Background: an optimization exercise with open tools, aiming at small area and a short achievable clock period. Do not read the settings as production practice.
Where RTL was checked, it was by simulation tests only, not by an equivalence proof against the original.
Some runs may be left out. An edit can pass the tests and still lose a function that they never use.
Function not checked in runs 6 and 7: the RTL went through the layout flow alone.

run_1/metal_stack.png
The bar under the picture is 200 um long.
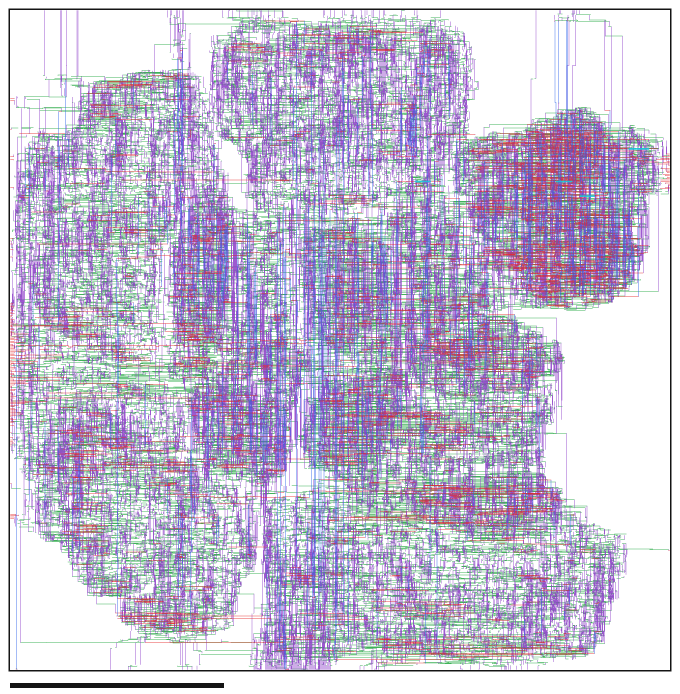
run_1/zoom.png
Region (294, 418) to (324, 448) um. Cells in gray, sequential cells in the stronger gray; small squares are vias.
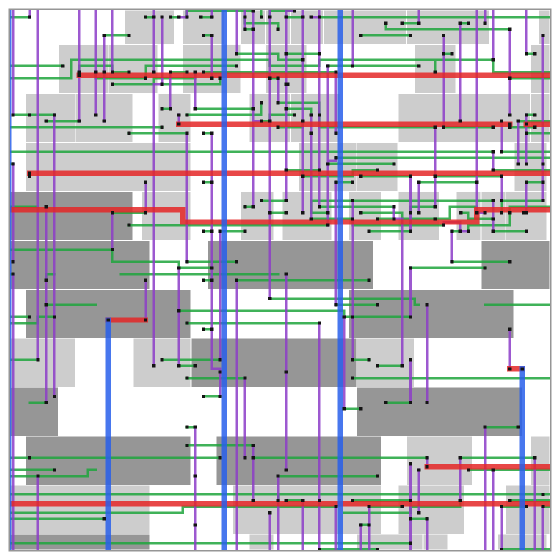
run_1/clock_map.png
The bar under the picture is 200 um long.
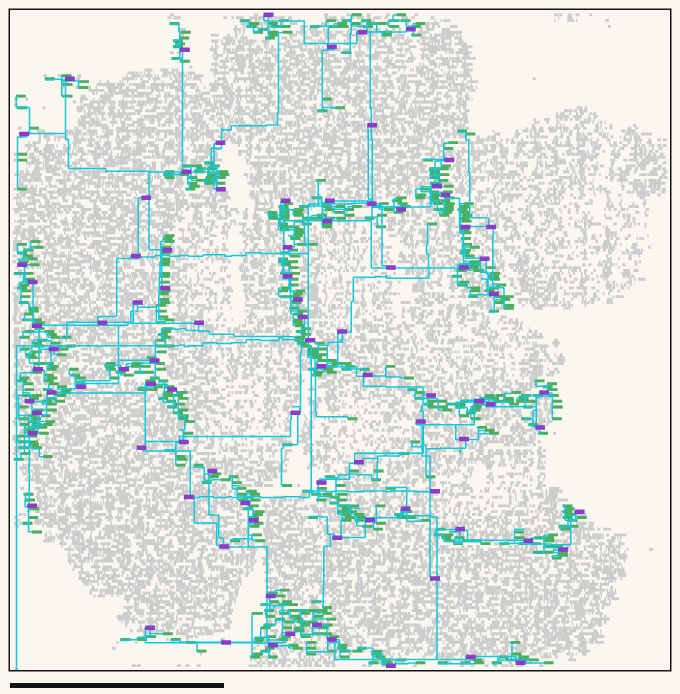
[design/flow/run.sh]
#!/bin/bash
# synth_recipe.tcl (not shown) runs the flow's synth.tcl, then flattens the netlist and writes it again
# the make line also repeats each setting of config.mk as NAME=value (left out here)
make -C /OpenROAD-flow-scripts/flow DESIGN_CONFIG=/design/flow/config.mk WORK_HOME=/design/flow/orfs CLKGATE_MAP_FILE= SYNTH_SCRIPT=/design/flow/synth_recipe.tcl finish
[design/flow/config.mk]
export PLATFORM = sky130hd
export DESIGN_NAME = mul_pipe
export DESIGN_NICKNAME = mul_pipe
export VERILOG_FILES = /design/flow/design.v
export SDC_FILE = /design/flow/constraint.sdc
export NUM_CORES = 4
export LEC_CHECK = 0
export CAP_MARGIN = 20
export CORE_MARGIN = 2
export CORE_UTILIZATION = 40
export PLACE_DENSITY = 0.6
export SLEW_MARGIN = 20
[design/flow/constraint.sdc]
create_clock -name core_clock -period 11.0 [get_ports {clk}]
set_input_delay 2.2000 -clock core_clock [delete_from_list [all_inputs] [get_ports {clk}]]
set_output_delay 2.2000 -clock core_clock [all_outputs]
set_load 0.01 [all_outputs]
[design/flow/design.v]
module mul_pipe(  clk, reset, X1, X2, X3, X4, Y1,Y2, Y3, Y4, ans);
	input clk, reset;
	input [31:0] X1, Y1, X2, Y2, X3, Y3, X4, Y4;
	output [31:0] ans;
	wire  X1_s, Y1_s, X2_s, Y2_s, X3_s, Y3_s, X4_s, Y4_s;
	wire [7:0] x_exp1, y_exp1, x_exp2, y_exp2, x_exp3, y_exp3, x_exp4, y_exp4;
	wire  [12:0] x_ext1_1, x_ext2_1, y_ext1_1, y_ext2_1,x_ext1_2, x_ext2_2, y_ext1_2, y_ext2_2, x_ext1_3, x_ext2_3, y_ext1_3, y_ext2_3, x_ext1_4, x_ext2_4, y_ext1_4, y_ext2_4;
	wire  X1_s_reg, Y1_s_reg, X2_s_reg, Y2_s_reg, X3_s_reg, Y3_s_reg, X4_s_reg, Y4_s_reg;
	wire [7:0] x_exp1_reg, y_exp1_reg, x_exp2_reg, y_exp2_reg, x_exp3_reg, y_exp3_reg, x_exp4_reg, y_exp4_reg;
	wire  [12:0] x_ext1_1_reg, x_ext2_1_reg, y_ext1_1_reg, y_ext2_1_reg,x_ext1_2_reg, x_ext2_2_reg, y_ext1_2_reg, y_ext2_2_reg, x_ext1_3_reg, x_ext2_3_reg, y_ext1_3_reg, y_ext2_3_reg, x_ext1_4_reg, x_ext2_4_reg, y_ext1_4_reg, y_ext2_4_reg;
	wire s1, s2, s3, s4;
	wire [7:0] exp1, exp2, exp3, exp4;
	wire [51:0] add1, add2, add3, add4;
	wire s1_reg, s2_reg, s3_reg, s4_reg;
	wire [7:0] exp1_reg, exp2_reg, exp3_reg, exp4_reg;
	wire [51:0] add1_reg, add2_reg, add3_reg, add4_reg;
	wire [51:0] sum1, sum2;
	wire [7:0] exp_1, exp_2;
	wire [51:0] sum1_reg, sum2_reg;
	wire [7:0] exp_1_reg, exp_2_reg;
	wire sign;
	wire [7:0] exp;
	wire [50:0] sum;
	wire sign_reg;
	wire [7:0] exp_reg;
	wire [50:0] sum_reg;
	wire s;
	wire [7:0] exp_o;
	wire [46:0] sum_o;
	wire sign_flag ;
	assign sign_flag = (X1[31:16] != 1'b0)? 1 : 0; 
	Unpack m1 (X1, Y1, X2, Y2, X3, Y3, X4, Y4, sign_flag, X1_s, Y1_s, X2_s, Y2_s, X3_s, Y3_s, X4_s, Y4_s, x_exp1, y_exp1, x_exp2, y_exp2, x_exp3, y_exp3, x_exp4, y_exp4, x_ext1_1, x_ext2_1, y_ext1_1, y_ext2_1,x_ext1_2, x_ext2_2, y_ext1_2, y_ext2_2, x_ext1_3, x_ext2_3, y_ext1_3, y_ext2_3, x_ext1_4, x_ext2_4, y_ext1_4, y_ext2_4);
	reg1 reg1( clk, reset,  X1_s, Y1_s, X2_s, Y2_s, X3_s, Y3_s, X4_s, Y4_s, x_exp1, y_exp1, x_exp2, y_exp2, x_exp3, y_exp3, x_exp4, y_exp4, x_ext1_1, x_ext2_1, y_ext1_1, y_ext2_1,x_ext1_2, x_ext2_2, y_ext1_2, y_ext2_2, x_ext1_3, x_ext2_3, y_ext1_3, y_ext2_3, x_ext1_4, x_ext2_4, y_ext1_4, y_ext2_4,
			X1_s_reg, Y1_s_reg, X2_s_reg, Y2_s_reg, X3_s_reg, Y3_s_reg, X4_s_reg, Y4_s_reg, x_exp1_reg, y_exp1_reg, x_exp2_reg, y_exp2_reg, x_exp3_reg, y_exp3_reg, x_exp4_reg, y_exp4_reg, x_ext1_1_reg, x_ext2_1_reg, y_ext1_1_reg, y_ext2_1_reg,x_ext1_2_reg, x_ext2_2_reg, y_ext1_2_reg, y_ext2_2_reg, x_ext1_3_reg, x_ext2_3_reg, y_ext1_3_reg, y_ext2_3_reg, x_ext1_4_reg, x_ext2_4_reg, y_ext1_4_reg, y_ext2_4_reg);
	mul_add m2 ( X1_s_reg, Y1_s_reg, X2_s_reg, Y2_s_reg, X3_s_reg, Y3_s_reg, X4_s_reg, Y4_s_reg, x_exp1_reg, y_exp1_reg, x_exp2_reg, y_exp2_reg, x_exp3_reg, y_exp3_reg, x_exp4_reg, y_exp4_reg, x_ext1_1_reg, x_ext2_1_reg, y_ext1_1_reg, y_ext2_1_reg,x_ext1_2_reg, x_ext2_2_reg, y_ext1_2_reg, y_ext2_2_reg, x_ext1_3_reg, x_ext2_3_reg, y_ext1_3_reg, y_ext2_3_reg, x_ext1_4_reg, x_ext2_4_reg, y_ext1_4_reg, y_ext2_4_reg, s1, s2, s3, s4, exp1, exp2, exp3, exp4, add1, add2, add3, add4);
	reg2 reg2( clk, reset, s1, s2, s3, s4, exp1, exp2, exp3, exp4, add1, add2, add3, add4, s1_reg, s2_reg, s3_reg, s4_reg, exp1_reg, exp2_reg, exp3_reg, exp4_reg, add1_reg, add2_reg, add3_reg, add4_reg);
	alig_sum1 m3( s1_reg, s2_reg, s3_reg, s4_reg, exp1_reg, exp2_reg, exp3_reg, exp4_reg, add1_reg, add2_reg, add3_reg, add4_reg, sum1, sum2, exp_1, exp_2);
	reg3 reg3( clk, reset, sum1, sum2, exp_1, exp_2, sum1_reg, sum2_reg, exp_1_reg, exp_2_reg);
	alig_sum2 m4(  exp_1_reg, exp_2_reg, sum1_reg, sum2_reg, sign, exp, sum);
	reg4 reg4( clk, reset, sign, exp, sum, sign_reg, exp_reg, sum_reg);
	normal m5( sign_reg, exp_reg, sum_reg, s, exp_o, sum_o);
	pack m6( s, exp_o, sum_o, ans);
endmodule
module reg4( clk, reset, sign, exp, sum, sign_reg, exp_reg, sum_reg);
	input clk, reset;
	input sign;
	input [7:0] exp;
	input [50:0] sum;
	output reg sign_reg;
	output reg [7:0] exp_reg;
	output reg [50:0] sum_reg;
	always@(posedge clk or posedge reset)begin
		if(reset)begin
			sign_reg <= 0;
			exp_reg  <= 0;
			sum_reg  <= 0;
		end
		else begin
			sign_reg <=	sign;
			exp_reg  <=	exp ;
			sum_reg  <=	sum ;
		end
	end
endmodule
module Unpack(  X1, Y1, X2, Y2, X3, Y3, X4, Y4, sign_flag, X1_s, Y1_s, X2_s, Y2_s, X3_s, Y3_s, X4_s, Y4_s, x_exp1, y_exp1, x_exp2, y_exp2, x_exp3, y_exp3, x_exp4, y_exp4, x_ext1_1, x_ext2_1, y_ext1_1, y_ext2_1,x_ext1_2, x_ext2_2, y_ext1_2, y_ext2_2, x_ext1_3, x_ext2_3, y_ext1_3, y_ext2_3, x_ext1_4, x_ext2_4, y_ext1_4, y_ext2_4);
	input sign_flag;
	input [31:0] X1, Y1, X2, Y2, X3, Y3, X4, Y4;
	output  X1_s, Y1_s, X2_s, Y2_s, X3_s, Y3_s, X4_s, Y4_s;
	output [7:0] x_exp1, y_exp1, x_exp2, y_exp2, x_exp3, y_exp3, x_exp4, y_exp4;
	output  [12:0] x_ext1_1, x_ext2_1, y_ext1_1, y_ext2_1,x_ext1_2, x_ext2_2, y_ext1_2, y_ext2_2, x_ext1_3, x_ext2_3, y_ext1_3, y_ext2_3, x_ext1_4, x_ext2_4, y_ext1_4, y_ext2_4;
	assign X1_s = (sign_flag)? X1[31] : X1[15]; 
	assign Y1_s = (sign_flag)? Y1[31] : Y1[15];
	assign X2_s = (sign_flag)? X2[31] : X2[15]; 
	assign Y2_s = (sign_flag)? Y2[31] : Y2[15];
	assign X3_s = (sign_flag)? X3[31] : X3[15]; 
	assign Y3_s = (sign_flag)? Y3[31] : Y3[15];
	assign X4_s = (sign_flag)? X4[31] : X4[15]; 
	assign Y4_s = (sign_flag)? Y4[31] : Y4[15];
	assign x_exp1 = (sign_flag)? X1[30:23] : X1[14:10];
	assign y_exp1 = (sign_flag)? Y1[30:23] : Y1[14:10];
	assign x_exp2 = (sign_flag)? X2[30:23] : X2[14:10];
	assign y_exp2 = (sign_flag)? Y2[30:23] : Y2[14:10];
	assign x_exp3 = (sign_flag)? X3[30:23] : X3[14:10];
	assign y_exp3 = (sign_flag)? Y3[30:23] : Y3[14:10];
	assign x_exp4 = (sign_flag)? X4[30:23] : X4[14:10];
	assign y_exp4 = (sign_flag)? Y4[30:23] : Y4[14:10];
	assign x_ext1_1 = (sign_flag)? {3'b001, X1[22:13]} : 0;
	assign x_ext1_2 = (sign_flag)? {3'b001, X2[22:13]} : 0;
	assign x_ext1_3 = (sign_flag)? {3'b001, X3[22:13]} : 0;
	assign x_ext1_4 = (sign_flag)? {3'b001, X4[22:13]} : 0;
	assign x_ext2_1 = (sign_flag)? X1[12:0] : {3'b001, X1[9:0]};
	assign x_ext2_2 = (sign_flag)? X2[12:0] : {3'b001, X2[9:0]};
	assign x_ext2_3 = (sign_flag)? X3[12:0] : {3'b001, X3[9:0]};
	assign x_ext2_4 = (sign_flag)? X4[12:0] : {3'b001, X4[9:0]};
	assign y_ext1_1 = (sign_flag)? {3'b001, Y1[22:13]} : 0;
	assign y_ext1_2 = (sign_flag)? {3'b001, Y2[22:13]} : 0;
	assign y_ext1_3 = (sign_flag)? {3'b001, Y3[22:13]} : 0;
	assign y_ext1_4 = (sign_flag)? {3'b001, Y4[22:13]} : 0;
	assign y_ext2_1 = (sign_flag)? Y1[12:0] : {3'b001, Y1[9:0]};
	assign y_ext2_2 = (sign_flag)? Y2[12:0] : {3'b001, Y2[9:0]};
	assign y_ext2_3 = (sign_flag)? Y3[12:0] : {3'b001, Y3[9:0]};
	assign y_ext2_4 = (sign_flag)? Y4[12:0] : {3'b001, Y4[9:0]};
endmodule
module reg1( clk, reset,  X1_s, Y1_s, X2_s, Y2_s, X3_s, Y3_s, X4_s, Y4_s, x_exp1, y_exp1, x_exp2, y_exp2, x_exp3, y_exp3, x_exp4, y_exp4, x_ext1_1, x_ext2_1, y_ext1_1, y_ext2_1,x_ext1_2, x_ext2_2, y_ext1_2, y_ext2_2, x_ext1_3, x_ext2_3, y_ext1_3, y_ext2_3, x_ext1_4, x_ext2_4, y_ext1_4, y_ext2_4,
			X1_s_reg, Y1_s_reg, X2_s_reg, Y2_s_reg, X3_s_reg, Y3_s_reg, X4_s_reg, Y4_s_reg, x_exp1_reg, y_exp1_reg, x_exp2_reg, y_exp2_reg, x_exp3_reg, y_exp3_reg, x_exp4_reg, y_exp4_reg, x_ext1_1_reg, x_ext2_1_reg, y_ext1_1_reg, y_ext2_1_reg,x_ext1_2_reg, x_ext2_2_reg, y_ext1_2_reg, y_ext2_2_reg, x_ext1_3_reg, x_ext2_3_reg, y_ext1_3_reg, y_ext2_3_reg, x_ext1_4_reg, x_ext2_4_reg, y_ext1_4_reg, y_ext2_4_reg);
	input  clk, reset, X1_s, Y1_s, X2_s, Y2_s, X3_s, Y3_s, X4_s, Y4_s;
	input [7:0] x_exp1, y_exp1, x_exp2, y_exp2, x_exp3, y_exp3, x_exp4, y_exp4;
	input  [12:0] x_ext1_1, x_ext2_1, y_ext1_1, y_ext2_1,x_ext1_2, x_ext2_2, y_ext1_2, y_ext2_2, x_ext1_3, x_ext2_3, y_ext1_3, y_ext2_3, x_ext1_4, x_ext2_4, y_ext1_4, y_ext2_4;
	output reg X1_s_reg, Y1_s_reg, X2_s_reg, Y2_s_reg, X3_s_reg, Y3_s_reg, X4_s_reg, Y4_s_reg;
	output reg [7:0] x_exp1_reg, y_exp1_reg, x_exp2_reg, y_exp2_reg, x_exp3_reg, y_exp3_reg, x_exp4_reg, y_exp4_reg;
	output reg [12:0] x_ext1_1_reg, x_ext2_1_reg, y_ext1_1_reg, y_ext2_1_reg,x_ext1_2_reg, x_ext2_2_reg, y_ext1_2_reg, y_ext2_2_reg, x_ext1_3_reg, x_ext2_3_reg, y_ext1_3_reg, y_ext2_3_reg, x_ext1_4_reg, x_ext2_4_reg, y_ext1_4_reg, y_ext2_4_reg;
	always@(posedge clk or posedge reset)begin
		if(reset)begin
			X1_s_reg <= 0;
			Y1_s_reg <= 0; 
			X2_s_reg <= 0; 
			Y2_s_reg <= 0; 
			X3_s_reg <= 0; 
			Y3_s_reg <= 0; 
			X4_s_reg <= 0;
			Y4_s_reg <= 0;
			x_exp1_reg <= 0;
			y_exp1_reg <= 0;
			x_exp2_reg <= 0; 
			y_exp2_reg <= 0;
			x_exp3_reg <= 0;
			y_exp3_reg <= 0;
			x_exp4_reg <= 0;
			y_exp4_reg <= 0;
			x_ext2_1_reg <= 0;
			x_ext2_2_reg <= 0;
			x_ext2_3_reg <= 0;
			x_ext2_4_reg <= 0;
			y_ext2_1_reg <= 0;
			y_ext2_2_reg <= 0;
			y_ext2_3_reg <= 0;
			y_ext2_4_reg <= 0;
		end 
		else begin
			X1_s_reg <= X1_s;
			Y1_s_reg <= Y1_s; 
			X2_s_reg <= X2_s; 
			Y2_s_reg <= Y2_s; 
			X3_s_reg <= X3_s; 
			Y3_s_reg <= Y3_s; 
			X4_s_reg <= X4_s;
			Y4_s_reg <= Y4_s;
			x_exp1_reg <= x_exp1;
			y_exp1_reg <= y_exp1;
			x_exp2_reg <= x_exp2; 
			y_exp2_reg <= y_exp2;
			x_exp3_reg <= x_exp3;
			y_exp3_reg <= y_exp3;
			x_exp4_reg <= x_exp4;
			y_exp4_reg <= y_exp4;
			x_ext2_1_reg <= x_ext2_1;
			x_ext2_2_reg <= x_ext2_2;
			x_ext2_3_reg <= x_ext2_3;
			x_ext2_4_reg <= x_ext2_4;
			y_ext2_1_reg <= y_ext2_1;
			y_ext2_2_reg <= y_ext2_2;
			y_ext2_3_reg <= y_ext2_3;
			y_ext2_4_reg <= y_ext2_4;
		end
	end
	always@(posedge clk or posedge reset)begin
		if(reset)begin
			x_ext1_1_reg <= 0 ;
			x_ext1_2_reg <= 0 ;
			x_ext1_3_reg <= 0 ;
			x_ext1_4_reg <= 0 ;
			y_ext1_1_reg <= 0 ;
			y_ext1_2_reg <= 0 ;
			y_ext1_3_reg <= 0 ;
			y_ext1_4_reg <= 0 ;
		end
		else begin
			x_ext1_1_reg <= x_ext1_1 ;
			x_ext1_2_reg <= x_ext1_2 ;
			x_ext1_3_reg <= x_ext1_3 ;
			x_ext1_4_reg <= x_ext1_4 ;
			y_ext1_1_reg <= y_ext1_1 ;
			y_ext1_2_reg <= y_ext1_2 ;
			y_ext1_3_reg <= y_ext1_3 ;
			y_ext1_4_reg <= y_ext1_4 ;
		end
	end
endmodule
module mul_add(  X1_s, Y1_s, X2_s, Y2_s, X3_s, Y3_s, X4_s, Y4_s, x_exp1, y_exp1, x_exp2, y_exp2, x_exp3, y_exp3, x_exp4, y_exp4, x_ext1_1, x_ext2_1, y_ext1_1, y_ext2_1,x_ext1_2, x_ext2_2, y_ext1_2, y_ext2_2, x_ext1_3, x_ext2_3, y_ext1_3, y_ext2_3, x_ext1_4, x_ext2_4, y_ext1_4, y_ext2_4, s1, s2, s3, s4, exp1, exp2, exp3, exp4, add1, add2, add3, add4);
	input  X1_s, Y1_s, X2_s, Y2_s, X3_s, Y3_s, X4_s, Y4_s;
	input [7:0] x_exp1, y_exp1, x_exp2, y_exp2, x_exp3, y_exp3, x_exp4, y_exp4;
	input  [12:0] x_ext1_1, x_ext2_1, y_ext1_1, y_ext2_1,x_ext1_2, x_ext2_2, y_ext1_2, y_ext2_2, x_ext1_3, x_ext2_3, y_ext1_3, y_ext2_3, x_ext1_4, x_ext2_4, y_ext1_4, y_ext2_4;
	output s1, s2, s3, s4;
	output [7:0] exp1, exp2, exp3, exp4;
	output [51:0] add1, add2, add3, add4;
	wire sign_flag;
	reg [25:0] m1[1:4];
	reg [25:0] m2[1:4];
	reg [25:0] m3[1:4];
	reg [25:0] m4[1:4];
	assign sign_flag = (x_ext1_1)? 1 : 0;
	assign s1 =  X1_s ^ Y1_s;
	assign s2 =  X2_s ^ Y2_s;
	assign s3 =  X3_s ^ Y3_s;
	assign s4 =  X4_s ^ Y4_s;
	assign exp1 = (sign_flag)? x_exp1 + y_exp1 - 127 : x_exp1 + y_exp1 - 15;
	assign exp2 = (sign_flag)? x_exp2 + y_exp2 - 127 : x_exp2 + y_exp2 - 15;
	assign exp3 = (sign_flag)? x_exp3 + y_exp3 - 127 : x_exp3 + y_exp3 - 15;
	assign exp4 = (sign_flag)? x_exp4 + y_exp4 - 127 : x_exp4 + y_exp4 - 15;
	assign add1 = {m1[4], 26'b0} + {m1[3], {13{1'b0}}} + {m1[2], {13{1'b0}}} + m1[1];
	assign add2 = {m2[4], 26'b0} + {m2[3], {13{1'b0}}} + {m2[2], {13{1'b0}}} + m2[1];
	assign add3 = {m3[4], 26'b0} + {m3[3], {13{1'b0}}} + {m3[2], {13{1'b0}}} + m3[1];
	assign add4 = {m4[4], 26'b0} + {m4[3], {13{1'b0}}} + {m4[2], {13{1'b0}}} + m4[1];
	always@(*)begin
		m1[4] = x_ext1_1 * y_ext1_1;
		m2[4] = x_ext1_2 * y_ext1_2;
		m3[4] = x_ext1_3 * y_ext1_3;
		m4[4] = x_ext1_4 * y_ext1_4;
	end
	always@(*)begin
		m1[3] = x_ext2_1 * y_ext1_1;
		m2[3] = x_ext2_2 * y_ext1_2;
		m3[3] = x_ext2_3 * y_ext1_3;
		m4[3] = x_ext2_4 * y_ext1_4;
	end
	always@(*)begin
		m1[2] = x_ext1_1 * y_ext2_1;
		m2[2] = x_ext1_2 * y_ext2_2;
		m3[2] = x_ext1_3 * y_ext2_3;
		m4[2] = x_ext1_4 * y_ext2_4;
	end
	always@(*)begin
		m1[1] = x_ext2_1 * y_ext2_1;
		m2[1] = x_ext2_2 * y_ext2_2;
		m3[1] = x_ext2_3 * y_ext2_3;
		m4[1] = x_ext2_4 * y_ext2_4;
	end
endmodule
module reg2(clk, reset, s1, s2, s3, s4, exp1, exp2, exp3, exp4, add1, add2, add3, add4, s1_reg, s2_reg, s3_reg, s4_reg, exp1_reg, exp2_reg, exp3_reg, exp4_reg, add1_reg, add2_reg, add3_reg, add4_reg);
	input clk, reset;
	input s1, s2, s3, s4;
	input [7:0] exp1, exp2, exp3, exp4;
	input [51:0] add1, add2, add3, add4;
	output reg s1_reg, s2_reg, s3_reg, s4_reg;
	output reg [7:0] exp1_reg, exp2_reg, exp3_reg, exp4_reg;
	output reg [51:0] add1_reg, add2_reg, add3_reg, add4_reg;
	always@(posedge clk or posedge reset)begin
		if(reset)begin
			s1_reg <= 0;
			s2_reg <= 0;
			s3_reg <= 0;
			s4_reg <= 0;
			exp1_reg <= 0;
			exp2_reg <= 0;
			exp3_reg <= 0;
			exp4_reg <= 0; 
			add1_reg <= 0;
			add2_reg <= 0;
			add3_reg <= 0;
			add4_reg <= 0;
		end
		else begin
			s1_reg <= s1;
			s2_reg <= s2;
			s3_reg <= s3;
			s4_reg <= s4;
			exp1_reg <= exp1;
			exp2_reg <= exp2;
			exp3_reg <= exp3;
			exp4_reg <= exp4; 
			add1_reg <= add1;
			add2_reg <= add2;
			add3_reg <= add3;
			add4_reg <= add4;
		end
	end
endmodule
module alig_sum1(s1, s2, s3, s4, exp1, exp2, exp3, exp4, add1, add2, add3, add4, sum1, sum2, exp_1, exp_2);
	input s1, s2, s3, s4;
	input [7:0] exp1, exp2, exp3, exp4;
	input [51:0] add1, add2, add3, add4;
	output [51:0] sum1, sum2;
	output [7:0] exp_1, exp_2;
	wire [51:0] add_1, add_2, add_3, add_4;
	wire [51:0] add_1_2, add_2_2, add_3_2, add_4_2;
	assign exp_1 = (exp1 > exp2)? exp1 : exp2;
	assign exp_2 = (exp3 > exp4)? exp3 : exp4;
	assign add_1 = (exp1 > exp2)? add1 : add1 >> (exp2 - exp1);
	assign add_2 = (exp1 > exp2)? add2 >> (exp1 - exp2) : add2;
	assign add_3 = (exp3 > exp4)? add3 : add3 >> (exp4 - exp3);
	assign add_4 = (exp3 > exp4)? add4 >> (exp3 - exp4) : add4;
	assign add_1_2 = (s1) ? ~add_1 + 1 : add_1;
	assign add_2_2 = (s2) ? ~add_2 + 1 : add_2;
	assign add_3_2 = (s3) ? ~add_3 + 1 : add_3;
	assign add_4_2 = (s4) ? ~add_4 + 1 : add_4;
	assign sum1 = add_1_2 + add_2_2;
	assign sum2 = add_3_2 + add_4_2;
endmodule
module reg3 ( clk, reset, sum1, sum2, exp_1, exp_2, sum1_reg, sum2_reg, exp_1_reg, exp_2_reg);
	input clk, reset;
	input [51:0] sum1, sum2;
	input [7:0] exp_1, exp_2;
	output reg  [51:0] sum1_reg, sum2_reg;
	output reg  [7:0] exp_1_reg, exp_2_reg;
	always@(posedge clk or posedge reset)begin
		if(reset)begin
			sum1_reg <= 0;
			sum2_reg <= 0;
			exp_1_reg <= 0;
			exp_2_reg <= 0;
		end
		else begin
			sum1_reg <= sum1;
			sum2_reg <= sum2;
			exp_1_reg <= exp_1;
			exp_2_reg <= exp_2;
		end
	end
endmodule
module alig_sum2(  exp_1, exp_2, sum1, sum2, sign, exp, sum);
	input signed[51:0] sum1, sum2;
	input [7:0] exp_1, exp_2;
	output sign;
	output [7:0] exp;
	output [50:0] sum;
	wire s1, s2;
	wire signed [51:0] sum1_1, sum2_1;
	wire [52:0] add;
	assign s1 = sum1[51];
	assign s2 = sum2[51];
	assign exp = (exp_1 > exp_2)? exp_1 : exp_2;
	assign sum1_1 = (exp_1 > exp_2)? sum1 : sum1 >>> (exp_2 - exp_1);
	assign sum2_1 = (exp_1 > exp_2)? sum2 >>> (exp_1 - exp_2) : sum2;
	assign add = sum1_1 + sum2_1;
	assign sign = add[51];
	assign sum = (add[51])? ~add[50:0] + 1 : add[50:0];
endmodule
module normal( sign, exp, sum, s, exp_o, sum_o);
	input sign;
	input [7:0] exp;
	input [50:0] sum;
	output s;
	output reg [7:0] exp_o;
	output reg [46:0] sum_o;
	reg [5:0] zero_cnt;
	wire flag;
	reg con;
	integer i;
	assign flag = (sum[50:24] == 0)? 0 : 1;
	assign s = sign;
	always@(*)begin
		con = 1'b1;
		zero_cnt = 0;
		for( i = 50 ; i>=0; i = i - 1)begin
			if(con)begin
				zero_cnt = (sum[i])? 6'd50 - i : 0;
				con = (sum[i])? 1'b0 : 1'b1;
			end
		end
	end
	always@(*)begin
		if(flag)begin
			if(sum[49])begin
				exp_o = exp + 3;
				sum_o = sum[48:0] >> 2;
			end
			else if(sum[48])begin
				exp_o = exp + 2;
				sum_o = sum[47:0] >> 1;
			end
			else if(sum[47])begin
				exp_o = exp + 1;
				sum_o = sum[46:0];
			end
			else begin
				exp_o = exp - (zero_cnt - 4);
				sum_o = sum[46:0] << (zero_cnt - 3);
			end
		end
		else begin
			if(sum[23])begin
				exp_o = exp + 3;
				sum_o = sum[22:0] >> 2;
			end
			else if(sum[22])begin
				exp_o = exp + 2;
				sum_o = sum[21:0] >> 1;
			end
			else if(sum[21])begin
				exp_o = exp + 1;
				sum_o = sum[20:0];
			end
			else begin
				exp_o = exp - (zero_cnt - 30);
				sum_o = sum[20:0] << (zero_cnt - 29);
			end
		end
	end
endmodule
module pack(sign, exp, sum, ans);
	input sign;
	input [7:0] exp;
	input [46:0] sum;
	output [31:0] ans;
	wire flag;
	assign flag = (sum[46:24] == 0)? 0 : 1;
	wire G, R, S, L, Gh, Rh, Sh, Lh;
	reg [22:0] sum_1;
	assign G = sum[23];
	assign R = sum[22];
	assign S = (sum[21:0] != 0) ? 1 : 0;
	assign L = sum[24];
	assign Gh = sum[10];
	assign Rh = sum[9];
	assign Sh = (sum[8:0] != 0) ? 1 : 0;
	assign Lh = sum[11];
	assign ans = (flag)? {sign, exp, sum_1} : {16'b0,sign,exp[4:0],sum_1[9:0]};
	always@(*)begin
		if(flag)begin
			if(G && ( R || S || L))	sum_1 = sum[46:24] + 1;
			else sum_1 = sum[46:24];
		end
		else begin
			if(Gh && (Rh || Sh || Lh)) sum_1 = sum[20:11] + 1;
			else sum_1 = sum[20:11] ;
		end
	end
endmodule
==> impl_metrics.json, run 1 <==
{
  "yosys_warnings": 11,
  "regToRegStartpoint": "reg1.y_ext1_3_reg[3]",
  "muxShareOfSynthArea_pct": 6.108,
  "arrival_ns": 8.59,
  "synth_seq_area_share_pct": 11.17,
  "num_antenna_cells": 173,
  "wl_per_cell_um": 22.26,
  "worstPathCellList": "or4_1, or4_4, or4_4, o31a_2, nor2_2, inv_1, ha_1, a21boi_1, o21a_1, buf_6, nor3b_1, o21ai_0, o21a_1, mux4_2, a21oi_1, a21oi_1, o21a_1, and4bb_1, nand4_1, nor3_4, buf_4, a211oi_1, buf_4, clkdlybuf4s50_1",
  "clock_area_share_pct": 1.924,
  "hold_viol": 0,
  "path_class": "flip-flop to primary output",
  "place.gp.congestion": 1.048,
  "reg2reg_to": "reg2.add3_reg[47]",
  "clkbuf_count": 105,
  "fmax_mhz": 92.67,
  "synth_compound_area_share_pct": 14.75,
  "hold_path.class": "flip-flop to flip-flop",
  "status": "timing/DRC/antenna clean",
  "fin_worst_skew_ns": 0.08163,
  "drive_gt1_share_pct": 6.408,
  "most-common-layout-cells": "nand2_1, inv_1, fa_1",
  "first_pass_iters": 7,
  "seqCellArea_mm2": 0.01685,
  "nonClockBufferCount": 760,
  "synth_largest_area_cell": "fa_1",
  "flops_and_latches": 673,
  "busiest_layer": "met2",
  "multi_input_area_mm2": 0.1217,
  "buf_share_pct": 4.052,
  "synth_edf_count": 0,
  "grt_util_met3_pct": 4.173,
  "fp-row-count": 225,
  "clk_latency_ns": 0.88,
  "met1_length_mm": 218.2,
  "period_share_pct": 98.10,
  "cp.required_ns": 8.80,
  "ys_ff_latch": 673,
  "r2r_setup_slack_ns": 0.95,
  "relSlewSlack_pct": 14.28,
  "startpoint": "reg4.sum_reg[46]",
  "final_common_cell": "nand2_1",
  "synth_simple_gate_area_share_pct": 18.30,
  "slowest_stage": "or4_4",
  "grt.overflow.total": 0,
  "gr-usage-all-layers_pct": 26.78,
  "nMultiInputCombCells": 14100,
  "chipHeight_um": 617.9,
  "drv_cap": 0,
  "path_delay_family": "simple AND/OR/NAND/NOR gates",
  "grt_first_pass_wirelength_mm": 797.0,
  "final_core_util_pct": 43.64,
  "die_area_mm2": 0.3818,
  "cts_tree": "yes",
  "start_util_pct": 40.17,
  "synthFlopType": "dfrtp_1",
  "ios": 290,
  "die_w_um": 617.9,
  "yosys-top-cells-area": "fa_1, ha_1, dfrtp_1",
  "cts_setup_buffers": 2,
  "routed_wl_mm": 516.3,
  "core-area_mm2": 0.3753,
  "yosys.area_share.adder_pct": 35.62,
  "fin_area_mm2": 0.1638,
  "multi_input_area_share_pct": 74.31,
  "r2r.worst_path.cells": 43,
  "placed_area_mm2": 0.1599,
  "cp_common_cell": "o21a_1",
  "path_depth": 24,
  "vias_per_cell": 5.673,
  "nonClockInverterCount": 2328,
  "synth_xor_area_share_pct": 5.542,
  "post-route-min-period_ns": 10.79,
  "slew_viol_final": 0,
  "clk_pin_slew_ns": 0.06,
  "async_flop_share_pct": 100.0,
  "synth_cells": 18100,
  "largest_class": "multi-input gates"
}
Back to the opening pictures, metal_stack.png:
[red] met3 | wire length: 36.5 mm
[cyan] met5 | wire length: 58.0 um
[blue] met4 | wire length: 26.4 mm
[green] met1 | wire length: 218 mm
[purple] met2 | wire length: 235 mm

Back to the opening pictures, zoom.png:
[red] met3
[purple] met2
[blue] met4
[green] met1
most frequent: dfrtp_1 (9), a21o_1 (5), nor2_1 (3)
sequential cells in the window: 9
netlist names of flops here include: reg2.add2_reg (5), reg1.y_ext2_2_reg (2), reg3.sum2_reg (2)
cells with their middle in the window: 48

Back to the opening pictures, clock_map.png:
[cyan] clock wires | length: 13,400 um
[purple] cells driving clock nets | count: 91
[green] flip-flops | count: 673
routed clock nets: 92

-- run 1: worst min path at each step --
stage                             start     endpoint  slack (ns)  cells past startpoint
after global placement    reg1.X3_s_reg  reg2.s3_reg        0.46                      1
after global routing      reg1.X2_s_reg  reg2.s2_reg        0.47                      1
after floorplan           reg1.X1_s_reg  reg2.s1_reg        0.42                      1
final                     reg1.Y3_s_reg  reg2.s3_reg        0.47                      1
after CTS                 reg1.X2_s_reg  reg2.s2_reg        0.46                      1
after detailed placement  reg1.Y3_s_reg  reg2.s3_reg        0.45                      1
-- run 1: cells in the mapped netlist, types with 60 or more instances --
| cell | count |
|---|---|
| a211oi_1 | 150 |
| a21o_1 | 195 |
| a21oi_1 | 863 |
| a221oi_1 | 88 |
| a22o_1 | 62 |
| a22oi_1 | 60 |
| a31oi_1 | 100 |
| and2_1 | 1051 |
| and3_1 | 138 |
| buf_1 | 98 |
| buf_2 | 66 |
| clkbuf_1 | 801 |
| dfrtp_1 | 673 |
| fa_1 | 1715 |
| ha_1 | 1547 |
| inv_1 | 2320 |
| mux2_2 | 120 |
| mux2i_1 | 460 |
| mux4_2 | 142 |
| nand2_1 | 2425 |
| nand2b_1 | 126 |
| nand3_1 | 313 |
| nand4_1 | 81 |
| nor2_1 | 878 |
| nor2b_1 | 103 |
| nor3_1 | 261 |
| nor4_1 | 67 |
| o211ai_1 | 154 |
| o21a_1 | 109 |
| o21ai_0 | 754 |
| o21bai_1 | 163 |
| o31ai_1 | 116 |
| or2_2 | 63 |
| or3_1 | 106 |
| xnor2_1 | 694 |
| xor2_1 | 256 |
-- run 1: worst reg2reg max path: cells and delay by family (launching register included) --
kind / cells / cell delay [ns]
AND/OR/NAND/NOR: 7 / 1.03
AO/OA/AOI/OAI: 20 / 3.62
XOR/XNOR: 2 / 0.34
buffers and inverters: 4 / 0.23
adder cells (fa/ha/maj): 10 / 3.72
flip-flops: 1 / 0.99
-- run 1: metrics by stage --
step	std cells	TNS [ns]	hold slack, ns	setup WS [ns]
6_report	23190	0	0.4683	0.2089
3_3_place_gp	22840	0	0.4556	0.6541
4_1_cts	23010	0	0.4607	0.005286
5_1_grt	23180	-0.01962	0.4714	-0.009541
2_1_floorplan	18100	-272.10	0.4166	-0.4043
3_5_place_dp	22840	0	0.4513	0.5111
==> run 2: a larger rewrite; changed files in full <==
==> design/flow/design.v <==
module mul_pipe(clk, reset, X1, X2, X3, X4, Y1, Y2, Y3, Y4, ans);
	input clk, reset;
	input [31:0] X1, Y1, X2, Y2, X3, Y3, X4, Y4;
	output [31:0] ans;
	wire f32 = |X1[31:16];
	wire        s0_1, s0_2, s0_3, s0_4;
	wire [7:0]  e0_1, e0_2, e0_3, e0_4;
	wire [23:0] a0_1, a0_2, a0_3, a0_4, b0_1, b0_2, b0_3, b0_4;
	unpack u1(f32, X1, Y1, s0_1, e0_1, a0_1, b0_1);
	unpack u2(f32, X2, Y2, s0_2, e0_2, a0_2, b0_2);
	unpack u3(f32, X3, Y3, s0_3, e0_3, a0_3, b0_3);
	unpack u4(f32, X4, Y4, s0_4, e0_4, a0_4, b0_4);
	reg        s1_1, s1_2, s1_3, s1_4;
	reg [7:0]  e1_1, e1_2, e1_3, e1_4;
	reg [23:0] a1_1, a1_2, a1_3, a1_4, b1_1, b1_2, b1_3, b1_4;
	always @(posedge clk) begin
		s1_1 <= s0_1; s1_2 <= s0_2; s1_3 <= s0_3; s1_4 <= s0_4;
		e1_1 <= e0_1; e1_2 <= e0_2; e1_3 <= e0_3; e1_4 <= e0_4;
		a1_1 <= a0_1; a1_2 <= a0_2; a1_3 <= a0_3; a1_4 <= a0_4;
		b1_1 <= b0_1; b1_2 <= b0_2; b1_3 <= b0_3; b1_4 <= b0_4;
	end
	wire [47:0] p1 = a1_1 * b1_1;
	wire [47:0] p2 = a1_2 * b1_2;
	wire [47:0] p3 = a1_3 * b1_3;
	wire [47:0] p4 = a1_4 * b1_4;
	wire       gt12, gt34, gtp;
	wire [5:0] sh12, sh34, shp;
	wire [7:0] m12, m34, mp;
	expcmp c12(e1_1, e1_2, gt12, sh12, m12);
	expcmp c34(e1_3, e1_4, gt34, sh34, m34);
	expcmp cp(m12, m34, gtp, shp, mp);
	reg [47:0] p2_1, p2_2, p2_3, p2_4;
	reg        s2_1, s2_2, s2_3, s2_4;
	reg        gt2_12, gt2_34, gt2_p;
	reg [5:0]  sh2_12, sh2_34, sh2_p;
	reg [7:0]  e2;
	always @(posedge clk) begin
		p2_1 <= p1; p2_2 <= p2; p2_3 <= p3; p2_4 <= p4;
		s2_1 <= s1_1; s2_2 <= s1_2; s2_3 <= s1_3; s2_4 <= s1_4;
		gt2_12 <= gt12; gt2_34 <= gt34; gt2_p <= gtp;
		sh2_12 <= sh12; sh2_34 <= sh34; sh2_p <= shp;
		e2 <= mp;
	end
	wire [49:0] q12, q34;
	pairsum ps12(gt2_12, sh2_12, s2_1, s2_2, p2_1, p2_2, q12);
	pairsum ps34(gt2_34, sh2_34, s2_3, s2_4, p2_3, p2_4, q34);
	reg [49:0] q3_12, q3_34;
	reg        gt3;
	reg [5:0]  sh3;
	reg [7:0]  e3;
	always @(posedge clk) begin
		q3_12 <= q12; q3_34 <= q34;
		gt3 <= gt2_p; sh3 <= sh2_p; e3 <= e2;
	end
	wire signed [49:0] big   = gt3 ? q3_12 : q3_34;
	wire signed [49:0] sml = gt3 ? q3_34 : q3_12;
	wire signed [49:0] sml_sh = sml >>> sh3;
	wire [50:0] tot = {big[49], big} + {sml_sh[49], sml_sh};
	wire        sgn = tot[50];
	wire [49:0] mag = sgn ? -tot[49:0] : tot[49:0];
	reg        sgn4;
	reg [7:0]  e4;
	reg [49:0] mag4;
	always @(posedge clk or posedge reset) begin
		if (reset) begin
			sgn4 <= 1'b0; e4 <= 8'd0; mag4 <= 50'd0;
		end else begin
			sgn4 <= sgn; e4 <= e3; mag4 <= mag;
		end
	end
	normpack np(sgn4, e4, mag4, ans);
endmodule
module unpack(f32, X, Y, s, e, a, b);
	input f32;
	input [31:0] X, Y;
	output s;
	output [7:0] e;
	output [23:0] a, b;
	assign s = f32 ? X[31] ^ Y[31] : X[15] ^ Y[15];
	assign e = f32 ? X[30:23] + Y[30:23] - 8'd127 : {3'b0, X[14:10]} + {3'b0, Y[14:10]} - 8'd15;
	assign a = f32 ? {1'b1, X[22:0]} : {13'b0, 1'b1, X[9:0]};
	assign b = f32 ? {1'b1, Y[22:0]} : {13'b0, 1'b1, Y[9:0]};
endmodule
module expcmp(x, y, gt, sh, m);
	input [7:0] x, y;
	output gt;
	output [5:0] sh;
	output [7:0] m;
	wire [8:0] dxy = {1'b0, x} - {1'b0, y};
	wire [7:0] dyx = y - x;
	assign gt = ~dxy[8] & (|dxy[7:0]);
	wire [7:0] d = gt ? dxy[7:0] : dyx;
	assign sh = (|d[7:6]) ? 6'd63 : d[5:0];
	assign m = gt ? x : y;
endmodule
module pairsum(gt, sh, sa, sb, pa, pb, q);
	input gt;
	input [5:0] sh;
	input sa, sb;
	input [47:0] pa, pb;
	output [49:0] q;
	wire [47:0] big   = gt ? pa : pb;
	wire [47:0] sml = gt ? pb : pa;
	wire sbig   = gt ? sa : sb;
	wire ssmall = gt ? sb : sa;
	wire [47:0] sml_sh = sml >> sh;
	wire [49:0] x = {2'b0, big} ^ {50{sbig}};
	wire [49:0] y = {2'b0, sml_sh} ^ {50{ssmall}};
	assign q = x + y + {48'd0, sbig & ssmall, sbig ^ ssmall};
endmodule
module normpack(sgn, e, mag, ans);
	input sgn;
	input [7:0] e;
	input [49:0] mag;
	output [31:0] ans;
	reg [5:0] lzc;
	integer i;
	always @(*) begin
		lzc = 6'd50;
		for (i = 0; i < 50; i = i + 1)
			if (mag[i]) lzc = 6'd49 - i;
	end
	wire [49:0] norm = mag << lzc;
	wire [48:0] bl = norm[48:0];	 
	wire zero = ~|mag;
	wire flag = |mag[49:24];
	wire [7:0] eo = zero ? e + 8'd30 : flag ? e + 8'd3 - {2'b0, lzc} : e + 8'd29 - {2'b0, lzc};
	wire f2 = flag & (|bl[48:26]);
	wire [22:0] m23 = bl[48:26] + (bl[25] & (bl[24] | (|bl[23:2]) | bl[26]));
	wire [20:0] w = flag ? bl[22:2] : bl[48:28];
	wire [9:0] m10 = w[20:11] + (w[10] & (w[9] | (|w[8:0]) | w[11]));
	assign ans = f2 ? {sgn, eo, m23} : {16'b0, sgn, eo[4:0], m10};
endmodule
==> design/flow/config.mk <==
export PLATFORM = sky130hd
export DESIGN_NAME = mul_pipe
export DESIGN_NICKNAME = mul_pipe
export VERILOG_FILES = /design/flow/design.v
export SDC_FILE = /design/flow/constraint.sdc
export NUM_CORES = 4
export LEC_CHECK = 0
export CAP_MARGIN = 20
export CORE_MARGIN = 2
export CORE_UTILIZATION = 40
export PLACE_DENSITY = 0.6
export SETUP_SLACK_MARGIN = 4.5
export SLEW_MARGIN = 20
run_2/clock_map.png
The bar under the picture is 200 um long.
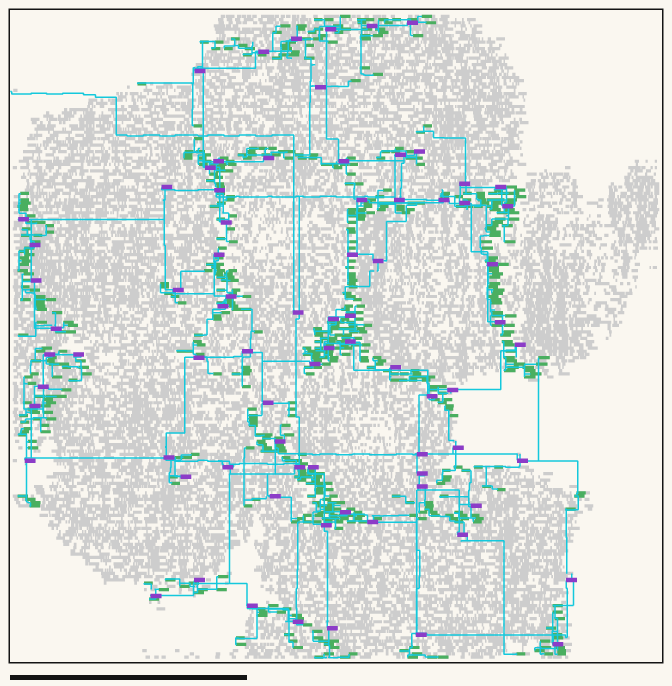
[green] flip-flops | count: 620
[cyan] clock wires | length: 10,900 um
[purple] cells driving clock nets | count: 78
routed clock nets: 79

run_2/metal_stack.png
The bar under the picture is 200 um long.
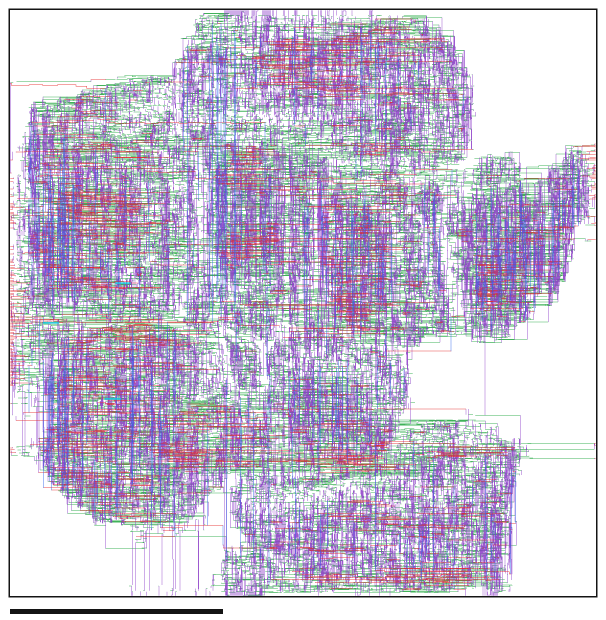
[red] met3 | wire length: 33.2 mm
[cyan] met5 | wire length: 40.5 um
[blue] met4 | wire length: 18,000 um
[purple] met2 | wire length: 179 mm
[green] met1 | wire length: 166 mm

==> run 2 against run 1 <==
Count of clock-buffer cells in the layout down 13; critical path depth up 6; largest cell class unchanged; register-to-register slack better by 2.5 ns; flip-flop and latch count down 53; still clean; fmax up 43%; design area down 11%.
==> impl_metrics.json, run 2 <==
{
  "synth_top_cell_area_share_pct": 32.67,
  "drv_cap": 0,
  "netlist_top_cells_count": "inv_1, fa_1, nand2_1",
  "fmax_mhz": 132.2,
  "setup_slack_ns": 3.433,
  "ios": 290,
  "slew_viol_final": 0,
  "start_util_pct": 40.25,
  "antenna_found_initial": 24,
  "placed_area_mm2": 0.1268,
  "final_common_cell": "inv_1",
  "die_area_mm2": 0.3033,
  "cp_common_cell": "fa_1",
  "whs_endpoint": "s2_2",
  "first_pass_iters": 6,
  "slowest_stage": "fa_1",
  "chipHeight_um": 550.7,
  "synth_edf_count": 0,
  "ys_ff_latch": 620,
  "netlist_area_mm2": 0.1196,
  "area_delta_synth_final_pct": 21.90,
  "period_share_pct": 68.79,
  "grt_first_pass_wirelength_mm": 598.6,
  "arrival_ns": 8.19,
  "post-place-ws_ns": 2.489,
  "most-common-layout-cells": "inv_1, fa_1, nand2_1",
  "clk_pin_slew_ns": 0.08,
  "hold_depth": 0,
  "fin_area_mm2": 0.1457,
  "place.gp.congestion": 0.9453,
  "core-area_mm2": 0.2970,
  "synth_cells": 13400,
  "yosys-top-cells-area": "fa_1, ha_1, dfxtp_1",
  "reg2reg_to": "p2_3[46]",
  "hold_viol": 0,
  "fp-row-count": 200,
  "slowest_delay_ns": 0.54,
  "async_flop_share_pct": 9.516,
  "synth.most_common_cell": "inv_1",
  "path_delay_family": "adder cells",
  "grt.overflow.total": 0,
  "cts_tree": "yes",
  "path_class": "flip-flop to flip-flop",
  "start_kind": "flip-flop",
  "r2r.worst_path.cells": 30,
  "fin_tns_setup_ns": 0,
  "die_w_um": 550.7,
  "synth_largest_area_cell": "fa_1",
  "synth_seq_area_share_pct": 10.63,
  "wl_per_cell_um": 21.87,
  "drive_gt1_share_pct": 19.15,
  "fin_worst_skew_ns": 0.07692,
  "regToRegStartpoint": "a1_3[17]",
  "r2r_setup_slack_ns": 3.43,
  "yosys_warnings": 2,
  "vias_per_cell": 5.380,
  "holdCritStartpoint": "s1_2",
  "gr-usage-all-layers_pct": 25.62,
  "routed_wl_mm": 396.8,
  "clk_latency_ns": 0.77,
  "post-route-min-period_ns": 7.567,
  "relSlewSlack_pct": 29.63,
  "cp.required_ns": 11.62,
  "status": "timing/DRC/antenna clean"
}
run_2/port_nets.png
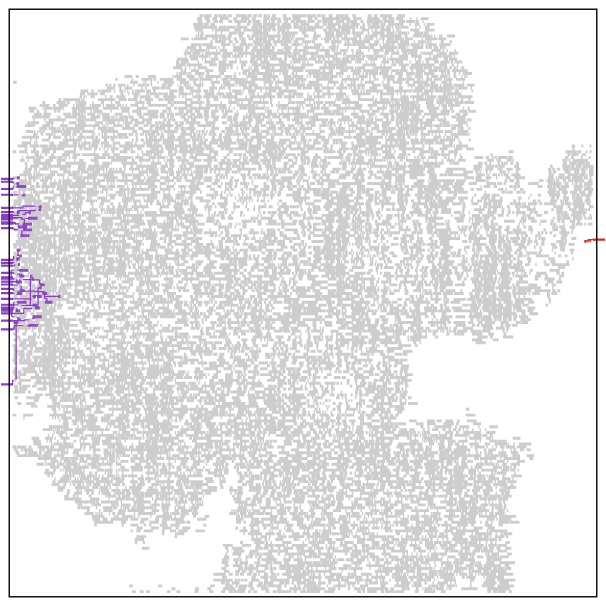
[purple] Y4 | bits: 32 | direction: input | end cells: 39 | buffers: 32 | wire: 590 um
[red] reset | bits: 1 | direction: input | end cells: 1 | buffers: 1 | wire: 15.1 um

## run 2: cell types whose count changed after synthesis, sizes merged, moves of 236 or more
cell and delta:
nor2 -312, a21oi -421, nand2 -541, xnor2 -270, ha -464, fa +236, dfxtp +561, o21ai -372
dfrtp -614
## run 2: how the worst max path moves through the flow
stage | startpoint | endpoint | slack [ns] | depth (start not counted)
5_1_grt | a1_3[10] | p2_3[46] | 3.19 | 29
3_3_place_gp | mag4[6] | ans[15] | 2.47 | 17
3_5_place_dp | mag4[34] | ans[14] | 2.49 | 16
4_1_cts | mag4[6] | ans[3] | 3.48 | 20
6_report | a1_3[17] | p2_3[46] | 3.43 | 30
2_1_floorplan | b1_3[5] | p2_3[47] | 4.04 | 28
## run 2: timing repair
item / in CTS / in global routing
gates resized for setup: 1223 / 688
gates cloned: 50 / 16
pin swaps: 311 / 448
setup buffers: 551 / 292
endpoints found under the setup margin: 254 / 207
## run 2: cell type report
class / count / area, um^2
multi-input combinational: 9948 / 102200
timing repair buffer: 1339 / 14450
antenna: 5 / 12.51
tap: 3939 / 4928
timing repair inverter: 8 / 68.82
clock buffer: 92 / 2107
inverter: 2145 / 8114
clock inverter: 51 / 614.3
fill: 27610 / 151300
sequential: 620 / 13240
## run 2: through the flow
| stage | util (%) | hold WS [ns] | std cells |
|---|---|---|---|
| after global placement | 42.69 | 0.3123 | 17090 |
| after detailed placement | 42.69 | 0.3136 | 17090 |
| after CTS | 47.19 | 0.2672 | 17830 |
| after global routing | 49.06 | 0.2819 | 18140 |
| final | 49.06 | 0.2664 | 18150 |
| after floorplan | - | 0.3096 | 13400 |
## run 2: kinds of logic (layout without fill, tap and decap cells)
family / after synthesis / in the layout / share of synthesized area [%]
compound gates: 1581 / 1583 / 8.359
xor+xnor: 662 / 662 / 4.850
fa+ha+maj: 3034 / 3034 / 44.00
buf+inv: 2833 / 3635 / 8.926
flops: 620 / 620 / 10.63
mux: 698 / 698 / 7.678
other cells: 0 / 5 / 0
simple gates: 3971 / 3971 / 15.55
## run 2: layer usage
layer  wire length, um  vias to the layer above  part of all wire, %  GRT usage [%]
met1            166200                    48990                   42          35.08
met4             17990                        6                  4.5          9.071
met5                40                        -                0.010              0
met3             33210                      770                  8.4          4.223
li1                  -                    43930                    -              -
met2            179400                     3930                   45          40.86
==> run 2 -> run 3 <==
--- a/design/flow/config.mk
+++ b/design/flow/config.mk
@@ -11,3 +11,2 @@
 export PLACE_DENSITY = 0.6
-export SETUP_SLACK_MARGIN = 4.5
 export SLEW_MARGIN = 20
run_3/metal_stack.png
The bar under the picture is 200 um long.
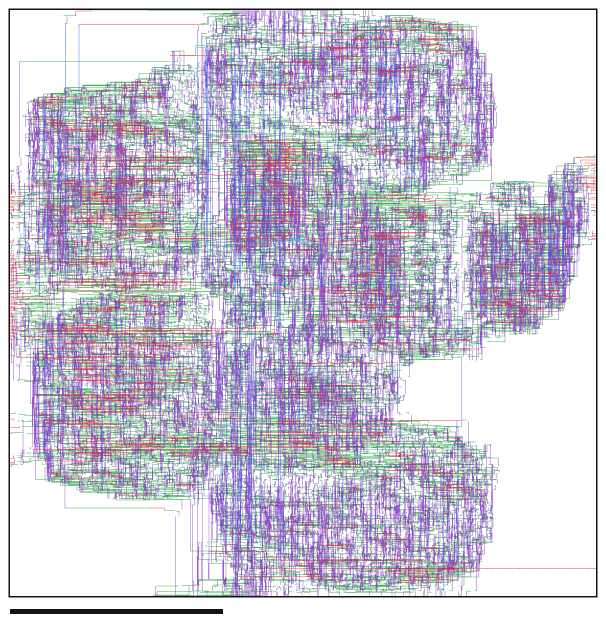
[blue] met4 | wire length: 12,700 um
[purple] met2 | wire length: 157 mm
[cyan] met5 | wire length: 27.6 um
[green] met1 | wire length: 156 mm
[red] met3 | wire length: 25.3 mm

run_3/clock_map.png
The bar under the picture is 200 um long.
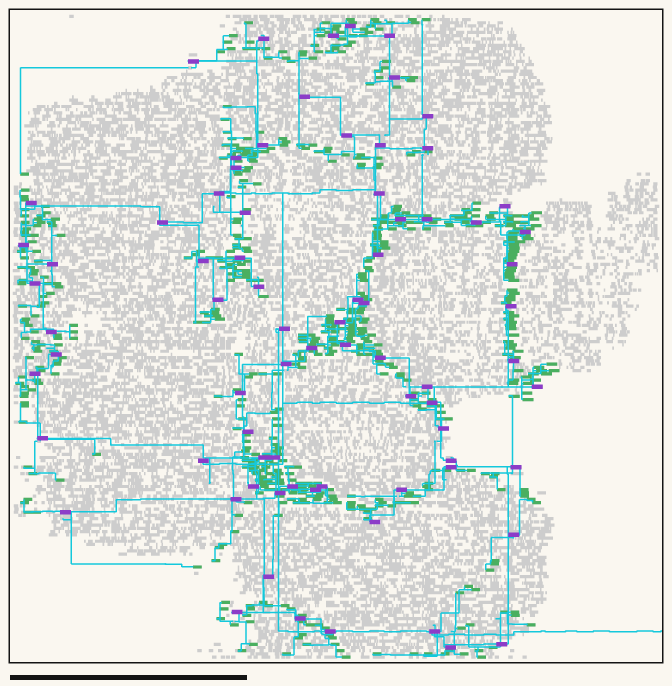
[purple] cells driving clock nets | count: 77
[cyan] clock wires | length: 11,000 um
[green] flip-flops | count: 620
routed clock nets: 78

==> run 3 against run 2 <==
Worst setup slack got worse by 1.9 ns; synthesized cell count unchanged; sequential share of layout area is 0.77 points higher.
==> impl_metrics.json, run 3 <==
{
  "synth_cells": 13400,
  "top_layer": "met5",
  "whs_endpoint": "s2_4",
  "ctsResizeCount": 0,
  "fin_worst_skew_ns": 0.04300,
  "fp-row-count": 200,
  "cp_common_cell": "buf_4",
  "numPortBuffers": 289,
  "path_class": "flip-flop to primary output",
  "cts_buffers": 77,
  "seqCellArea_mm2": 0.01274,
  "grt_pass1_vias": 93920,
  "grt_first_pass_wirelength_mm": 551.6,
  "grt.overflow.total": 0,
  "ant_nets": 0,
  "holdCritStartpoint": "s1_4",
  "routed_wl_mm": 350.3,
  "multi_input_area_mm2": 0.09628,
  "drv_cap": 0,
  "start_kind": "flip-flop",
  "relSlewSlack_pct": 16.32,
  "die_area_mm2": 0.3033,
  "n_fill_cell": 29100,
  "synth.most_common_cell": "inv_1",
  "core-area_mm2": 0.2970,
  "final_core_util_pct": 43.50,
  "crit_path_end_kind": "primary output",
  "area_delta_synth_final_pct": 8.068,
  "tightestPinTransition_ns": 1.246,
  "netlist_top_cells_count": "inv_1, fa_1, nand2_1",
  "fin_nets": 16580,
  "reg2reg_to": "p2_1[47]",
  "drt-initial-drc-count": 6903,
  "wl_per_cell_um": 20.26,
  "place.gp.congestion": 0.9642,
  "clk_pin_slew_ns": 0.07,
  "hold_viol": 0,
  "async_flop_share_pct": 9.516,
  "setup_slack_ns": 1.541,
  "synth_largest_area_cell": "fa_1",
  "synthFlopType": "dfxtp_1",
  "drive_gt1_share_pct": 5.680,
  "setup_violations": 0,
  "die_w_um": 550.7,
  "path_delay_family": "compound AO/OA/AOI/OAI gates",
  "start_util_pct": 40.25,
  "clk_latency_ns": 0.73,
  "hold_depth": 0,
  "cts_setup_buffers": 0,
  "place_hpwl_mm": 278.9,
  "cts_tree": "yes",
  "regToRegStartpoint": "a1_1[8]",
  "netlist_area_mm2": 0.1196,
  "ios": 290,
  "htreeDepth": 3,
  "arrival_ns": 7.26,
  "vias": 91730,
  "first_pass_iters": 5,
  "period_share_pct": 85.99,
  "cts_buffer_depth": 3,
  "hold_ws_ns": 0.3182,
  "slowest_delay_ns": 0.86,
  "ys_ff_latch": 620,
  "gr-usage-all-layers_pct": 23.37,
  "synthDistinctLibCells": 96,
  "synth_seq_area_share_pct": 10.63,
  "critical_path_buf_inv_count": 4,
  "synth_top_cell_area_share_pct": 32.67,
  "r2r.worst_path.cells": 25,
  "yosys-top-cells-area": "fa_1, ha_1, dfxtp_1",
  "chipHeight_um": 550.7,
  "synth_edf_count": 0,
  "cts-root-buf": "clkbuf_16",
  "vias_per_cell": 5.304,
  "crit_fanout": 35,
  "slowest_stage": "a21oi_1",
  "fin_tns_setup_ns": 0,
  "most-common-layout-cells": "inv_1, fa_1, nand2_1",
  "yosys_warnings": 2,
  "post-place-ws_ns": 2.002,
  "fmax_mhz": 105.7,
  "grt_setup_unrepaired": "false",
  "status": "timing/DRC/antenna clean",
  "slew_viol_final": 0,
  "post-route-min-period_ns": 9.459,
  "route.met2.wl_mm": 156.6,
  "ctsHoldBuffers": 0,
  "r2r_setup_slack_ns": 2.01,
  "antenna_found_initial": 17,
  "worstPathCellList": "inv_1, a221oi_1, o41ai_1, o211ai_1, a21oi_1, o21ai_4, buf_4, mux2i_1, o22ai_1, a222oi_1, o2111ai_1, nor3_1, nand4b_1, o31ai_4, buf_4, mux2_2, clkdlybuf4s50_1",
  "met3_length_mm": 25.33,
  "final_common_cell": "inv_1",
  "met1_length_mm": 155.7,
  "hold_path.class": "flip-flop to flip-flop",
  "cp.required_ns": 8.80,
  "grt_max_degree": 106
}
run_3/zoom.png
Region (260, 370) to (290, 400) um. Cells in gray, sequential cells in the stronger gray; small squares are vias.
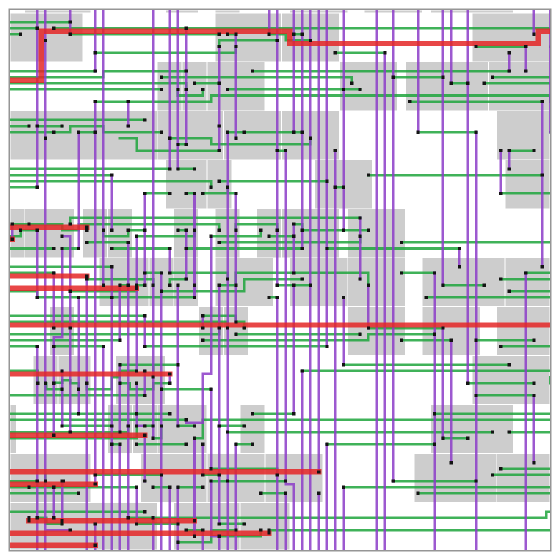

==> run 3: cell count changes in the layout (fill, tap and decap cells not counted), sizes merged, moves of 8 or more <==
cell | before | now
buf | 1039 | 204
bufbuf | 26 | 0
clkbuf | 109 | 89
clkdlybuf4s50 | 257 | 289
clkinvlp | 18 | 10
==> run 3: routing by layer <==
layer	vias to the layer above	track usage [%]
li1	42130	-
met1	46090	32.63
met2	3036	36.75
met3	468	4.016
met4	4	7.450
met5	-	0
==> run 3: cell families (layout without fill, tap and decap cells) <==
logic type / Yosys count / after routing / synth area share, %
compound gates: 1581 / 1581 / 8.359
mux: 698 / 698 / 7.678
other cells: 0 / 7 / 0
simple gates: 3971 / 3971 / 15.55
xor+xnor: 662 / 662 / 4.850
buf+inv: 2833 / 2780 / 8.926
flops: 620 / 620 / 10.63
fa+ha+maj: 3034 / 3034 / 44.00
==> run 3: area by class of cell <==
| class | instances | share of cell area (%) |
|---|---|---|
| multi-input cells | 9946 | 74.52 |
| well taps | 3939 | 3.815 |
| inverters | 2145 | 6.232 |
| repair buffers | 493 | 3.459 |
| flip-flops and latches | 620 | 9.860 |
| clock buffers | 89 | 1.596 |
| clock inverters | 53 | 0.5036 |
| diodes | 7 | 0.01356 |
==> run 3: how the worst max path moves through the flow <==
stage	startpoint	end	slack [ns]	cells after the start
floorplan	gt3	mag4[49]	3.45	28
global placement	a1_1[8]	p2_1[47]	2.00	25
detailed placement	a1_1[8]	p2_1[47]	2.00	25
CTS	mag4[4]	ans[15]	1.58	17
global route	mag4[2]	ans[9]	1.02	17
finish	mag4[4]	ans[0]	1.54	17
==> run 3: through the flow <==
| stage | area (um^2) | std cells |
|---|---|---|
| 2_1_floorplan | 119600 | 13400 |
| 3_3_place_gp | 126400 | 17140 |
| 3_5_place_dp | 126400 | 17140 |
| 4_1_cts | 129200 | 17280 |
| 5_1_grt | 129200 | 17290 |
| 6_report | 129200 | 17290 |
==> run 3 -> run 4 <==
--- a/design/flow/config.mk
+++ b/design/flow/config.mk
@@ -11,2 +11,3 @@
 export PLACE_DENSITY = 0.6
+export SETUP_SLACK_MARGIN = 3
 export SLEW_MARGIN = 20
run_4/zoom.png
Region (260, 370) to (290, 400) um. Cells in gray, sequential cells in the stronger gray; small squares are vias.
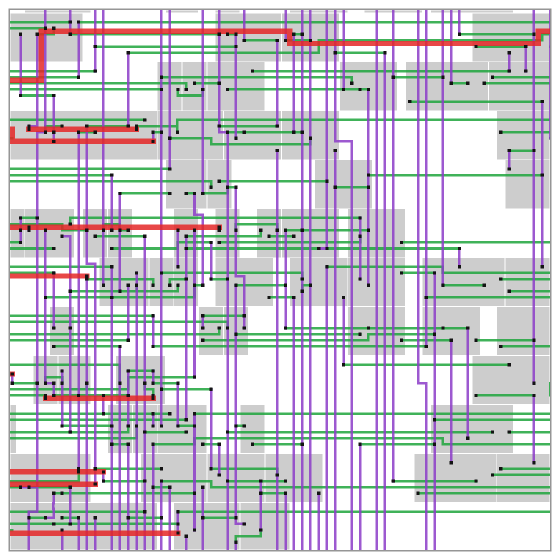

run_4/metal_stack.png
The bar under the picture is 200 um long.
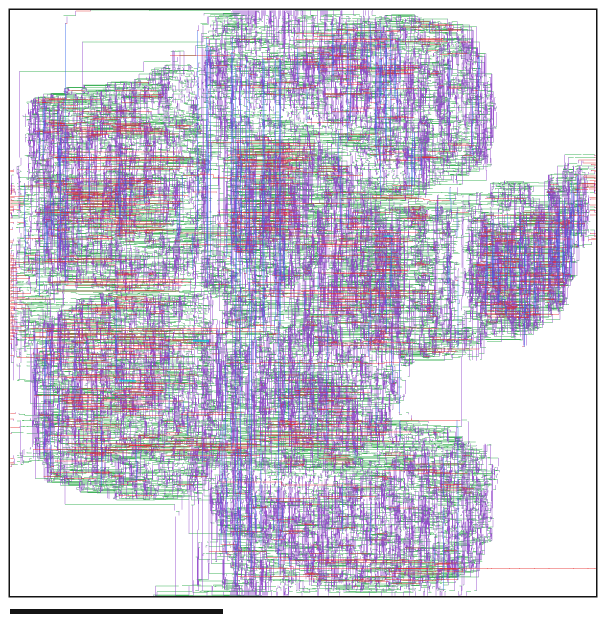
[cyan] met5 | wire length: 35.0 um
[red] met3 | wire length: 27.8 mm
[blue] met4 | wire length: 13,100 um
[green] met1 | wire length: 157 mm
[purple] met2 | wire length: 162 mm

==> run 4 against run 3 <==
Synthesized cell count unchanged; synthesized area is the same; still clean; critical endpoint is now ans[30]; die area unchanged; critical path depth grew 2; sequential share of layout area is 0.11 points lower; largest cell class unchanged; routed wire length increased by 2.6%; clock skew is 0.0013 ns lower.
==> impl_metrics.json, run 4 <==
{
  "vias_per_cell": 5.326,
  "path_class": "flip-flop to primary output",
  "tightestPinTransition_ns": 1.217,
  "synth_cells": 13400,
  "grt_first_pass_wirelength_mm": 557.7,
  "grt_max_degree": 106,
  "cts_tree": "yes",
  "drive_gt1_share_pct": 8.522,
  "fp-row-count": 200,
  "synth_seq_area_share_pct": 10.63,
  "slew_viol_final": 0,
  "yosys-top-cells-area": "fa_1, ha_1, dfxtp_1",
  "place.gp.congestion": 0.9642,
  "slowest_stage": "or4_4",
  "clk_pin_slew_ns": 0.06,
  "worstPathCellList": "or4_4, o211a_1, a21oi_1, a211o_4, bufbuf_16, mux2i_1, o211ai_1, nand3_1, o21ai_2, a32oi_2, o21ai_2, nor4_2, nand3_2, o31ai_4, buf_6, buf_4, bufbuf_16, nor2_1, clkdlybuf4s50_1",
  "hold_path.class": "flip-flop to flip-flop",
  "final_common_cell": "inv_1",
  "synth_largest_area_cell": "fa_1",
  "critical_path_buf_inv_count": 5,
  "vias": 92830,
  "hold_viol": 0,
  "first_pass_iters": 6,
  "cp.required_ns": 8.80,
  "async_flop_share_pct": 9.516,
  "drt-initial-drc-count": 7015,
  "synth_top_cell_area_share_pct": 32.67,
  "yosys_warnings": 2,
  "wl_per_cell_um": 20.62,
  "cts-root-buf": "clkbuf_16",
  "cts_buffers": 77,
  "die_w_um": 550.7,
  "die_area_mm2": 0.3033,
  "crit_path_end_kind": "primary output",
  "period_share_pct": 72.08,
  "clk_latency_ns": 0.73,
  "numPortBuffers": 289,
  "netlist_top_cells_count": "inv_1, fa_1, nand2_1",
  "chipHeight_um": 550.7,
  "gr-usage-all-layers_pct": 23.63,
  "crit_fanout": 28,
  "status": "timing/DRC/antenna clean",
  "area_delta_synth_final_pct": 11.06,
  "fin_nets": 16710,
  "grt.overflow.total": 0,
  "path_delay_family": "compound AO/OA/AOI/OAI gates",
  "grt_pass1_vias": 94880,
  "start_kind": "flip-flop",
  "start_util_pct": 40.25,
  "synth.most_common_cell": "inv_1",
  "fin_tns_setup_ns": 0,
  "drv_cap": 0,
  "cts_buffer_depth": 3,
  "ctsHoldBuffers": 0
}
run_4/final_placement.png
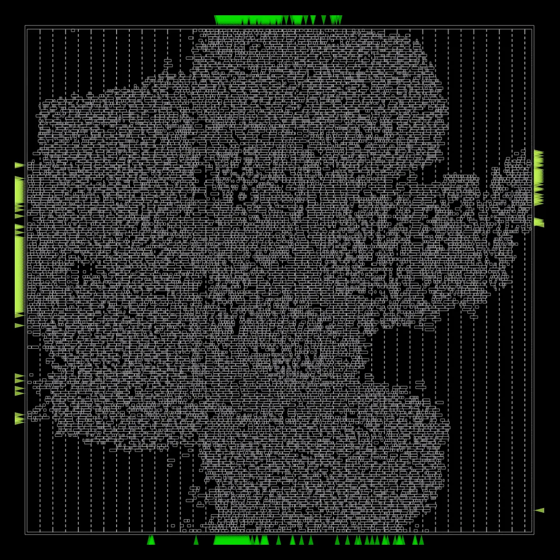
Seq area share: 9.753%
seq_cells: 620
Core Footprint: 0.2970 mm^2

-- run 4: cell counts after synthesis --
No cell type changed its count.
-- run 4: final cells by class --
cell class | instances | area (um^2)
diodes | 9 | 22.52
clock buffers | 89 | 2062
clock inverters | 53 | 650.6
fillers | 28770 | 164300
inverters | 2145 | 8083
multi-input cells | 9946 | 97540
flip-flops and latches | 620 | 12950
well taps | 3939 | 4928
repair buffers | 626 | 6504
repair inverters | 4 | 31.28
-- run 4: cell families after synthesis --
family                   Yosys count  share of synthesized area (%)
AND/OR/NAND/NOR                 3971                          15.55
adder cells (fa/ha/maj)         3034                          44.00
buffers and inverters           2833                          8.926
AO/OA/AOI/OAI                   1581                          8.359
multiplexers                     698                          7.678
XOR/XNOR                         662                          4.850
flip-flops                       620                          10.63
-- run 4: what timing repair did --
action                     4_1_cts  5_1_grt
buffers inserted                60       61
pin swaps                       20       30
setup endpoints to repair      117      127
gates cloned                    12        5
gates resized for setup        272      281
-- run 4: per-stage QoR --
stage / area [um^2] / hold WS (ns) / std cells / utilization, % / worst slack [ns]
3_5_place_dp: 126400 / 0.3121 / 17140 / 42.57 / 2.002
2_1_floorplan: 119600 / 0.3096 / 13400 / - / 3.452
4_1_cts: 131000 / 0.3183 / 17360 / 44.11 / 3.001
5_1_grt: 132800 / 0.3269 / 17420 / 44.69 / 2.845
3_3_place_gp: 126400 / 0.3120 / 17140 / 42.57 / 1.996
6_report: 132800 / 0.3184 / 17430 / 44.70 / 3.071
-- run 4: final timing paths --
kind | start | to | depth (start not counted)
worst max-delay path | mag4[19] | ans[30] | 19
worst min-delay path | s1_4 | s2_4 | 0
worst max register to register | a1_3[15] | p2_3[47] | 28
worst min register to register | s1_4 | s2_4 | 0
max in group asynchronous | reset | mag4[4] | 3
min in group asynchronous | reset | mag4[32] | 3
-- run 4: layer usage --
layer | vias up | wire length [um] | track usage (%)
met5 | - | 34 | 0
met4 | 6 | 13060 | 7.607
met3 | 537 | 27850 | 4.098
met2 | 3210 | 161600 | 37.34
met1 | 46660 | 156900 | 32.81
li1 | 42420 | - | -
==> run 4 -> run 5 <==
==> design/flow/flow/run.sh (new file) <==
#!/bin/bash
# Standard ORFS layout with one extra step between synthesis and floorplan:
# flow/polopt.py removes the inverters that Yosys' full-adder extraction leaves
# between adder cells (full adders are self-dual), without changing the logic
# function or any register. Everything else is the standard flow.
set -euo pipefail
R=orfs/results/${FLOW_PLATFORM}/mul_pipe/base
bash standard.sh synth > synth.log 2>&1
cp $R/1_2_yosys.v yosys_netlist.v
python3 flow/polopt.py yosys_netlist.v polopt_netlist.v > polopt.log 2>&1
cp polopt_netlist.v $R/1_2_yosys.v
touch $R/1_2_yosys.v
rm -f $R/1_synth.odb
bash standard.sh > layout.log 2>&1
==> design/flow/flow/polopt.py (new file) <==
#!/usr/bin/env python3
"""Inverter clean-up for a Yosys gate netlist (sky130hd).

Full adders are self-dual: FA(~a,~b,~c) = (~sum, ~cout). Yosys' full-adder
extraction leaves many inverters between adder cells. This pass chooses, for
every fa cell, whether it computes in true or complemented polarity, so that
as few inverted nets as possible are needed, then rewires every pin that was
fed from an inverter chain and rebuilds one inverter per net whose
complement is still needed. The logic function of the netlist is unchanged.

usage: polopt.py IN.v OUT.v
"""
import re
import sys
from collections import defaultdict

INV_RE = re.compile(r'^sky130_fd_sc_hd__(inv|clkinv)_\d+$')
SWAP = {'and2_1': ('nand2_1', 'X', 'Y'), 'nand2_1': ('and2_1', 'Y', 'X'),
        'and3_1': ('nand3_1', 'X', 'Y'), 'nand3_1': ('and3_1', 'Y', 'X'),
        'or2_1': ('nor2_1', 'X', 'Y'), 'nor2_1': ('or2_1', 'Y', 'X'),
        'xor2_1': ('xnor2_1', 'X', 'Y'), 'xnor2_1': ('xor2_1', 'Y', 'X')}
OUT_PINS = {'X', 'Y', 'Q', 'Q_N', 'SUM', 'COUT', 'HI', 'LO'}
CELL_RE = re.compile(r'^  (sky130_fd_sc_hd__\w+) (\\\S+ |\S+) \($')
PIN_RE = re.compile(r'^    \.(\w+)\((.*)\),?$')


def parse(path):
    lines = open(path).read().split('\n')
    head, cells, tail = [], [], []
    i = 0
    while i < len(lines) and not CELL_RE.match(lines[i]):
        head.append(lines[i])
        i += 1
    while i < len(lines):
        m = CELL_RE.match(lines[i])
        if not m:
            break
        typ, name = m.group(1), m.group(2)
        pins = []
        i += 1
        while lines[i] != '  );':
            pm = PIN_RE.match(lines[i])
            assert pm, lines[i]
            pins.append([pm.group(1), pm.group(2)])
            i += 1
        i += 1
        cells.append({'type': typ, 'name': name, 'pins': pins})
    tail = lines[i:]
    # anything else (assign statements) must not appear between cells
    assert all(not l.strip().startswith('sky130') for l in tail)
    return head, cells, tail


def main(inp, outp):
    head, cells, tail = parse(inp)
    for l in tail:
        assert 'assign' not in l, l
    driver = {}          # net -> (cell index, pin)
    for ci, c in enumerate(cells):
        for p, n in c['pins']:
            if p in OUT_PINS:
                driver[n] = (ci, p)
    is_inv = [bool(INV_RE.match(c['type'])) for c in cells]
    is_fa = [c['type'].startswith('sky130_fd_sc_hd__fa_') for c in cells]

    def base_of(net):
        par = 0
        seen = 0
        while net in driver and is_inv[driver[net][0]]:
            c = cells[driver[net][0]]
            net = dict(c['pins'])['A']
            par ^= 1
            seen += 1
            assert seen < 100
        return net, par

    # consumers: every input pin of every non-inverter cell, plus output ports
    # (ports are handled by keeping nets: a port net driven by an inverter keeps it)
    port_nets = set()
    for l in head:
        m = re.match(r'^  output (?:\[(\d+):(\d+)\] )?(\S+);$', l)
        if m:
            if m.group(1):
                for k in range(int(m.group(2)), int(m.group(1)) + 1):
                    port_nets.add(f"{m.group(3)}[{k}]")
            else:
                port_nets.add(m.group(3))

    cons = []            # (cell index, pin index, base net, parity)
    for ci, c in enumerate(cells):
        if is_inv[ci]:
            continue
        for pi, (p, n) in enumerate(c['pins']):
            if p in OUT_PINS or p == 'CLK':
                continue
            b, par = base_of(n)
            cons.append((ci, pi, b, par))

    # inverters that drive ports must stay as they are (port name is the net)
    keep_inv = set()
    for n in port_nets:
        if n in driver and is_inv[driver[n][0]]:
            # keep whole chain
            net = n
            while net in driver and is_inv[driver[net][0]]:
                keep_inv.add(driver[net][0])
                net = dict(cells[driver[net][0]]['pins'])['A']

    keep_bases = set()
    for ci in keep_inv:
        keep_bases.add(dict(cells[ci]['pins'])['A'])
    flip = [0] * len(cells)
    # per base net: list of (consumer cell, parity)
    by_base = defaultdict(list)
    for (ci, pi, b, par) in cons:
        by_base[b].append((ci, par))

    def drv_flip(b):
        d = driver.get(b)
        return flip[d[0]] if d and is_fa[d[0]] else 0

    def swappable(b):
        d = driver.get(b)
        return d is not None and cells[d[0]]['type'][17:] in SWAP and b not in port_nets \
            and b not in keep_bases

    def wants(b):
        f = drv_flip(b)
        return set(par ^ (flip[ci] if is_fa[ci] else 0) ^ f for (ci, par) in by_base[b])

    def need_inv(b):
        w = wants(b)
        if swappable(b):
            return 1 if len(w) == 2 else 0
        return 1 if 1 in w else 0

    def need_true(b):
        f = drv_flip(b)
        for (ci, par) in by_base[b]:
            want = par ^ (flip[ci] if is_fa[ci] else 0) ^ f
            if not want:
                return 1
        return 0

    # nets touching each fa
    fa_nets = {}
    for ci, c in enumerate(cells):
        if is_fa[ci]:
            s = set()
            for p, n in c['pins']:
                if p in OUT_PINS:
                    s.add(n)
                else:
                    s.add(base_of(n)[0])
            fa_nets[ci] = s

    def local_cost(ci):
        return sum(need_inv(b) for b in fa_nets[ci])

    before = sum(need_inv(b) for b in by_base)
    # exact parity propagation over fa->fa edges (BFS), then greedy clean-up
    adj = defaultdict(list)
    for (ci, pi, b, par) in cons:
        if is_fa[ci]:
            d = driver.get(b)
            if d and is_fa[d[0]]:
                adj[ci].append((d[0], par))
                adj[d[0]].append((ci, par))
    seen = set()
    for root in fa_nets:
        if root in seen:
            continue
        comp = [root]
        seen.add(root)
        flip[root] = 0
        q = [root]
        while q:
            u = q.pop()
            for v, e in adj[u]:
                if v not in seen:
                    seen.add(v)
                    flip[v] = flip[u] ^ e
                    comp.append(v)
                    q.append(v)
        # choose the better global polarity of the component
        nets = set()
        for u in comp:
            nets |= fa_nets[u]
        c0 = sum(need_inv(b) for b in nets)
        for u in comp:
            flip[u] ^= 1
        c1 = sum(need_inv(b) for b in nets)
        if c0 <= c1:
            for u in comp:
                flip[u] ^= 1
    improved = True
    rounds = 0
    while improved and rounds < 50:
        improved = False
        rounds += 1
        for ci in fa_nets:
            c0 = local_cost(ci)
            flip[ci] ^= 1
            c1 = local_cost(ci)
            if c1 < c0:
                improved = True
            else:
                flip[ci] ^= 1
    after = sum(need_inv(b) for b in by_base)
    nflip = sum(flip)

    # rewire
    inv_net = {}
    new_cells = []
    k = 0

    def inv_of(b):
        nonlocal k
        if b not in inv_net:
            k += 1
            nn = f"\\polinv_{k} "
            inv_net[b] = nn
            new_cells.append({'type': 'sky130_fd_sc_hd__inv_1', 'name': f"\\polinv_c{k} ",
                              'pins': [['A', b], ['Y', nn]]})
        return inv_net[b]

    swapped = set()
    for b in list(by_base):
        if swappable(b) and wants(b) == {1}:
            ci = driver[b][0]
            t = cells[ci]['type'][17:]
            nt, op, np_ = SWAP[t]
            cells[ci]['type'] = 'sky130_fd_sc_hd__' + nt
            for pp in cells[ci]['pins']:
                if pp[0] == op:
                    pp[0] = np_
            swapped.add(b)
    for (ci, pi, b, par) in cons:
        want = par ^ (flip[ci] if is_fa[ci] else 0) ^ drv_flip(b)
        if b in swapped:
            want ^= 1
        cells[ci]['pins'][pi][1] = inv_of(b) if want else b
    # a flipped fa computes complemented outputs: nets keep their names and now
    # carry the complement, which the rewiring above already accounts for.
    # Port nets driven by flipped fa outputs need the true value back.
    for ci in fa_nets:
        if flip[ci]:
            for p, n in cells[ci]['pins']:
                if p in OUT_PINS and n in port_nets:
                    raise SystemExit(f"flipped fa drives port {n}")
    # drop inverters no longer used (all except kept chains)
    out_cells = [c for ci, c in enumerate(cells) if not is_inv[ci] or ci in keep_inv]
    # inverters kept for ports read their chain input: if that base is a flipped fa
    # output, make it read the true value
    for ci in keep_inv:
        c = cells[ci]
        a = dict(c['pins'])['A']
        if not (a in driver and is_inv[driver[a][0]]):
            if drv_flip(a):
                raise SystemExit("port inverter fed by flipped fa")
    out_cells += new_cells
    declared = set()
    decl = []
    for nn in inv_net.values():
        decl.append(f"  wire {nn};")
    # strip the old endmodule region: head holds declarations, tail holds endmodule
    with open(outp, 'w') as f:
        f.write('\n'.join(head) + '\n')
        f.write('\n'.join(decl) + '\n')
        for c in out_cells:
            f.write(f"  {c['type']} {c['name']} (\n")
            f.write(',\n'.join(f"    .{p}({n})" for p, n in c['pins']) + '\n')
            f.write("  );\n")
        f.write('\n'.join(tail) + '\n')
    ninv_before = sum(is_inv)
    ninv_after = len(new_cells) + len(keep_inv)
    sys.stderr.write(f"polopt: fa {len(fa_nets)}, flipped {nflip}, inverted nets {before} -> {after}, "
                     f"inverter cells {ninv_before} -> {ninv_after}, swapped gates {len(swapped)}\n")


if __name__ == '__main__':
    main(sys.argv[1], sys.argv[2])
==> design/flow/standard.sh (new file) <==
#!/bin/bash
# synth_recipe.tcl (not shown) runs the flow's synth.tcl, then flattens the netlist and writes it again
# the make line also repeats each setting of config.mk as NAME=value (left out here)
make -C /OpenROAD-flow-scripts/flow DESIGN_CONFIG=/design/flow/config.mk WORK_HOME=/design/flow/orfs CLKGATE_MAP_FILE= SYNTH_SCRIPT=/design/flow/synth_recipe.tcl "${@:-finish}"
removed: design/flow/run.sh
run_5/zoom.png
Region (256, 365) to (286, 395) um. Cells in gray, sequential cells in the stronger gray; small squares are vias.
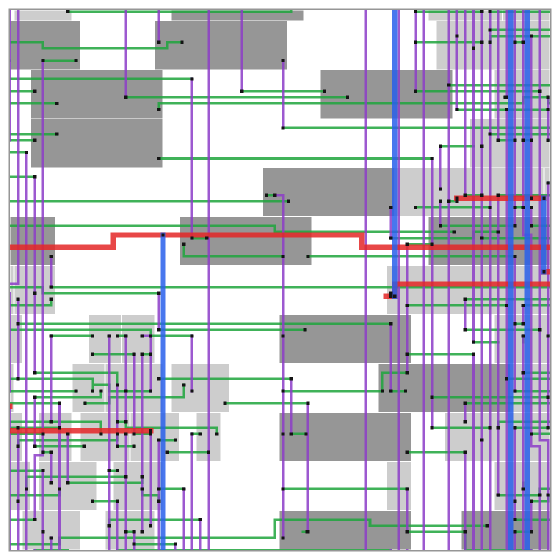
[purple] met2
[blue] met4
[green] met1
[red] met3
cells with their middle in the window: 35
sequential cells in the window: 13
netlist names of flops here include: q3_34 (12), p2_3 (1)
most frequent: dfxtp_1 (13), xnor2_1 (4), mux4_2 (4)

run_5/metal_stack.png
The bar under the picture is 200 um long.
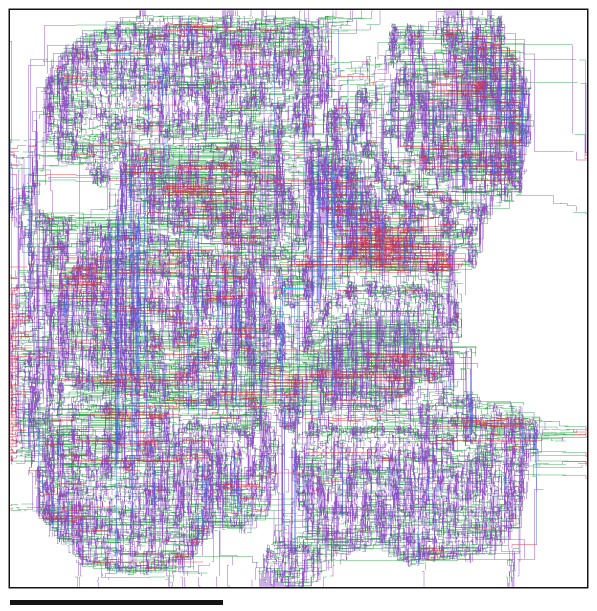
[blue] met4 | wire length: 14,900 um
[green] met1 | wire length: 157 mm
[cyan] met5 | wire length: 30.4 um
[purple] met2 | wire length: 176 mm
[red] met3 | wire length: 22.6 mm

==> run 5 against run 4 <==
Via count fell by 6.6%; hold slack improved by 0.0062 ns; cell count fell by 12%; sequential share of layout area rose by 0.41 points; count of clock-buffer cells in the layout rose by 21.
==> impl_metrics.json, run 5 <==
{
  "status": "timing/DRC/antenna clean",
  "clk_pin_slew_ns": 0.06,
  "hold_viol": 0,
  "numPortBuffers": 289,
  "clk_latency_ns": 0.74,
  "fmax_mhz": 126.6,
  "fin_nets": 14720,
  "cts-root-buf": "clkbuf_16",
  "critical_path_buf_inv_count": 5,
  "drive_gt1_share_pct": 10.37,
  "die_w_um": 542.6,
  "path_class": "flip-flop to primary output",
  "area_delta_synth_final_pct": 10.90,
  "fp-row-count": 197,
  "cts_buffers": 86,
  "gr-usage-all-layers_pct": 25.27,
  "post-route-min-period_ns": 7.896,
  "hold_ws_ns": 0.3246,
  "crit_path_end_kind": "primary output",
  "routed_wl_mm": 370.7,
  "start_kind": "flip-flop",
  "grt_first_pass_wirelength_mm": 574.3,
  "multi_input_area_mm2": 0.1015,
  "final_common_cell": "and2_1",
  "fin_tns_setup_ns": 0,
  "htreeDepth": 3,
  "vias": 86720,
  "period_share_pct": 71.79,
  "arrival_ns": 5.70,
  "cp.required_ns": 8.80,
  "synth_cells": 11460,
  "slowest_delay_ns": 0.63,
  "grt_max_degree": 72,
  "ios": 290,
  "grt_pass1_vias": 94370,
  "yosys_warnings": 2,
  "fin_worst_skew_ns": 0.04395,
  "chipHeight_um": 542.6,
  "vias_per_cell": 5.665,
  "drt-initial-drc-count": 6290,
  "relSlewSlack_pct": 19.68
}
run_5/final_placement.png
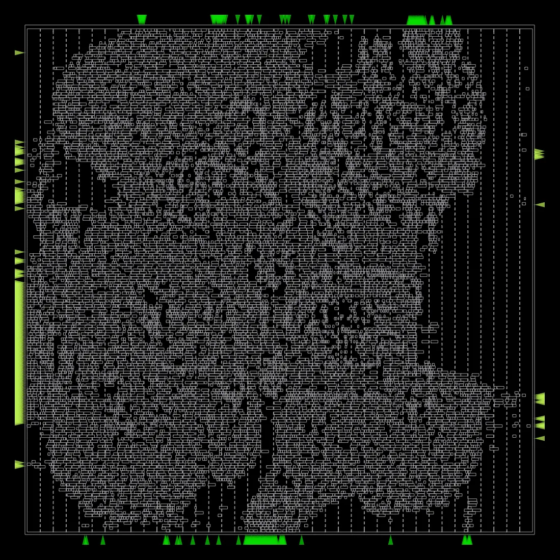
layout filler cell count: 27,180
fin util: 44.62%
Seq area share: 10.16%
Core Footprint: 0.2884 mm^2

## run 5: worst paths after layout
path	cells after the start	startpoint	end	slack [ns]
min in group asynchronous	3	reset	mag4[2]	2.02
hold reg to reg	0	sh2_p[0]	sh3[0]	0.32
setup reg to reg	25	a1_2[7]	p2_2[47]	3.25
setup / recovery	18	mag4[19]	ans[7]	3.10
max in group asynchronous	3	reset	mag4[42]	8.43
hold / removal	0	sh2_p[0]	sh3[0]	0.32
## run 5: worst register-to-register path, delay by kind of cell, from the launching register on
kind / cells / cell delay, ns
simple gates: 4 / 0.72
compound gates: 11 / 2.60
fa+ha+maj: 8 / 3.51
flops: 1 / 0.31
buf+inv: 1 / 0.33
xor+xnor: 1 / 0.16
## run 5: area by class of cell
| class | instances | area share [%] |
|---|---|---|
| Multi-Input combinational cell | 9946 | 78.84 |
| Tap cell | 3781 | 3.676 |
| Clock inverter | 49 | 0.4307 |
| Antenna cell | 25 | 0.04861 |
| Sequential cell | 620 | 10.16 |
| Clock buffer | 110 | 1.861 |
| Timing Repair inverter | 2 | 0.009722 |
| Inverter | 209 | 0.6271 |
| Timing Repair Buffer | 567 | 4.343 |
## run 5: metal layers
metal  vias up  global-route usage [%]  wire length [um]
li1      38520                       -                 -
met1     44870                   33.22            156700
met2      2737                   42.16            176500
met3       589                   3.791             22570
met4         4                   9.018             14920
met5         -                       0                30
## run 5: what timing repair did
| action | 4_1_cts | 5_1_grt |
|---|---|---|
| endpoints found under the setup margin | 121 | 128 |
| gates cloned | 10 | 1 |
| pin swaps | 31 | 51 |
| buffers inserted | 71 | 61 |
| resized for setup | 367 | 246 |
| endpoints found under the hold margin | 0 | 0 |
## run 5: metrics by stage
| step | std cells | setup WS (ns) | instance area (um^2) |
|---|---|---|---|
| after floorplan | 11460 | 3.452 | 116000 |
| after global placement | 14980 | 1.976 | 122200 |
| after detailed placement | 14980 | 1.946 | 122200 |
| after CTS | 15220 | 2.905 | 127200 |
| after global routing | 15300 | 2.908 | 128700 |
| final | 15310 | 3.104 | 128700 |
--- run 6: outline of the changes from run 5 ---
design/flow/design.v: 133 -> 1815 lines; modules unchanged: 2
  mul_pipe: edited, 72 -> 99 lines
  pairsum: edited, 15 -> 10 lines
  normpack: edited, 23 -> 27 lines
  mul_lo: new, 580 lines
  mul_hi: new, 1076 lines
==> module pairsum as of run 6 <==
module pairsum(sh, sbig, ssml, big, sml, q);
	input [5:0] sh;
	input sbig, ssml;
	input [47:0] big, sml;
	output [49:0] q;
	wire [47:0] sml_sh = sml >> sh;
	wire [49:0] x = {2'b0, big} ^ {50{sbig}};
	wire [49:0] y = {2'b0, sml_sh} ^ {50{ssml}};
	assign q = x + y + {48'd0, sbig & ssml, sbig ^ ssml};
endmodule
==> module mul_pipe as of run 6 <==
module mul_pipe(clk, reset, X1, X2, X3, X4, Y1, Y2, Y3, Y4, ans);
	input clk, reset;
	input [31:0] X1, Y1, X2, Y2, X3, Y3, X4, Y4;
	output [31:0] ans;
	wire f32 = |X1[31:16];
	wire        s0_1, s0_2, s0_3, s0_4;
	wire [7:0]  e0_1, e0_2, e0_3, e0_4;
	wire [23:0] a0_1, a0_2, a0_3, a0_4, b0_1, b0_2, b0_3, b0_4;
	unpack u1(f32, X1, Y1, s0_1, e0_1, a0_1, b0_1);
	unpack u2(f32, X2, Y2, s0_2, e0_2, a0_2, b0_2);
	unpack u3(f32, X3, Y3, s0_3, e0_3, a0_3, b0_3);
	unpack u4(f32, X4, Y4, s0_4, e0_4, a0_4, b0_4);
	wire [32:0] l0_1;
	mul_lo ml1(a0_1, b0_1[8:0], l0_1);
	wire [32:0] l0_2;
	mul_lo ml2(a0_2, b0_2[8:0], l0_2);
	wire [32:0] l0_3;
	mul_lo ml3(a0_3, b0_3[8:0], l0_3);
	wire [32:0] l0_4;
	mul_lo ml4(a0_4, b0_4[8:0], l0_4);
	reg        s1_1, s1_2, s1_3, s1_4;
	reg [7:0]  e1_1, e1_2, e1_3, e1_4;
	reg [23:0] a1_1, a1_2, a1_3, a1_4;
	reg [14:0] b1_1, b1_2, b1_3, b1_4;
	reg [32:0] l1_1, l1_2, l1_3, l1_4;
	always @(posedge clk) begin
		s1_1 <= s0_1; s1_2 <= s0_2; s1_3 <= s0_3; s1_4 <= s0_4;
		e1_1 <= e0_1; e1_2 <= e0_2; e1_3 <= e0_3; e1_4 <= e0_4;
		a1_1 <= a0_1; a1_2 <= a0_2; a1_3 <= a0_3; a1_4 <= a0_4;
		b1_1 <= b0_1[23:9]; b1_2 <= b0_2[23:9]; b1_3 <= b0_3[23:9]; b1_4 <= b0_4[23:9];
		l1_1 <= l0_1; l1_2 <= l0_2; l1_3 <= l0_3; l1_4 <= l0_4;
	end
	wire [47:0] p1;
	mul_hi mh1(a1_1, b1_1, l1_1, p1);
	wire [47:0] p2;
	mul_hi mh2(a1_2, b1_2, l1_2, p2);
	wire [47:0] p3;
	mul_hi mh3(a1_3, b1_3, l1_3, p3);
	wire [47:0] p4;
	mul_hi mh4(a1_4, b1_4, l1_4, p4);
	wire       gt12, gt34, gtp;
	wire [5:0] sh12, sh34, shp;
	wire [7:0] m12, m34, mp;
	expcmp c12(e1_1, e1_2, gt12, sh12, m12);
	expcmp c34(e1_3, e1_4, gt34, sh34, m34);
	expcmp cp(m12, m34, gtp, shp, mp);
	wire gtb = gtp ? gt12 : gt34;
	wire gts = gtp ? gt34 : gt12;
	reg [47:0] p2_1, p2_2, p2_3, p2_4;
	reg        s2_1, s2_2, s2_3, s2_4;
	reg        gt2_p, gt2_b, gt2_s;
	reg [5:0]  sh2_b, sh2_s, sh2_p;
	reg [7:0]  e2;
	always @(posedge clk) begin
		p2_1 <= p1; p2_2 <= p2; p2_3 <= p3; p2_4 <= p4;
		s2_1 <= s1_1; s2_2 <= s1_2; s2_3 <= s1_3; s2_4 <= s1_4;
		gt2_p <= gtp; gt2_b <= gtb; gt2_s <= gts;
		sh2_b <= gtp ? sh12 : sh34;
		sh2_s <= gtp ? sh34 : sh12;
		sh2_p <= shp;
		e2 <= mp;
	end
	wire [47:0] pa = gt2_p ? (gt2_b ? p2_1 : p2_2) : (gt2_b ? p2_3 : p2_4);
	wire [47:0] pb = gt2_p ? (gt2_b ? p2_2 : p2_1) : (gt2_b ? p2_4 : p2_3);
	wire [47:0] pc = gt2_p ? (gt2_s ? p2_3 : p2_4) : (gt2_s ? p2_1 : p2_2);
	wire [47:0] pd = gt2_p ? (gt2_s ? p2_4 : p2_3) : (gt2_s ? p2_2 : p2_1);
	wire sa = gt2_p ? (gt2_b ? s2_1 : s2_2) : (gt2_b ? s2_3 : s2_4);
	wire sb = gt2_p ? (gt2_b ? s2_2 : s2_1) : (gt2_b ? s2_4 : s2_3);
	wire sc = gt2_p ? (gt2_s ? s2_3 : s2_4) : (gt2_s ? s2_1 : s2_2);
	wire sd = gt2_p ? (gt2_s ? s2_4 : s2_3) : (gt2_s ? s2_2 : s2_1);
	wire [49:0] qb, qs;
	pairsum psb(sh2_b, sa, sb, pa, pb, qb);
	pairsum pss(sh2_s, sc, sd, pc, pd, qs);
	reg [49:0] q3_b, q3_s;
	reg [5:0]  sh3;
	reg [7:0]  e3;
	always @(posedge clk) begin
		q3_b <= qb; q3_s <= qs;
		sh3 <= sh2_p; e3 <= e2;
	end
	wire signed [49:0] qs_sh = $signed(q3_s) >>> sh3;
	wire [50:0] x = {q3_b[49], q3_b};
	wire [50:0] y = {qs_sh[49], qs_sh};
	wire [50:0] tot = x + y;
	wire [50:0] totm1 = x + y + {51{1'b1}};
	wire        sgn = tot[50];
	wire [49:0] mag = sgn ? ~totm1[49:0] : tot[49:0];
	reg        sgn4;
	reg [7:0]  e4;
	reg [49:0] mag4;
	always @(posedge clk or posedge reset) begin
		if (reset) begin
			sgn4 <= 1'b0; e4 <= 8'd0; mag4 <= 50'd0;
		end else begin
			sgn4 <= sgn; e4 <= e3; mag4 <= mag;
		end
	end
	normpack np(sgn4, e4, mag4, ans);
endmodule
==> module normpack as of run 6 <==
module normpack(sgn, e, mag, ans);
	input sgn;
	input [7:0] e;
	input [49:0] mag;
	output [31:0] ans;
	reg [5:0] lzc;
	integer i;
	always @(*) begin
		lzc = 6'd50;
		for (i = 0; i < 50; i = i + 1)
			if (mag[i]) lzc = 6'd49 - i;
	end
	wire [49:0] norm = mag << lzc;
	wire [48:0] bl = norm[48:0];	 
	wire zero = ~|mag;
	wire flag = |mag[49:24];
	wire [7:0] eo = zero ? e + 8'd30 : flag ? e + 8'd3 - {2'b0, lzc} : e + 8'd29 - {2'b0, lzc};
	wire f2 = flag & (|bl[48:26]);
	wire [22:0] m23i = bl[48:26] + 23'd1;
	wire r23 = bl[25] & (bl[24] | (|bl[23:2]) | bl[26]);
	wire [22:0] m23 = r23 ? m23i : bl[48:26];
	wire [20:0] w = flag ? bl[22:2] : bl[48:28];
	wire [9:0] m10i = w[20:11] + 10'd1;
	wire r10 = w[10] & (w[9] | (|w[8:0]) | w[11]);
	wire [9:0] m10 = r10 ? m10i : w[20:11];
	assign ans = f2 ? {sgn, eo, m23} : {16'b0, sgn, eo[4:0], m10};
endmodule
==> design/flow/run.sh (new file) <==
#!/bin/bash
# synth_recipe.tcl (not shown) runs the flow's synth.tcl, then flattens the netlist and writes it again
# the make line also repeats each setting of config.mk as NAME=value (left out here)
make -C /OpenROAD-flow-scripts/flow DESIGN_CONFIG=/design/flow/config.mk WORK_HOME=/design/flow/orfs CLKGATE_MAP_FILE= SYNTH_SCRIPT=/design/flow/synth_recipe.tcl finish
--- a/design/flow/config.mk
+++ b/design/flow/config.mk
@@ -10,4 +10,4 @@
 export CORE_UTILIZATION = 40
 export PLACE_DENSITY = 0.6
-export SETUP_SLACK_MARGIN = 3
+export SETUP_SLACK_MARGIN = 3.5
 export SLEW_MARGIN = 20
removed: design/flow/flow/run.sh
removed: design/flow/flow/polopt.py
removed: design/flow/standard.sh
run_6/clock_map.png
The bar under the picture is 200 um long.
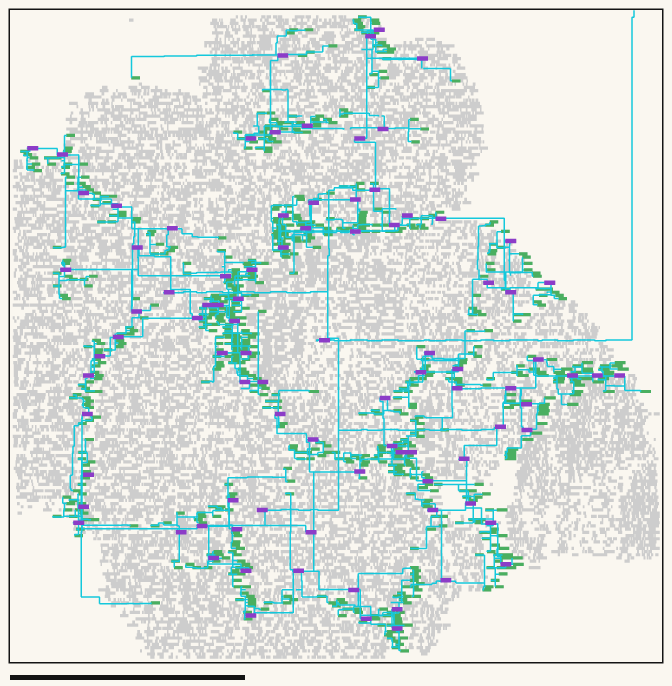
Final Skew: 0.04977 ns
Worst-Skew Late Latency: 0.81 ns

run_6/zoom.png
Region (262, 373) to (292, 403) um. Cells in gray, sequential cells in the stronger gray; small squares are vias.
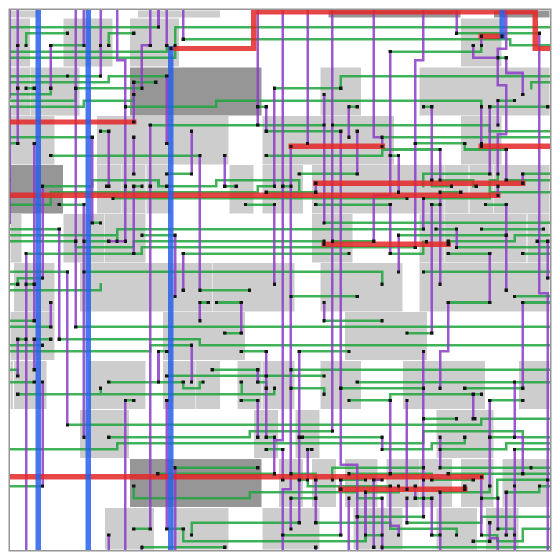
[green] met1
[red] met3
[blue] met4
[purple] met2
netlist names of flops here include: p2_1 (1), p2_3 (1)
sequential cells in the window: 2
cells with their middle in the window: 61
most frequent: and2_1 (8), inv_1 (8), ha_1 (7)

==> run 6 against run 5 <==
Critical path type unchanged; still clean; worst setup slack better by 0.20 ns; register-to-register slack better by 0.38 ns.
==> impl_metrics.json, run 6 <==
{
  "netlist_top_cells_count": "inv_1, fa_1, and2_1",
  "regToRegStartpoint": "gt2_p",
  "ctsHoldBuffers": 0,
  "tightestPinTransition_ns": 1.161,
  "final_common_cell": "inv_1",
  "synthDistinctLibCells": 106,
  "grt_pass1_vias": 98820,
  "cts_buffer_depth": 4,
  "fmax_mhz": 130.0,
  "ys_ff_latch": 715,
  "drt-initial-drc-count": 7961,
  "synth_top_family_by_area": "adder cells",
  "grt.overflow.total": 0,
  "slew_viol_final": 0,
  "die_w_um": 554,
  "reg2reg_to": "q3_s[47]",
  "synth.most_common_cell": "inv_1",
  "holdCritStartpoint": "l1_2[0]",
  "clk_pin_slew_ns": 0.06,
  "drive_gt1_share_pct": 11.54,
  "grt.met1_usage_pct": 34.46,
  "setup_violations": 0,
  "crit_fanout": 27,
  "yosys-top-cells-area": "fa_1, dfxtp_1, ha_1",
  "cts_tree": "yes",
  "routed_wl_mm": 407.7,
  "start_kind": "flip-flop",
  "arrival_ns": 5.49,
  "area_delta_synth_final_pct": 12.37,
  "synth_top_cell_area_share_pct": 31.02,
  "gr-usage-all-layers_pct": 26.15,
  "hold_viol": 0,
  "netlist_area_mm2": 0.1210,
  "use_met2_pct": 41.78,
  "muxShareOfSynthArea_pct": 8.312,
  "async_flop_share_pct": 8.252,
  "numPortBuffers": 289,
  "first_pass_iters": 6,
  "period_share_pct": 69.94,
  "vias_per_cell": 5.527,
  "placed_area_mm2": 0.1278,
  "drv_cap": 0,
  "fin_area_mm2": 0.1360,
  "busiest_layer": "met2",
  "r2r_setup_slack_ns": 3.63,
  "place.gp.congestion": 1.007,
  "synth_cells": 13370,
  "fin_nets": 16360,
  "synth_largest_area_cell": "fa_1",
  "whs_endpoint": "p2_2[0]",
  "status": "timing/DRC/antenna clean",
  "grt_max_degree": 82,
  "cts-root-buf": "clkbuf_16",
  "chipHeight_um": 554,
  "cts_buffers": 91
}
run_6/final_placement.png
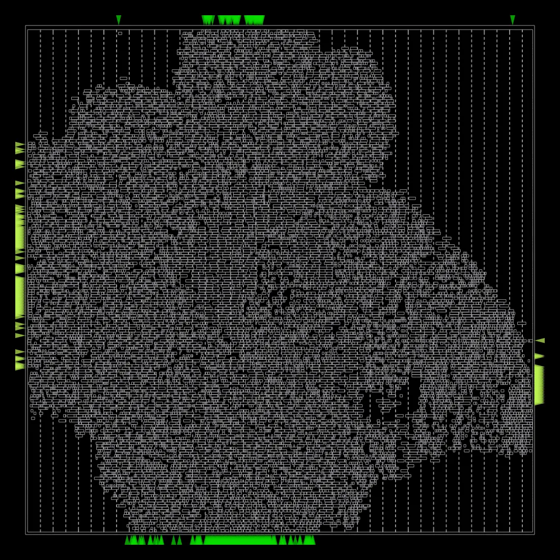
seq_cells: 715
fin util: 45.24%
non-filler instance count after layout: 17,520
FP Rows: 201

[run 6: worst max path at each step]
stage	end	start	slack, ns
after detailed placement	l1_3[30]	X1[30]	1.59
after global routing	ans[4]	mag4[32]	3.16
after floorplan	l1_3[30]	Y3[0]	3.49
after global placement	l1_3[30]	X1[30]	-0.11
after CTS	ans[5]	mag4[48]	3.33
final	ans[8]	mag4[25]	3.31
[run 6: worst max-delay path: stages, from the launching register on]
cell and delay, ns:
dfrtp_2 0.54, nor2_4 0.22, o311ai_2 0.13, a211oi_2 0.32
o21ai_2 0.14, buf_4 0.28, nand3_1 0.14, a21boi_1 0.34
mux2i_1 0.13, mux2_4 0.32, a221oi_1 0.29, o211ai_1 0.25
nor4b_2 0.31, nand3_1 0.16, o31ai_4 0.25, buf_6 0.15
buf_6 0.11, buf_16 0.11, buf_4 0.12, mux2i_4 0.23
buf_2 0.16
[run 6: metal layers]
metal  vias up  wire length, um
met5         -               46
met4         8            21600
met3       852            31780
met2      3852           186200
met1     48830           168100
li1      43310                -
[run 6: per-stage QoR]
step	setup WS [ns]	util [%]	hold WS [ns]	setup TNS [ns]	std cells
global placement	-0.1120	42.52	0.3111	-0.1842	17110
global route	3.164	45.24	0.3279	0	17520
detailed placement	1.585	42.53	0.3121	0	17110
CTS	3.328	44.64	0.3242	0	17410
finish	3.307	45.24	0.3217	0	17520
floorplan	3.487	-	0.3096	0	13370
[run 6: cells by family (layout without fill, tap and decap cells)]
family / after synthesis / count (layout)
DFF: 715 / 715
buffers and inverters: 2626 / 2799
and+or+nand+nor: 4170 / 4171
other: 0 / 26
muxes: 668 / 668
AOI/OAI and AO/OA: 1839 / 1839
xor gates and xnor gates: 721 / 721
adders and majority gates: 2627 / 2627
[run 6: cell type report]
cell class                 count  area [um^2]
antenna                       26        65.06
timing repair buffer         701         7044
inverter                    1932         7300
timing repair inverter         3        28.78
clock buffer                 106         2404
multi-input combinational  10030        98660
clock inverter                57        795.8
tap                         3958         4952
sequential                   715        14720
fill                       29080       164600
[run 6: timing repair]
item                       in CTS  in global routing
setup endpoints to repair     160                146
buffers inserted              119                 73
pin swaps                      54                 73
cloned                         20                 11
gates resized for setup       564                346
==> run 6 -> run 7 <==
==> design/flow/flow/run.sh (new file) <==
#!/bin/bash
# Standard ORFS layout with one extra step between synthesis and floorplan:
# flow/polopt.py removes the inverters that Yosys' full-adder extraction leaves
# between adder cells (full adders are self-dual), without changing the logic
# function or any register. Everything else is the standard flow.
set -euo pipefail
R=orfs/results/${FLOW_PLATFORM}/mul_pipe/base
bash standard.sh synth > synth.log 2>&1
cp $R/1_2_yosys.v yosys_netlist.v
python3 flow/polopt.py yosys_netlist.v polopt_netlist.v > polopt.log 2>&1
cp polopt_netlist.v $R/1_2_yosys.v
touch $R/1_2_yosys.v
rm -f $R/1_synth.odb
bash standard.sh > layout.log 2>&1
==> design/flow/flow/polopt.py (new file) <==
#!/usr/bin/env python3
"""Inverter clean-up for a Yosys gate netlist (sky130hd).

Full adders are self-dual: FA(~a,~b,~c) = (~sum, ~cout). Yosys' full-adder
extraction leaves many inverters between adder cells. This pass chooses, for
every fa cell, whether it computes in true or complemented polarity, so that
as few inverted nets as possible are needed, then rewires every pin that was
fed from an inverter chain and rebuilds one inverter per net whose
complement is still needed. The logic function of the netlist is unchanged.

usage: polopt.py IN.v OUT.v
"""
import re
import sys
from collections import defaultdict

INV_RE = re.compile(r'^sky130_fd_sc_hd__(inv|clkinv)_\d+$')
A_INV = 3.7536
AREA = {'and2_1': 6.256, 'nand2_1': 3.7536, 'and3_1': 6.256, 'nand3_1': 5.0048,
        'or2_1': 6.256, 'nor2_1': 3.7536, 'xor2_1': 8.7584, 'xnor2_1': 8.7584}
SWAP = {'and2_1': ('nand2_1', 'X', 'Y'), 'nand2_1': ('and2_1', 'Y', 'X'),
        'and3_1': ('nand3_1', 'X', 'Y'), 'nand3_1': ('and3_1', 'Y', 'X'),
        'or2_1': ('nor2_1', 'X', 'Y'), 'nor2_1': ('or2_1', 'Y', 'X'),
        'xor2_1': ('xnor2_1', 'X', 'Y'), 'xnor2_1': ('xor2_1', 'Y', 'X')}
OUT_PINS = {'X', 'Y', 'Q', 'Q_N', 'SUM', 'COUT', 'HI', 'LO'}
CELL_RE = re.compile(r'^  (sky130_fd_sc_hd__\w+) (\\\S+ |\S+) \($')
PIN_RE = re.compile(r'^    \.(\w+)\((.*)\),?$')


def parse(path):
    lines = open(path).read().split('\n')
    head, cells, tail = [], [], []
    i = 0
    while i < len(lines) and not CELL_RE.match(lines[i]):
        head.append(lines[i])
        i += 1
    while i < len(lines):
        m = CELL_RE.match(lines[i])
        if not m:
            break
        typ, name = m.group(1), m.group(2)
        pins = []
        i += 1
        while lines[i] != '  );':
            pm = PIN_RE.match(lines[i])
            assert pm, lines[i]
            pins.append([pm.group(1), pm.group(2)])
            i += 1
        i += 1
        cells.append({'type': typ, 'name': name, 'pins': pins})
    tail = lines[i:]
    # anything else (assign statements) must not appear between cells
    assert all(not l.strip().startswith('sky130') for l in tail)
    return head, cells, tail


def main(inp, outp):
    head, cells, tail = parse(inp)
    for l in tail:
        assert 'assign' not in l, l
    driver = {}          # net -> (cell index, pin)
    for ci, c in enumerate(cells):
        for p, n in c['pins']:
            if p in OUT_PINS:
                driver[n] = (ci, p)
    is_inv = [bool(INV_RE.match(c['type'])) for c in cells]
    is_fa = [c['type'].startswith('sky130_fd_sc_hd__fa_') for c in cells]

    def base_of(net):
        par = 0
        seen = 0
        while net in driver and is_inv[driver[net][0]]:
            c = cells[driver[net][0]]
            net = dict(c['pins'])['A']
            par ^= 1
            seen += 1
            assert seen < 100
        return net, par

    # consumers: every input pin of every non-inverter cell, plus output ports
    # (ports are handled by keeping nets: a port net driven by an inverter keeps it)
    port_nets = set()
    for l in head:
        m = re.match(r'^  output (?:\[(\d+):(\d+)\] )?(\S+);$', l)
        if m:
            if m.group(1):
                for k in range(int(m.group(2)), int(m.group(1)) + 1):
                    port_nets.add(f"{m.group(3)}[{k}]")
            else:
                port_nets.add(m.group(3))

    cons = []            # (cell index, pin index, base net, parity)
    for ci, c in enumerate(cells):
        if is_inv[ci]:
            continue
        for pi, (p, n) in enumerate(c['pins']):
            if p in OUT_PINS or p == 'CLK':
                continue
            b, par = base_of(n)
            cons.append((ci, pi, b, par))

    # inverters that drive ports must stay as they are (port name is the net)
    keep_inv = set()
    for n in port_nets:
        if n in driver and is_inv[driver[n][0]]:
            # keep whole chain
            net = n
            while net in driver and is_inv[driver[net][0]]:
                keep_inv.add(driver[net][0])
                net = dict(cells[driver[net][0]]['pins'])['A']

    keep_bases = set()
    for ci in keep_inv:
        keep_bases.add(dict(cells[ci]['pins'])['A'])
    flip = [0] * len(cells)
    # per base net: list of (consumer cell, parity)
    by_base = defaultdict(list)
    for (ci, pi, b, par) in cons:
        by_base[b].append((ci, par))

    def drv_flip(b):
        d = driver.get(b)
        return flip[d[0]] if d and is_fa[d[0]] else 0

    def swappable(b):
        d = driver.get(b)
        return d is not None and cells[d[0]]['type'][17:] in SWAP and b not in port_nets \
            and b not in keep_bases

    def wants(b):
        f = drv_flip(b)
        return set(par ^ (flip[ci] if is_fa[ci] else 0) ^ f for (ci, par) in by_base[b])

    def need_inv(b):
        w = wants(b)
        if 1 not in w:
            return 0.0
        if swappable(b) and 0 not in w:
            t = cells[driver[b][0]]['type'][17:]
            return min(A_INV, AREA[SWAP[t][0]] - AREA[t])
        return A_INV

    def need_true(b):
        f = drv_flip(b)
        for (ci, par) in by_base[b]:
            want = par ^ (flip[ci] if is_fa[ci] else 0) ^ f
            if not want:
                return 1
        return 0

    # nets touching each fa
    fa_nets = {}
    for ci, c in enumerate(cells):
        if is_fa[ci]:
            s = set()
            for p, n in c['pins']:
                if p in OUT_PINS:
                    s.add(n)
                else:
                    s.add(base_of(n)[0])
            fa_nets[ci] = s

    def local_cost(ci):
        return sum(need_inv(b) for b in fa_nets[ci])

    before = sum(need_inv(b) for b in by_base)
    # exact parity propagation over fa->fa edges (BFS), then greedy clean-up
    adj = defaultdict(list)
    for (ci, pi, b, par) in cons:
        if is_fa[ci]:
            d = driver.get(b)
            if d and is_fa[d[0]]:
                adj[ci].append((d[0], par))
                adj[d[0]].append((ci, par))
    seen = set()
    for root in fa_nets:
        if root in seen:
            continue
        comp = [root]
        seen.add(root)
        flip[root] = 0
        q = [root]
        while q:
            u = q.pop()
            for v, e in adj[u]:
                if v not in seen:
                    seen.add(v)
                    flip[v] = flip[u] ^ e
                    comp.append(v)
                    q.append(v)
        # choose the better global polarity of the component
        nets = set()
        for u in comp:
            nets |= fa_nets[u]
        c0 = sum(need_inv(b) for b in nets)
        for u in comp:
            flip[u] ^= 1
        c1 = sum(need_inv(b) for b in nets)
        if c0 <= c1:
            for u in comp:
                flip[u] ^= 1
    improved = True
    rounds = 0
    while improved and rounds < 50:
        improved = False
        rounds += 1
        for ci in fa_nets:
            c0 = local_cost(ci)
            flip[ci] ^= 1
            c1 = local_cost(ci)
            if c1 < c0 - 1e-9:
                improved = True
            else:
                flip[ci] ^= 1
    after = sum(need_inv(b) for b in by_base)
    nflip = sum(flip)

    # rewire
    inv_net = {}
    new_cells = []
    k = 0

    def inv_of(b):
        nonlocal k
        if b not in inv_net:
            k += 1
            nn = f"\\polinv_{k} "
            inv_net[b] = nn
            new_cells.append({'type': 'sky130_fd_sc_hd__inv_1', 'name': f"\\polinv_c{k} ",
                              'pins': [['A', b], ['Y', nn]]})
        return inv_net[b]

    swapped = set()
    for b in list(by_base):
        if swappable(b) and wants(b) == {1} and need_inv(b) < A_INV:
            ci = driver[b][0]
            t = cells[ci]['type'][17:]
            nt, op, np_ = SWAP[t]
            cells[ci]['type'] = 'sky130_fd_sc_hd__' + nt
            for pp in cells[ci]['pins']:
                if pp[0] == op:
                    pp[0] = np_
            swapped.add(b)
    for (ci, pi, b, par) in cons:
        want = par ^ (flip[ci] if is_fa[ci] else 0) ^ drv_flip(b)
        if b in swapped:
            want ^= 1
        cells[ci]['pins'][pi][1] = inv_of(b) if want else b
    # a flipped fa computes complemented outputs: nets keep their names and now
    # carry the complement, which the rewiring above already accounts for.
    # Port nets driven by flipped fa outputs need the true value back.
    for ci in fa_nets:
        if flip[ci]:
            for p, n in cells[ci]['pins']:
                if p in OUT_PINS and n in port_nets:
                    raise SystemExit(f"flipped fa drives port {n}")
    # drop inverters no longer used (all except kept chains)
    out_cells = [c for ci, c in enumerate(cells) if not is_inv[ci] or ci in keep_inv]
    # inverters kept for ports read their chain input: if that base is a flipped fa
    # output, make it read the true value
    for ci in keep_inv:
        c = cells[ci]
        a = dict(c['pins'])['A']
        if not (a in driver and is_inv[driver[a][0]]):
            if drv_flip(a):
                raise SystemExit("port inverter fed by flipped fa")
    out_cells += new_cells
    declared = set()
    decl = []
    for nn in inv_net.values():
        decl.append(f"  wire {nn};")
    # strip the old endmodule region: head holds declarations, tail holds endmodule
    with open(outp, 'w') as f:
        f.write('\n'.join(head) + '\n')
        f.write('\n'.join(decl) + '\n')
        for c in out_cells:
            f.write(f"  {c['type']} {c['name']} (\n")
            f.write(',\n'.join(f"    .{p}({n})" for p, n in c['pins']) + '\n')
            f.write("  );\n")
        f.write('\n'.join(tail) + '\n')
    ninv_before = sum(is_inv)
    ninv_after = len(new_cells) + len(keep_inv)
    sys.stderr.write(f"polopt: fa {len(fa_nets)}, flipped {nflip}, polarity cost {before:.0f} -> {after:.0f} um2, "
                     f"inverter cells {ninv_before} -> {ninv_after}, swapped gates {len(swapped)}\n")


if __name__ == '__main__':
    main(sys.argv[1], sys.argv[2])
==> design/flow/standard.sh (new file) <==
#!/bin/bash
# synth_recipe.tcl (not shown) runs the flow's synth.tcl, then flattens the netlist and writes it again
# the make line also repeats each setting of config.mk as NAME=value (left out here)
make -C /OpenROAD-flow-scripts/flow DESIGN_CONFIG=/design/flow/config.mk WORK_HOME=/design/flow/orfs CLKGATE_MAP_FILE= SYNTH_SCRIPT=/design/flow/synth_recipe.tcl "${@:-finish}"
--- a/design/flow/config.mk
+++ b/design/flow/config.mk
@@ -9,4 +9,4 @@
 export CORE_MARGIN = 2
-export CORE_UTILIZATION = 40
-export PLACE_DENSITY = 0.6
+export CORE_UTILIZATION = 55
+export PLACE_DENSITY = 0.7
 export SETUP_SLACK_MARGIN = 3.5
removed: design/flow/run.sh
run_7/clock_map.png
The bar under the picture is 100 um long.
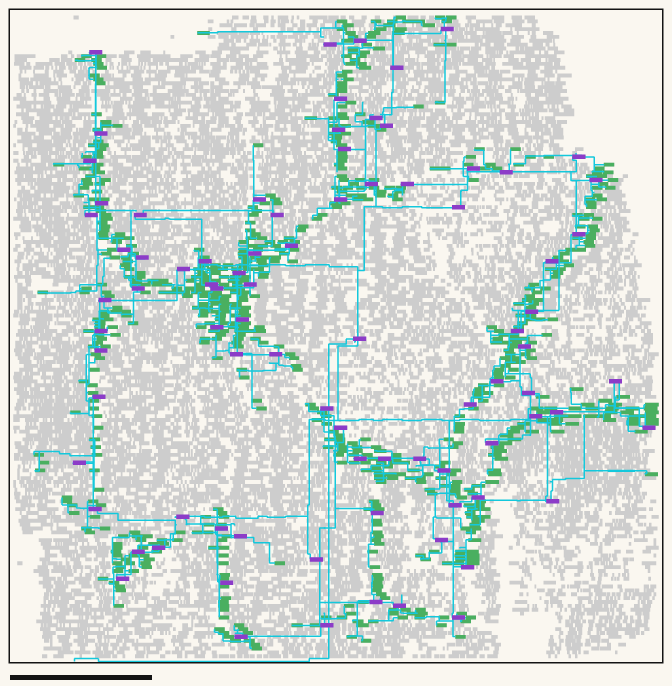
[purple] cells driving clock nets | count: 85
[cyan] clock wires | length: 10,100 um
[green] flip-flops | count: 715
flops lie: widely spread

run_7/final_placement.png
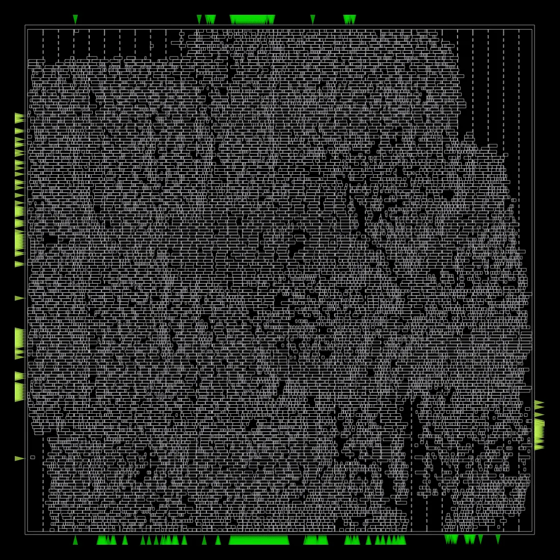
Tapcells: 2,688
non-filler instance count after layout: 15,150

==> run 7 against run 6 <==
First-iteration DRC count is 34% higher; largest cell class unchanged; worst setup slack worse by 0.021 ns; flip-flop and latch count stayed put; non-clock buffer count is 37 higher; synthesized area is 6.3% lower; design area is 6.2% lower; die area is 32% lower; clock skew is 0.0085 ns higher; synthesized cell count is 8.3% lower.
==> impl_metrics.json, run 7 <==
{
  "yosys_warnings": 2,
  "start_util_pct": 55.39,
  "grt.overflow.total": 0,
  "n_fill_cell": 16840,
  "cts_buffers": 85,
  "ant_nets": 0,
  "grt_setup_unrepaired": "true",
  "core-area_mm2": 0.2048,
  "drt-initial-drc-count": 10640,
  "seqCellArea_mm2": 0.01479,
  "most-common-layout-cells": "nand2_1, fa_1, inv_1",
  "hold_depth": 0,
  "netlist_area_mm2": 0.1134,
  "crit_fanout": 8,
  "regToRegStartpoint": "gt2_p",
  "grt_first_pass_wirelength_mm": 593.9,
  "place_hpwl_mm": 299.1,
  "setup_violations": 0,
  "cts_buffer_depth": 3,
  "r2r.worst_path.cells": 28,
  "fp-row-count": 166,
  "routed_wl_mm": 394.2,
  "slowest_delay_ns": 0.56,
  "fmax_mhz": 129.6,
  "htreeDepth": 3,
  "relSlewSlack_pct": 27.53,
  "cts-root-buf": "clkbuf_16",
  "grt_max_degree": 79,
  "reg2reg_to": "q3_s[47]",
  "r2r_setup_slack_ns": 3.58,
  "clk_latency_ns": 0.77,
  "final_common_cell": "nand2_1",
  "area_delta_synth_final_pct": 12.40,
  "period_share_pct": 70.13,
  "fin_worst_skew_ns": 0.05827,
  "whs_endpoint": "e4[6]",
  "worstPathCellList": "a221oi_2, o31a_1, o311ai_4, a211o_4, nor2_8, clkinvlp_4, buf_12, mux2i_1, a221o_1, nand2_2, o211ai_1, buf_4, o211a_1, nor4b_1, nand4_1, xor2_1, mux2i_1, clkdlybuf4s15_1",
  "die_w_um": 458.1,
  "status": "timing/DRC/antenna clean",
  "holdCritStartpoint": "e3[6]",
  "start_kind": "flip-flop",
  "cp_common_cell": "mux2i_1",
  "vias_per_cell": 6.369,
  "drc": 0,
  "place.gp.congestion": 1.042,
  "drive_gt1_share_pct": 13.42,
  "clock_sinks": 715,
  "tightestPinTransition_ns": 1.083,
  "slowest_stage": "dfrtp_1",
  "wl_per_cell_um": 26.01,
  "synth_cells": 12250,
  "hold_path.class": "flip-flop to flip-flop",
  "gr-usage-all-layers_pct": 36.85,
  "die_area_mm2": 0.2099,
  "cts_tree": "yes",
  "ios": 290,
  "slew_viol_final": 0,
  "numPortBuffers": 289,
  "path_delay_family": "compound AO/OA/AOI/OAI gates",
  "grt_pass1_vias": 98980,
  "critical_path_buf_inv_count": 4,
  "antenna_found_initial": 21,
  "path_class": "flip-flop to primary output",
  "arrival_ns": 5.51,
  "multi_input_area_mm2": 0.09566,
  "first_pass_iters": 8,
  "vias": 96510,
  "clk_pin_slew_ns": 0.08,
  "cp.required_ns": 8.80,
  "chipHeight_um": 458.1,
  "post-route-min-period_ns": 7.715,
  "fin_nets": 15280,
  "drv_cap": 0,
  "hold_viol": 0,
  "crit_path_end_kind": "primary output",
  "fin_tns_setup_ns": 0
}
run_7/zoom.png
Region (214, 306) to (244, 336) um. Cells in gray, sequential cells in the stronger gray; small squares are vias.
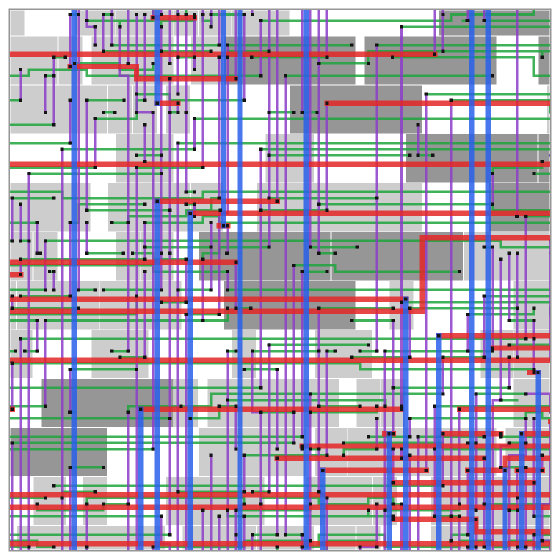

## run 7: metal layers
layer	wire (um)	up-vias	global-route usage (%)	part of all wire, %
met5	168	-	0	0.043
met4	24440	22	18.08	6.2
met3	47830	1457	10.78	12
met2	174800	6177	56.91	44
met1	147000	47710	47.45	37
li1	-	41150	-	-
## run 7: stage by stage
| stage | util, % | area [um^2] | worst slack (ns) | hold WS (ns) | instances |
|---|---|---|---|---|---|
| 6_report | 62.26 | 127500 | 3.285 | 0.2746 | 15150 |
| 5_1_grt | 62.25 | 127500 | 3.180 | 0.2880 | 15150 |
| 3_3_place_gp | 57.85 | 118500 | 1.672 | 0.3133 | 14710 |
| 4_1_cts | 60.89 | 124700 | 3.378 | 0.2831 | 15030 |
| 3_5_place_dp | 57.85 | 118500 | 1.545 | 0.3121 | 14710 |
| 2_1_floorplan | - | 113500 | 3.468 | 0.3096 | 12250 |
## run 7: worst max-delay path by stage
stage,startpoint,depth (start not counted),end
floorplan,gt2_p,28,q3_s[47]
global placement,X1[16],23,l1_1[30]
detailed placement,X1[16],23,l1_1[30]
CTS,mag4[1],19,ans[7]
global route,mag4[8],19,ans[9]
finish,mag4[5],18,ans[9]
## run 7: timing repair
item                                   4_1_cts  5_1_grt
buffers inserted                           135       95
gates cloned                                27       27
pin swaps                                   84      112
hold buffers                                 0        0
gates resized for setup                    598      533
endpoints found under the hold margin        0        0
setup endpoints to repair                  143      161
## run 7: area by class of cell
cell class,count,area share [%]
sequential,715,11.60
inverter,818,2.435
timing repair buffer,738,6.068
timing repair inverter,3,0.01766
multi-input combinational,10030,75.03
tap,2688,2.638
antenna,6,0.01178
clock inverter,47,0.4200
clock buffer,104,1.779

-- static timing again, ports no longer ideal --
The flow's constraints put no driver on any port. The routed layouts listed below were extracted and timed again, unchanged, in two steps.
Step 1 (the two cells are an assumption about what drives the block):
set clk [get_ports {clk}]
set_driving_cell -lib_cell sky130_fd_sc_hd__clkbuf_16 $clk
set_driving_cell -lib_cell sky130_fd_sc_hd__buf_2 [delete_from_list [all_inputs] $clk]
Step 2 times the ports against the registers' clock, not the clock port: input delays grow and output delays shrink by t, the midpoint of the rising clock arrivals with the driver on.
Three values: no drivers, after step 1, after step 2; two values: the first two.
run | t, ns | slack for setup (ns) | hold WS [ns] | clock arrival spread, ns
run 1 | 0.954 | 0.209 / 0.098 / 0.947 | 0.468 / 0.468 / 0.468 | 0.086 / 0.085
run 2 | 0.816 | 3.433 / 3.397 / 3.433 | 0.266 / 0.266 / 0.266 | 0.083 / 0.083
run 3 | 0.827 | 1.541 / 1.423 / 2.010 | 0.318 / 0.318 / 0.318 | 0.054 / 0.054
run 4 | 0.828 | 3.071 / 2.951 / 3.319 | 0.318 / 0.318 / 0.318 | 0.053 / 0.052
run 5 | 0.820 | 3.104 / 3.007 / 3.249 | 0.325 / 0.325 / 0.325 | 0.050 / 0.050
run 6 | 0.897 | 3.307 / 3.200 / 2.846 | 0.322 / 0.322 / 0.322 | 0.059 / 0.059
run 7 | 0.836 | 3.285 / 3.191 / 2.838 | 0.275 / 0.275 / 0.275 | 0.059 / 0.058
After both steps setup and hold are still met in every run listed. For run 6, which loses most, drivers alone change the setup slack by -0.107 ns; drivers and shift together by -0.461 ns.
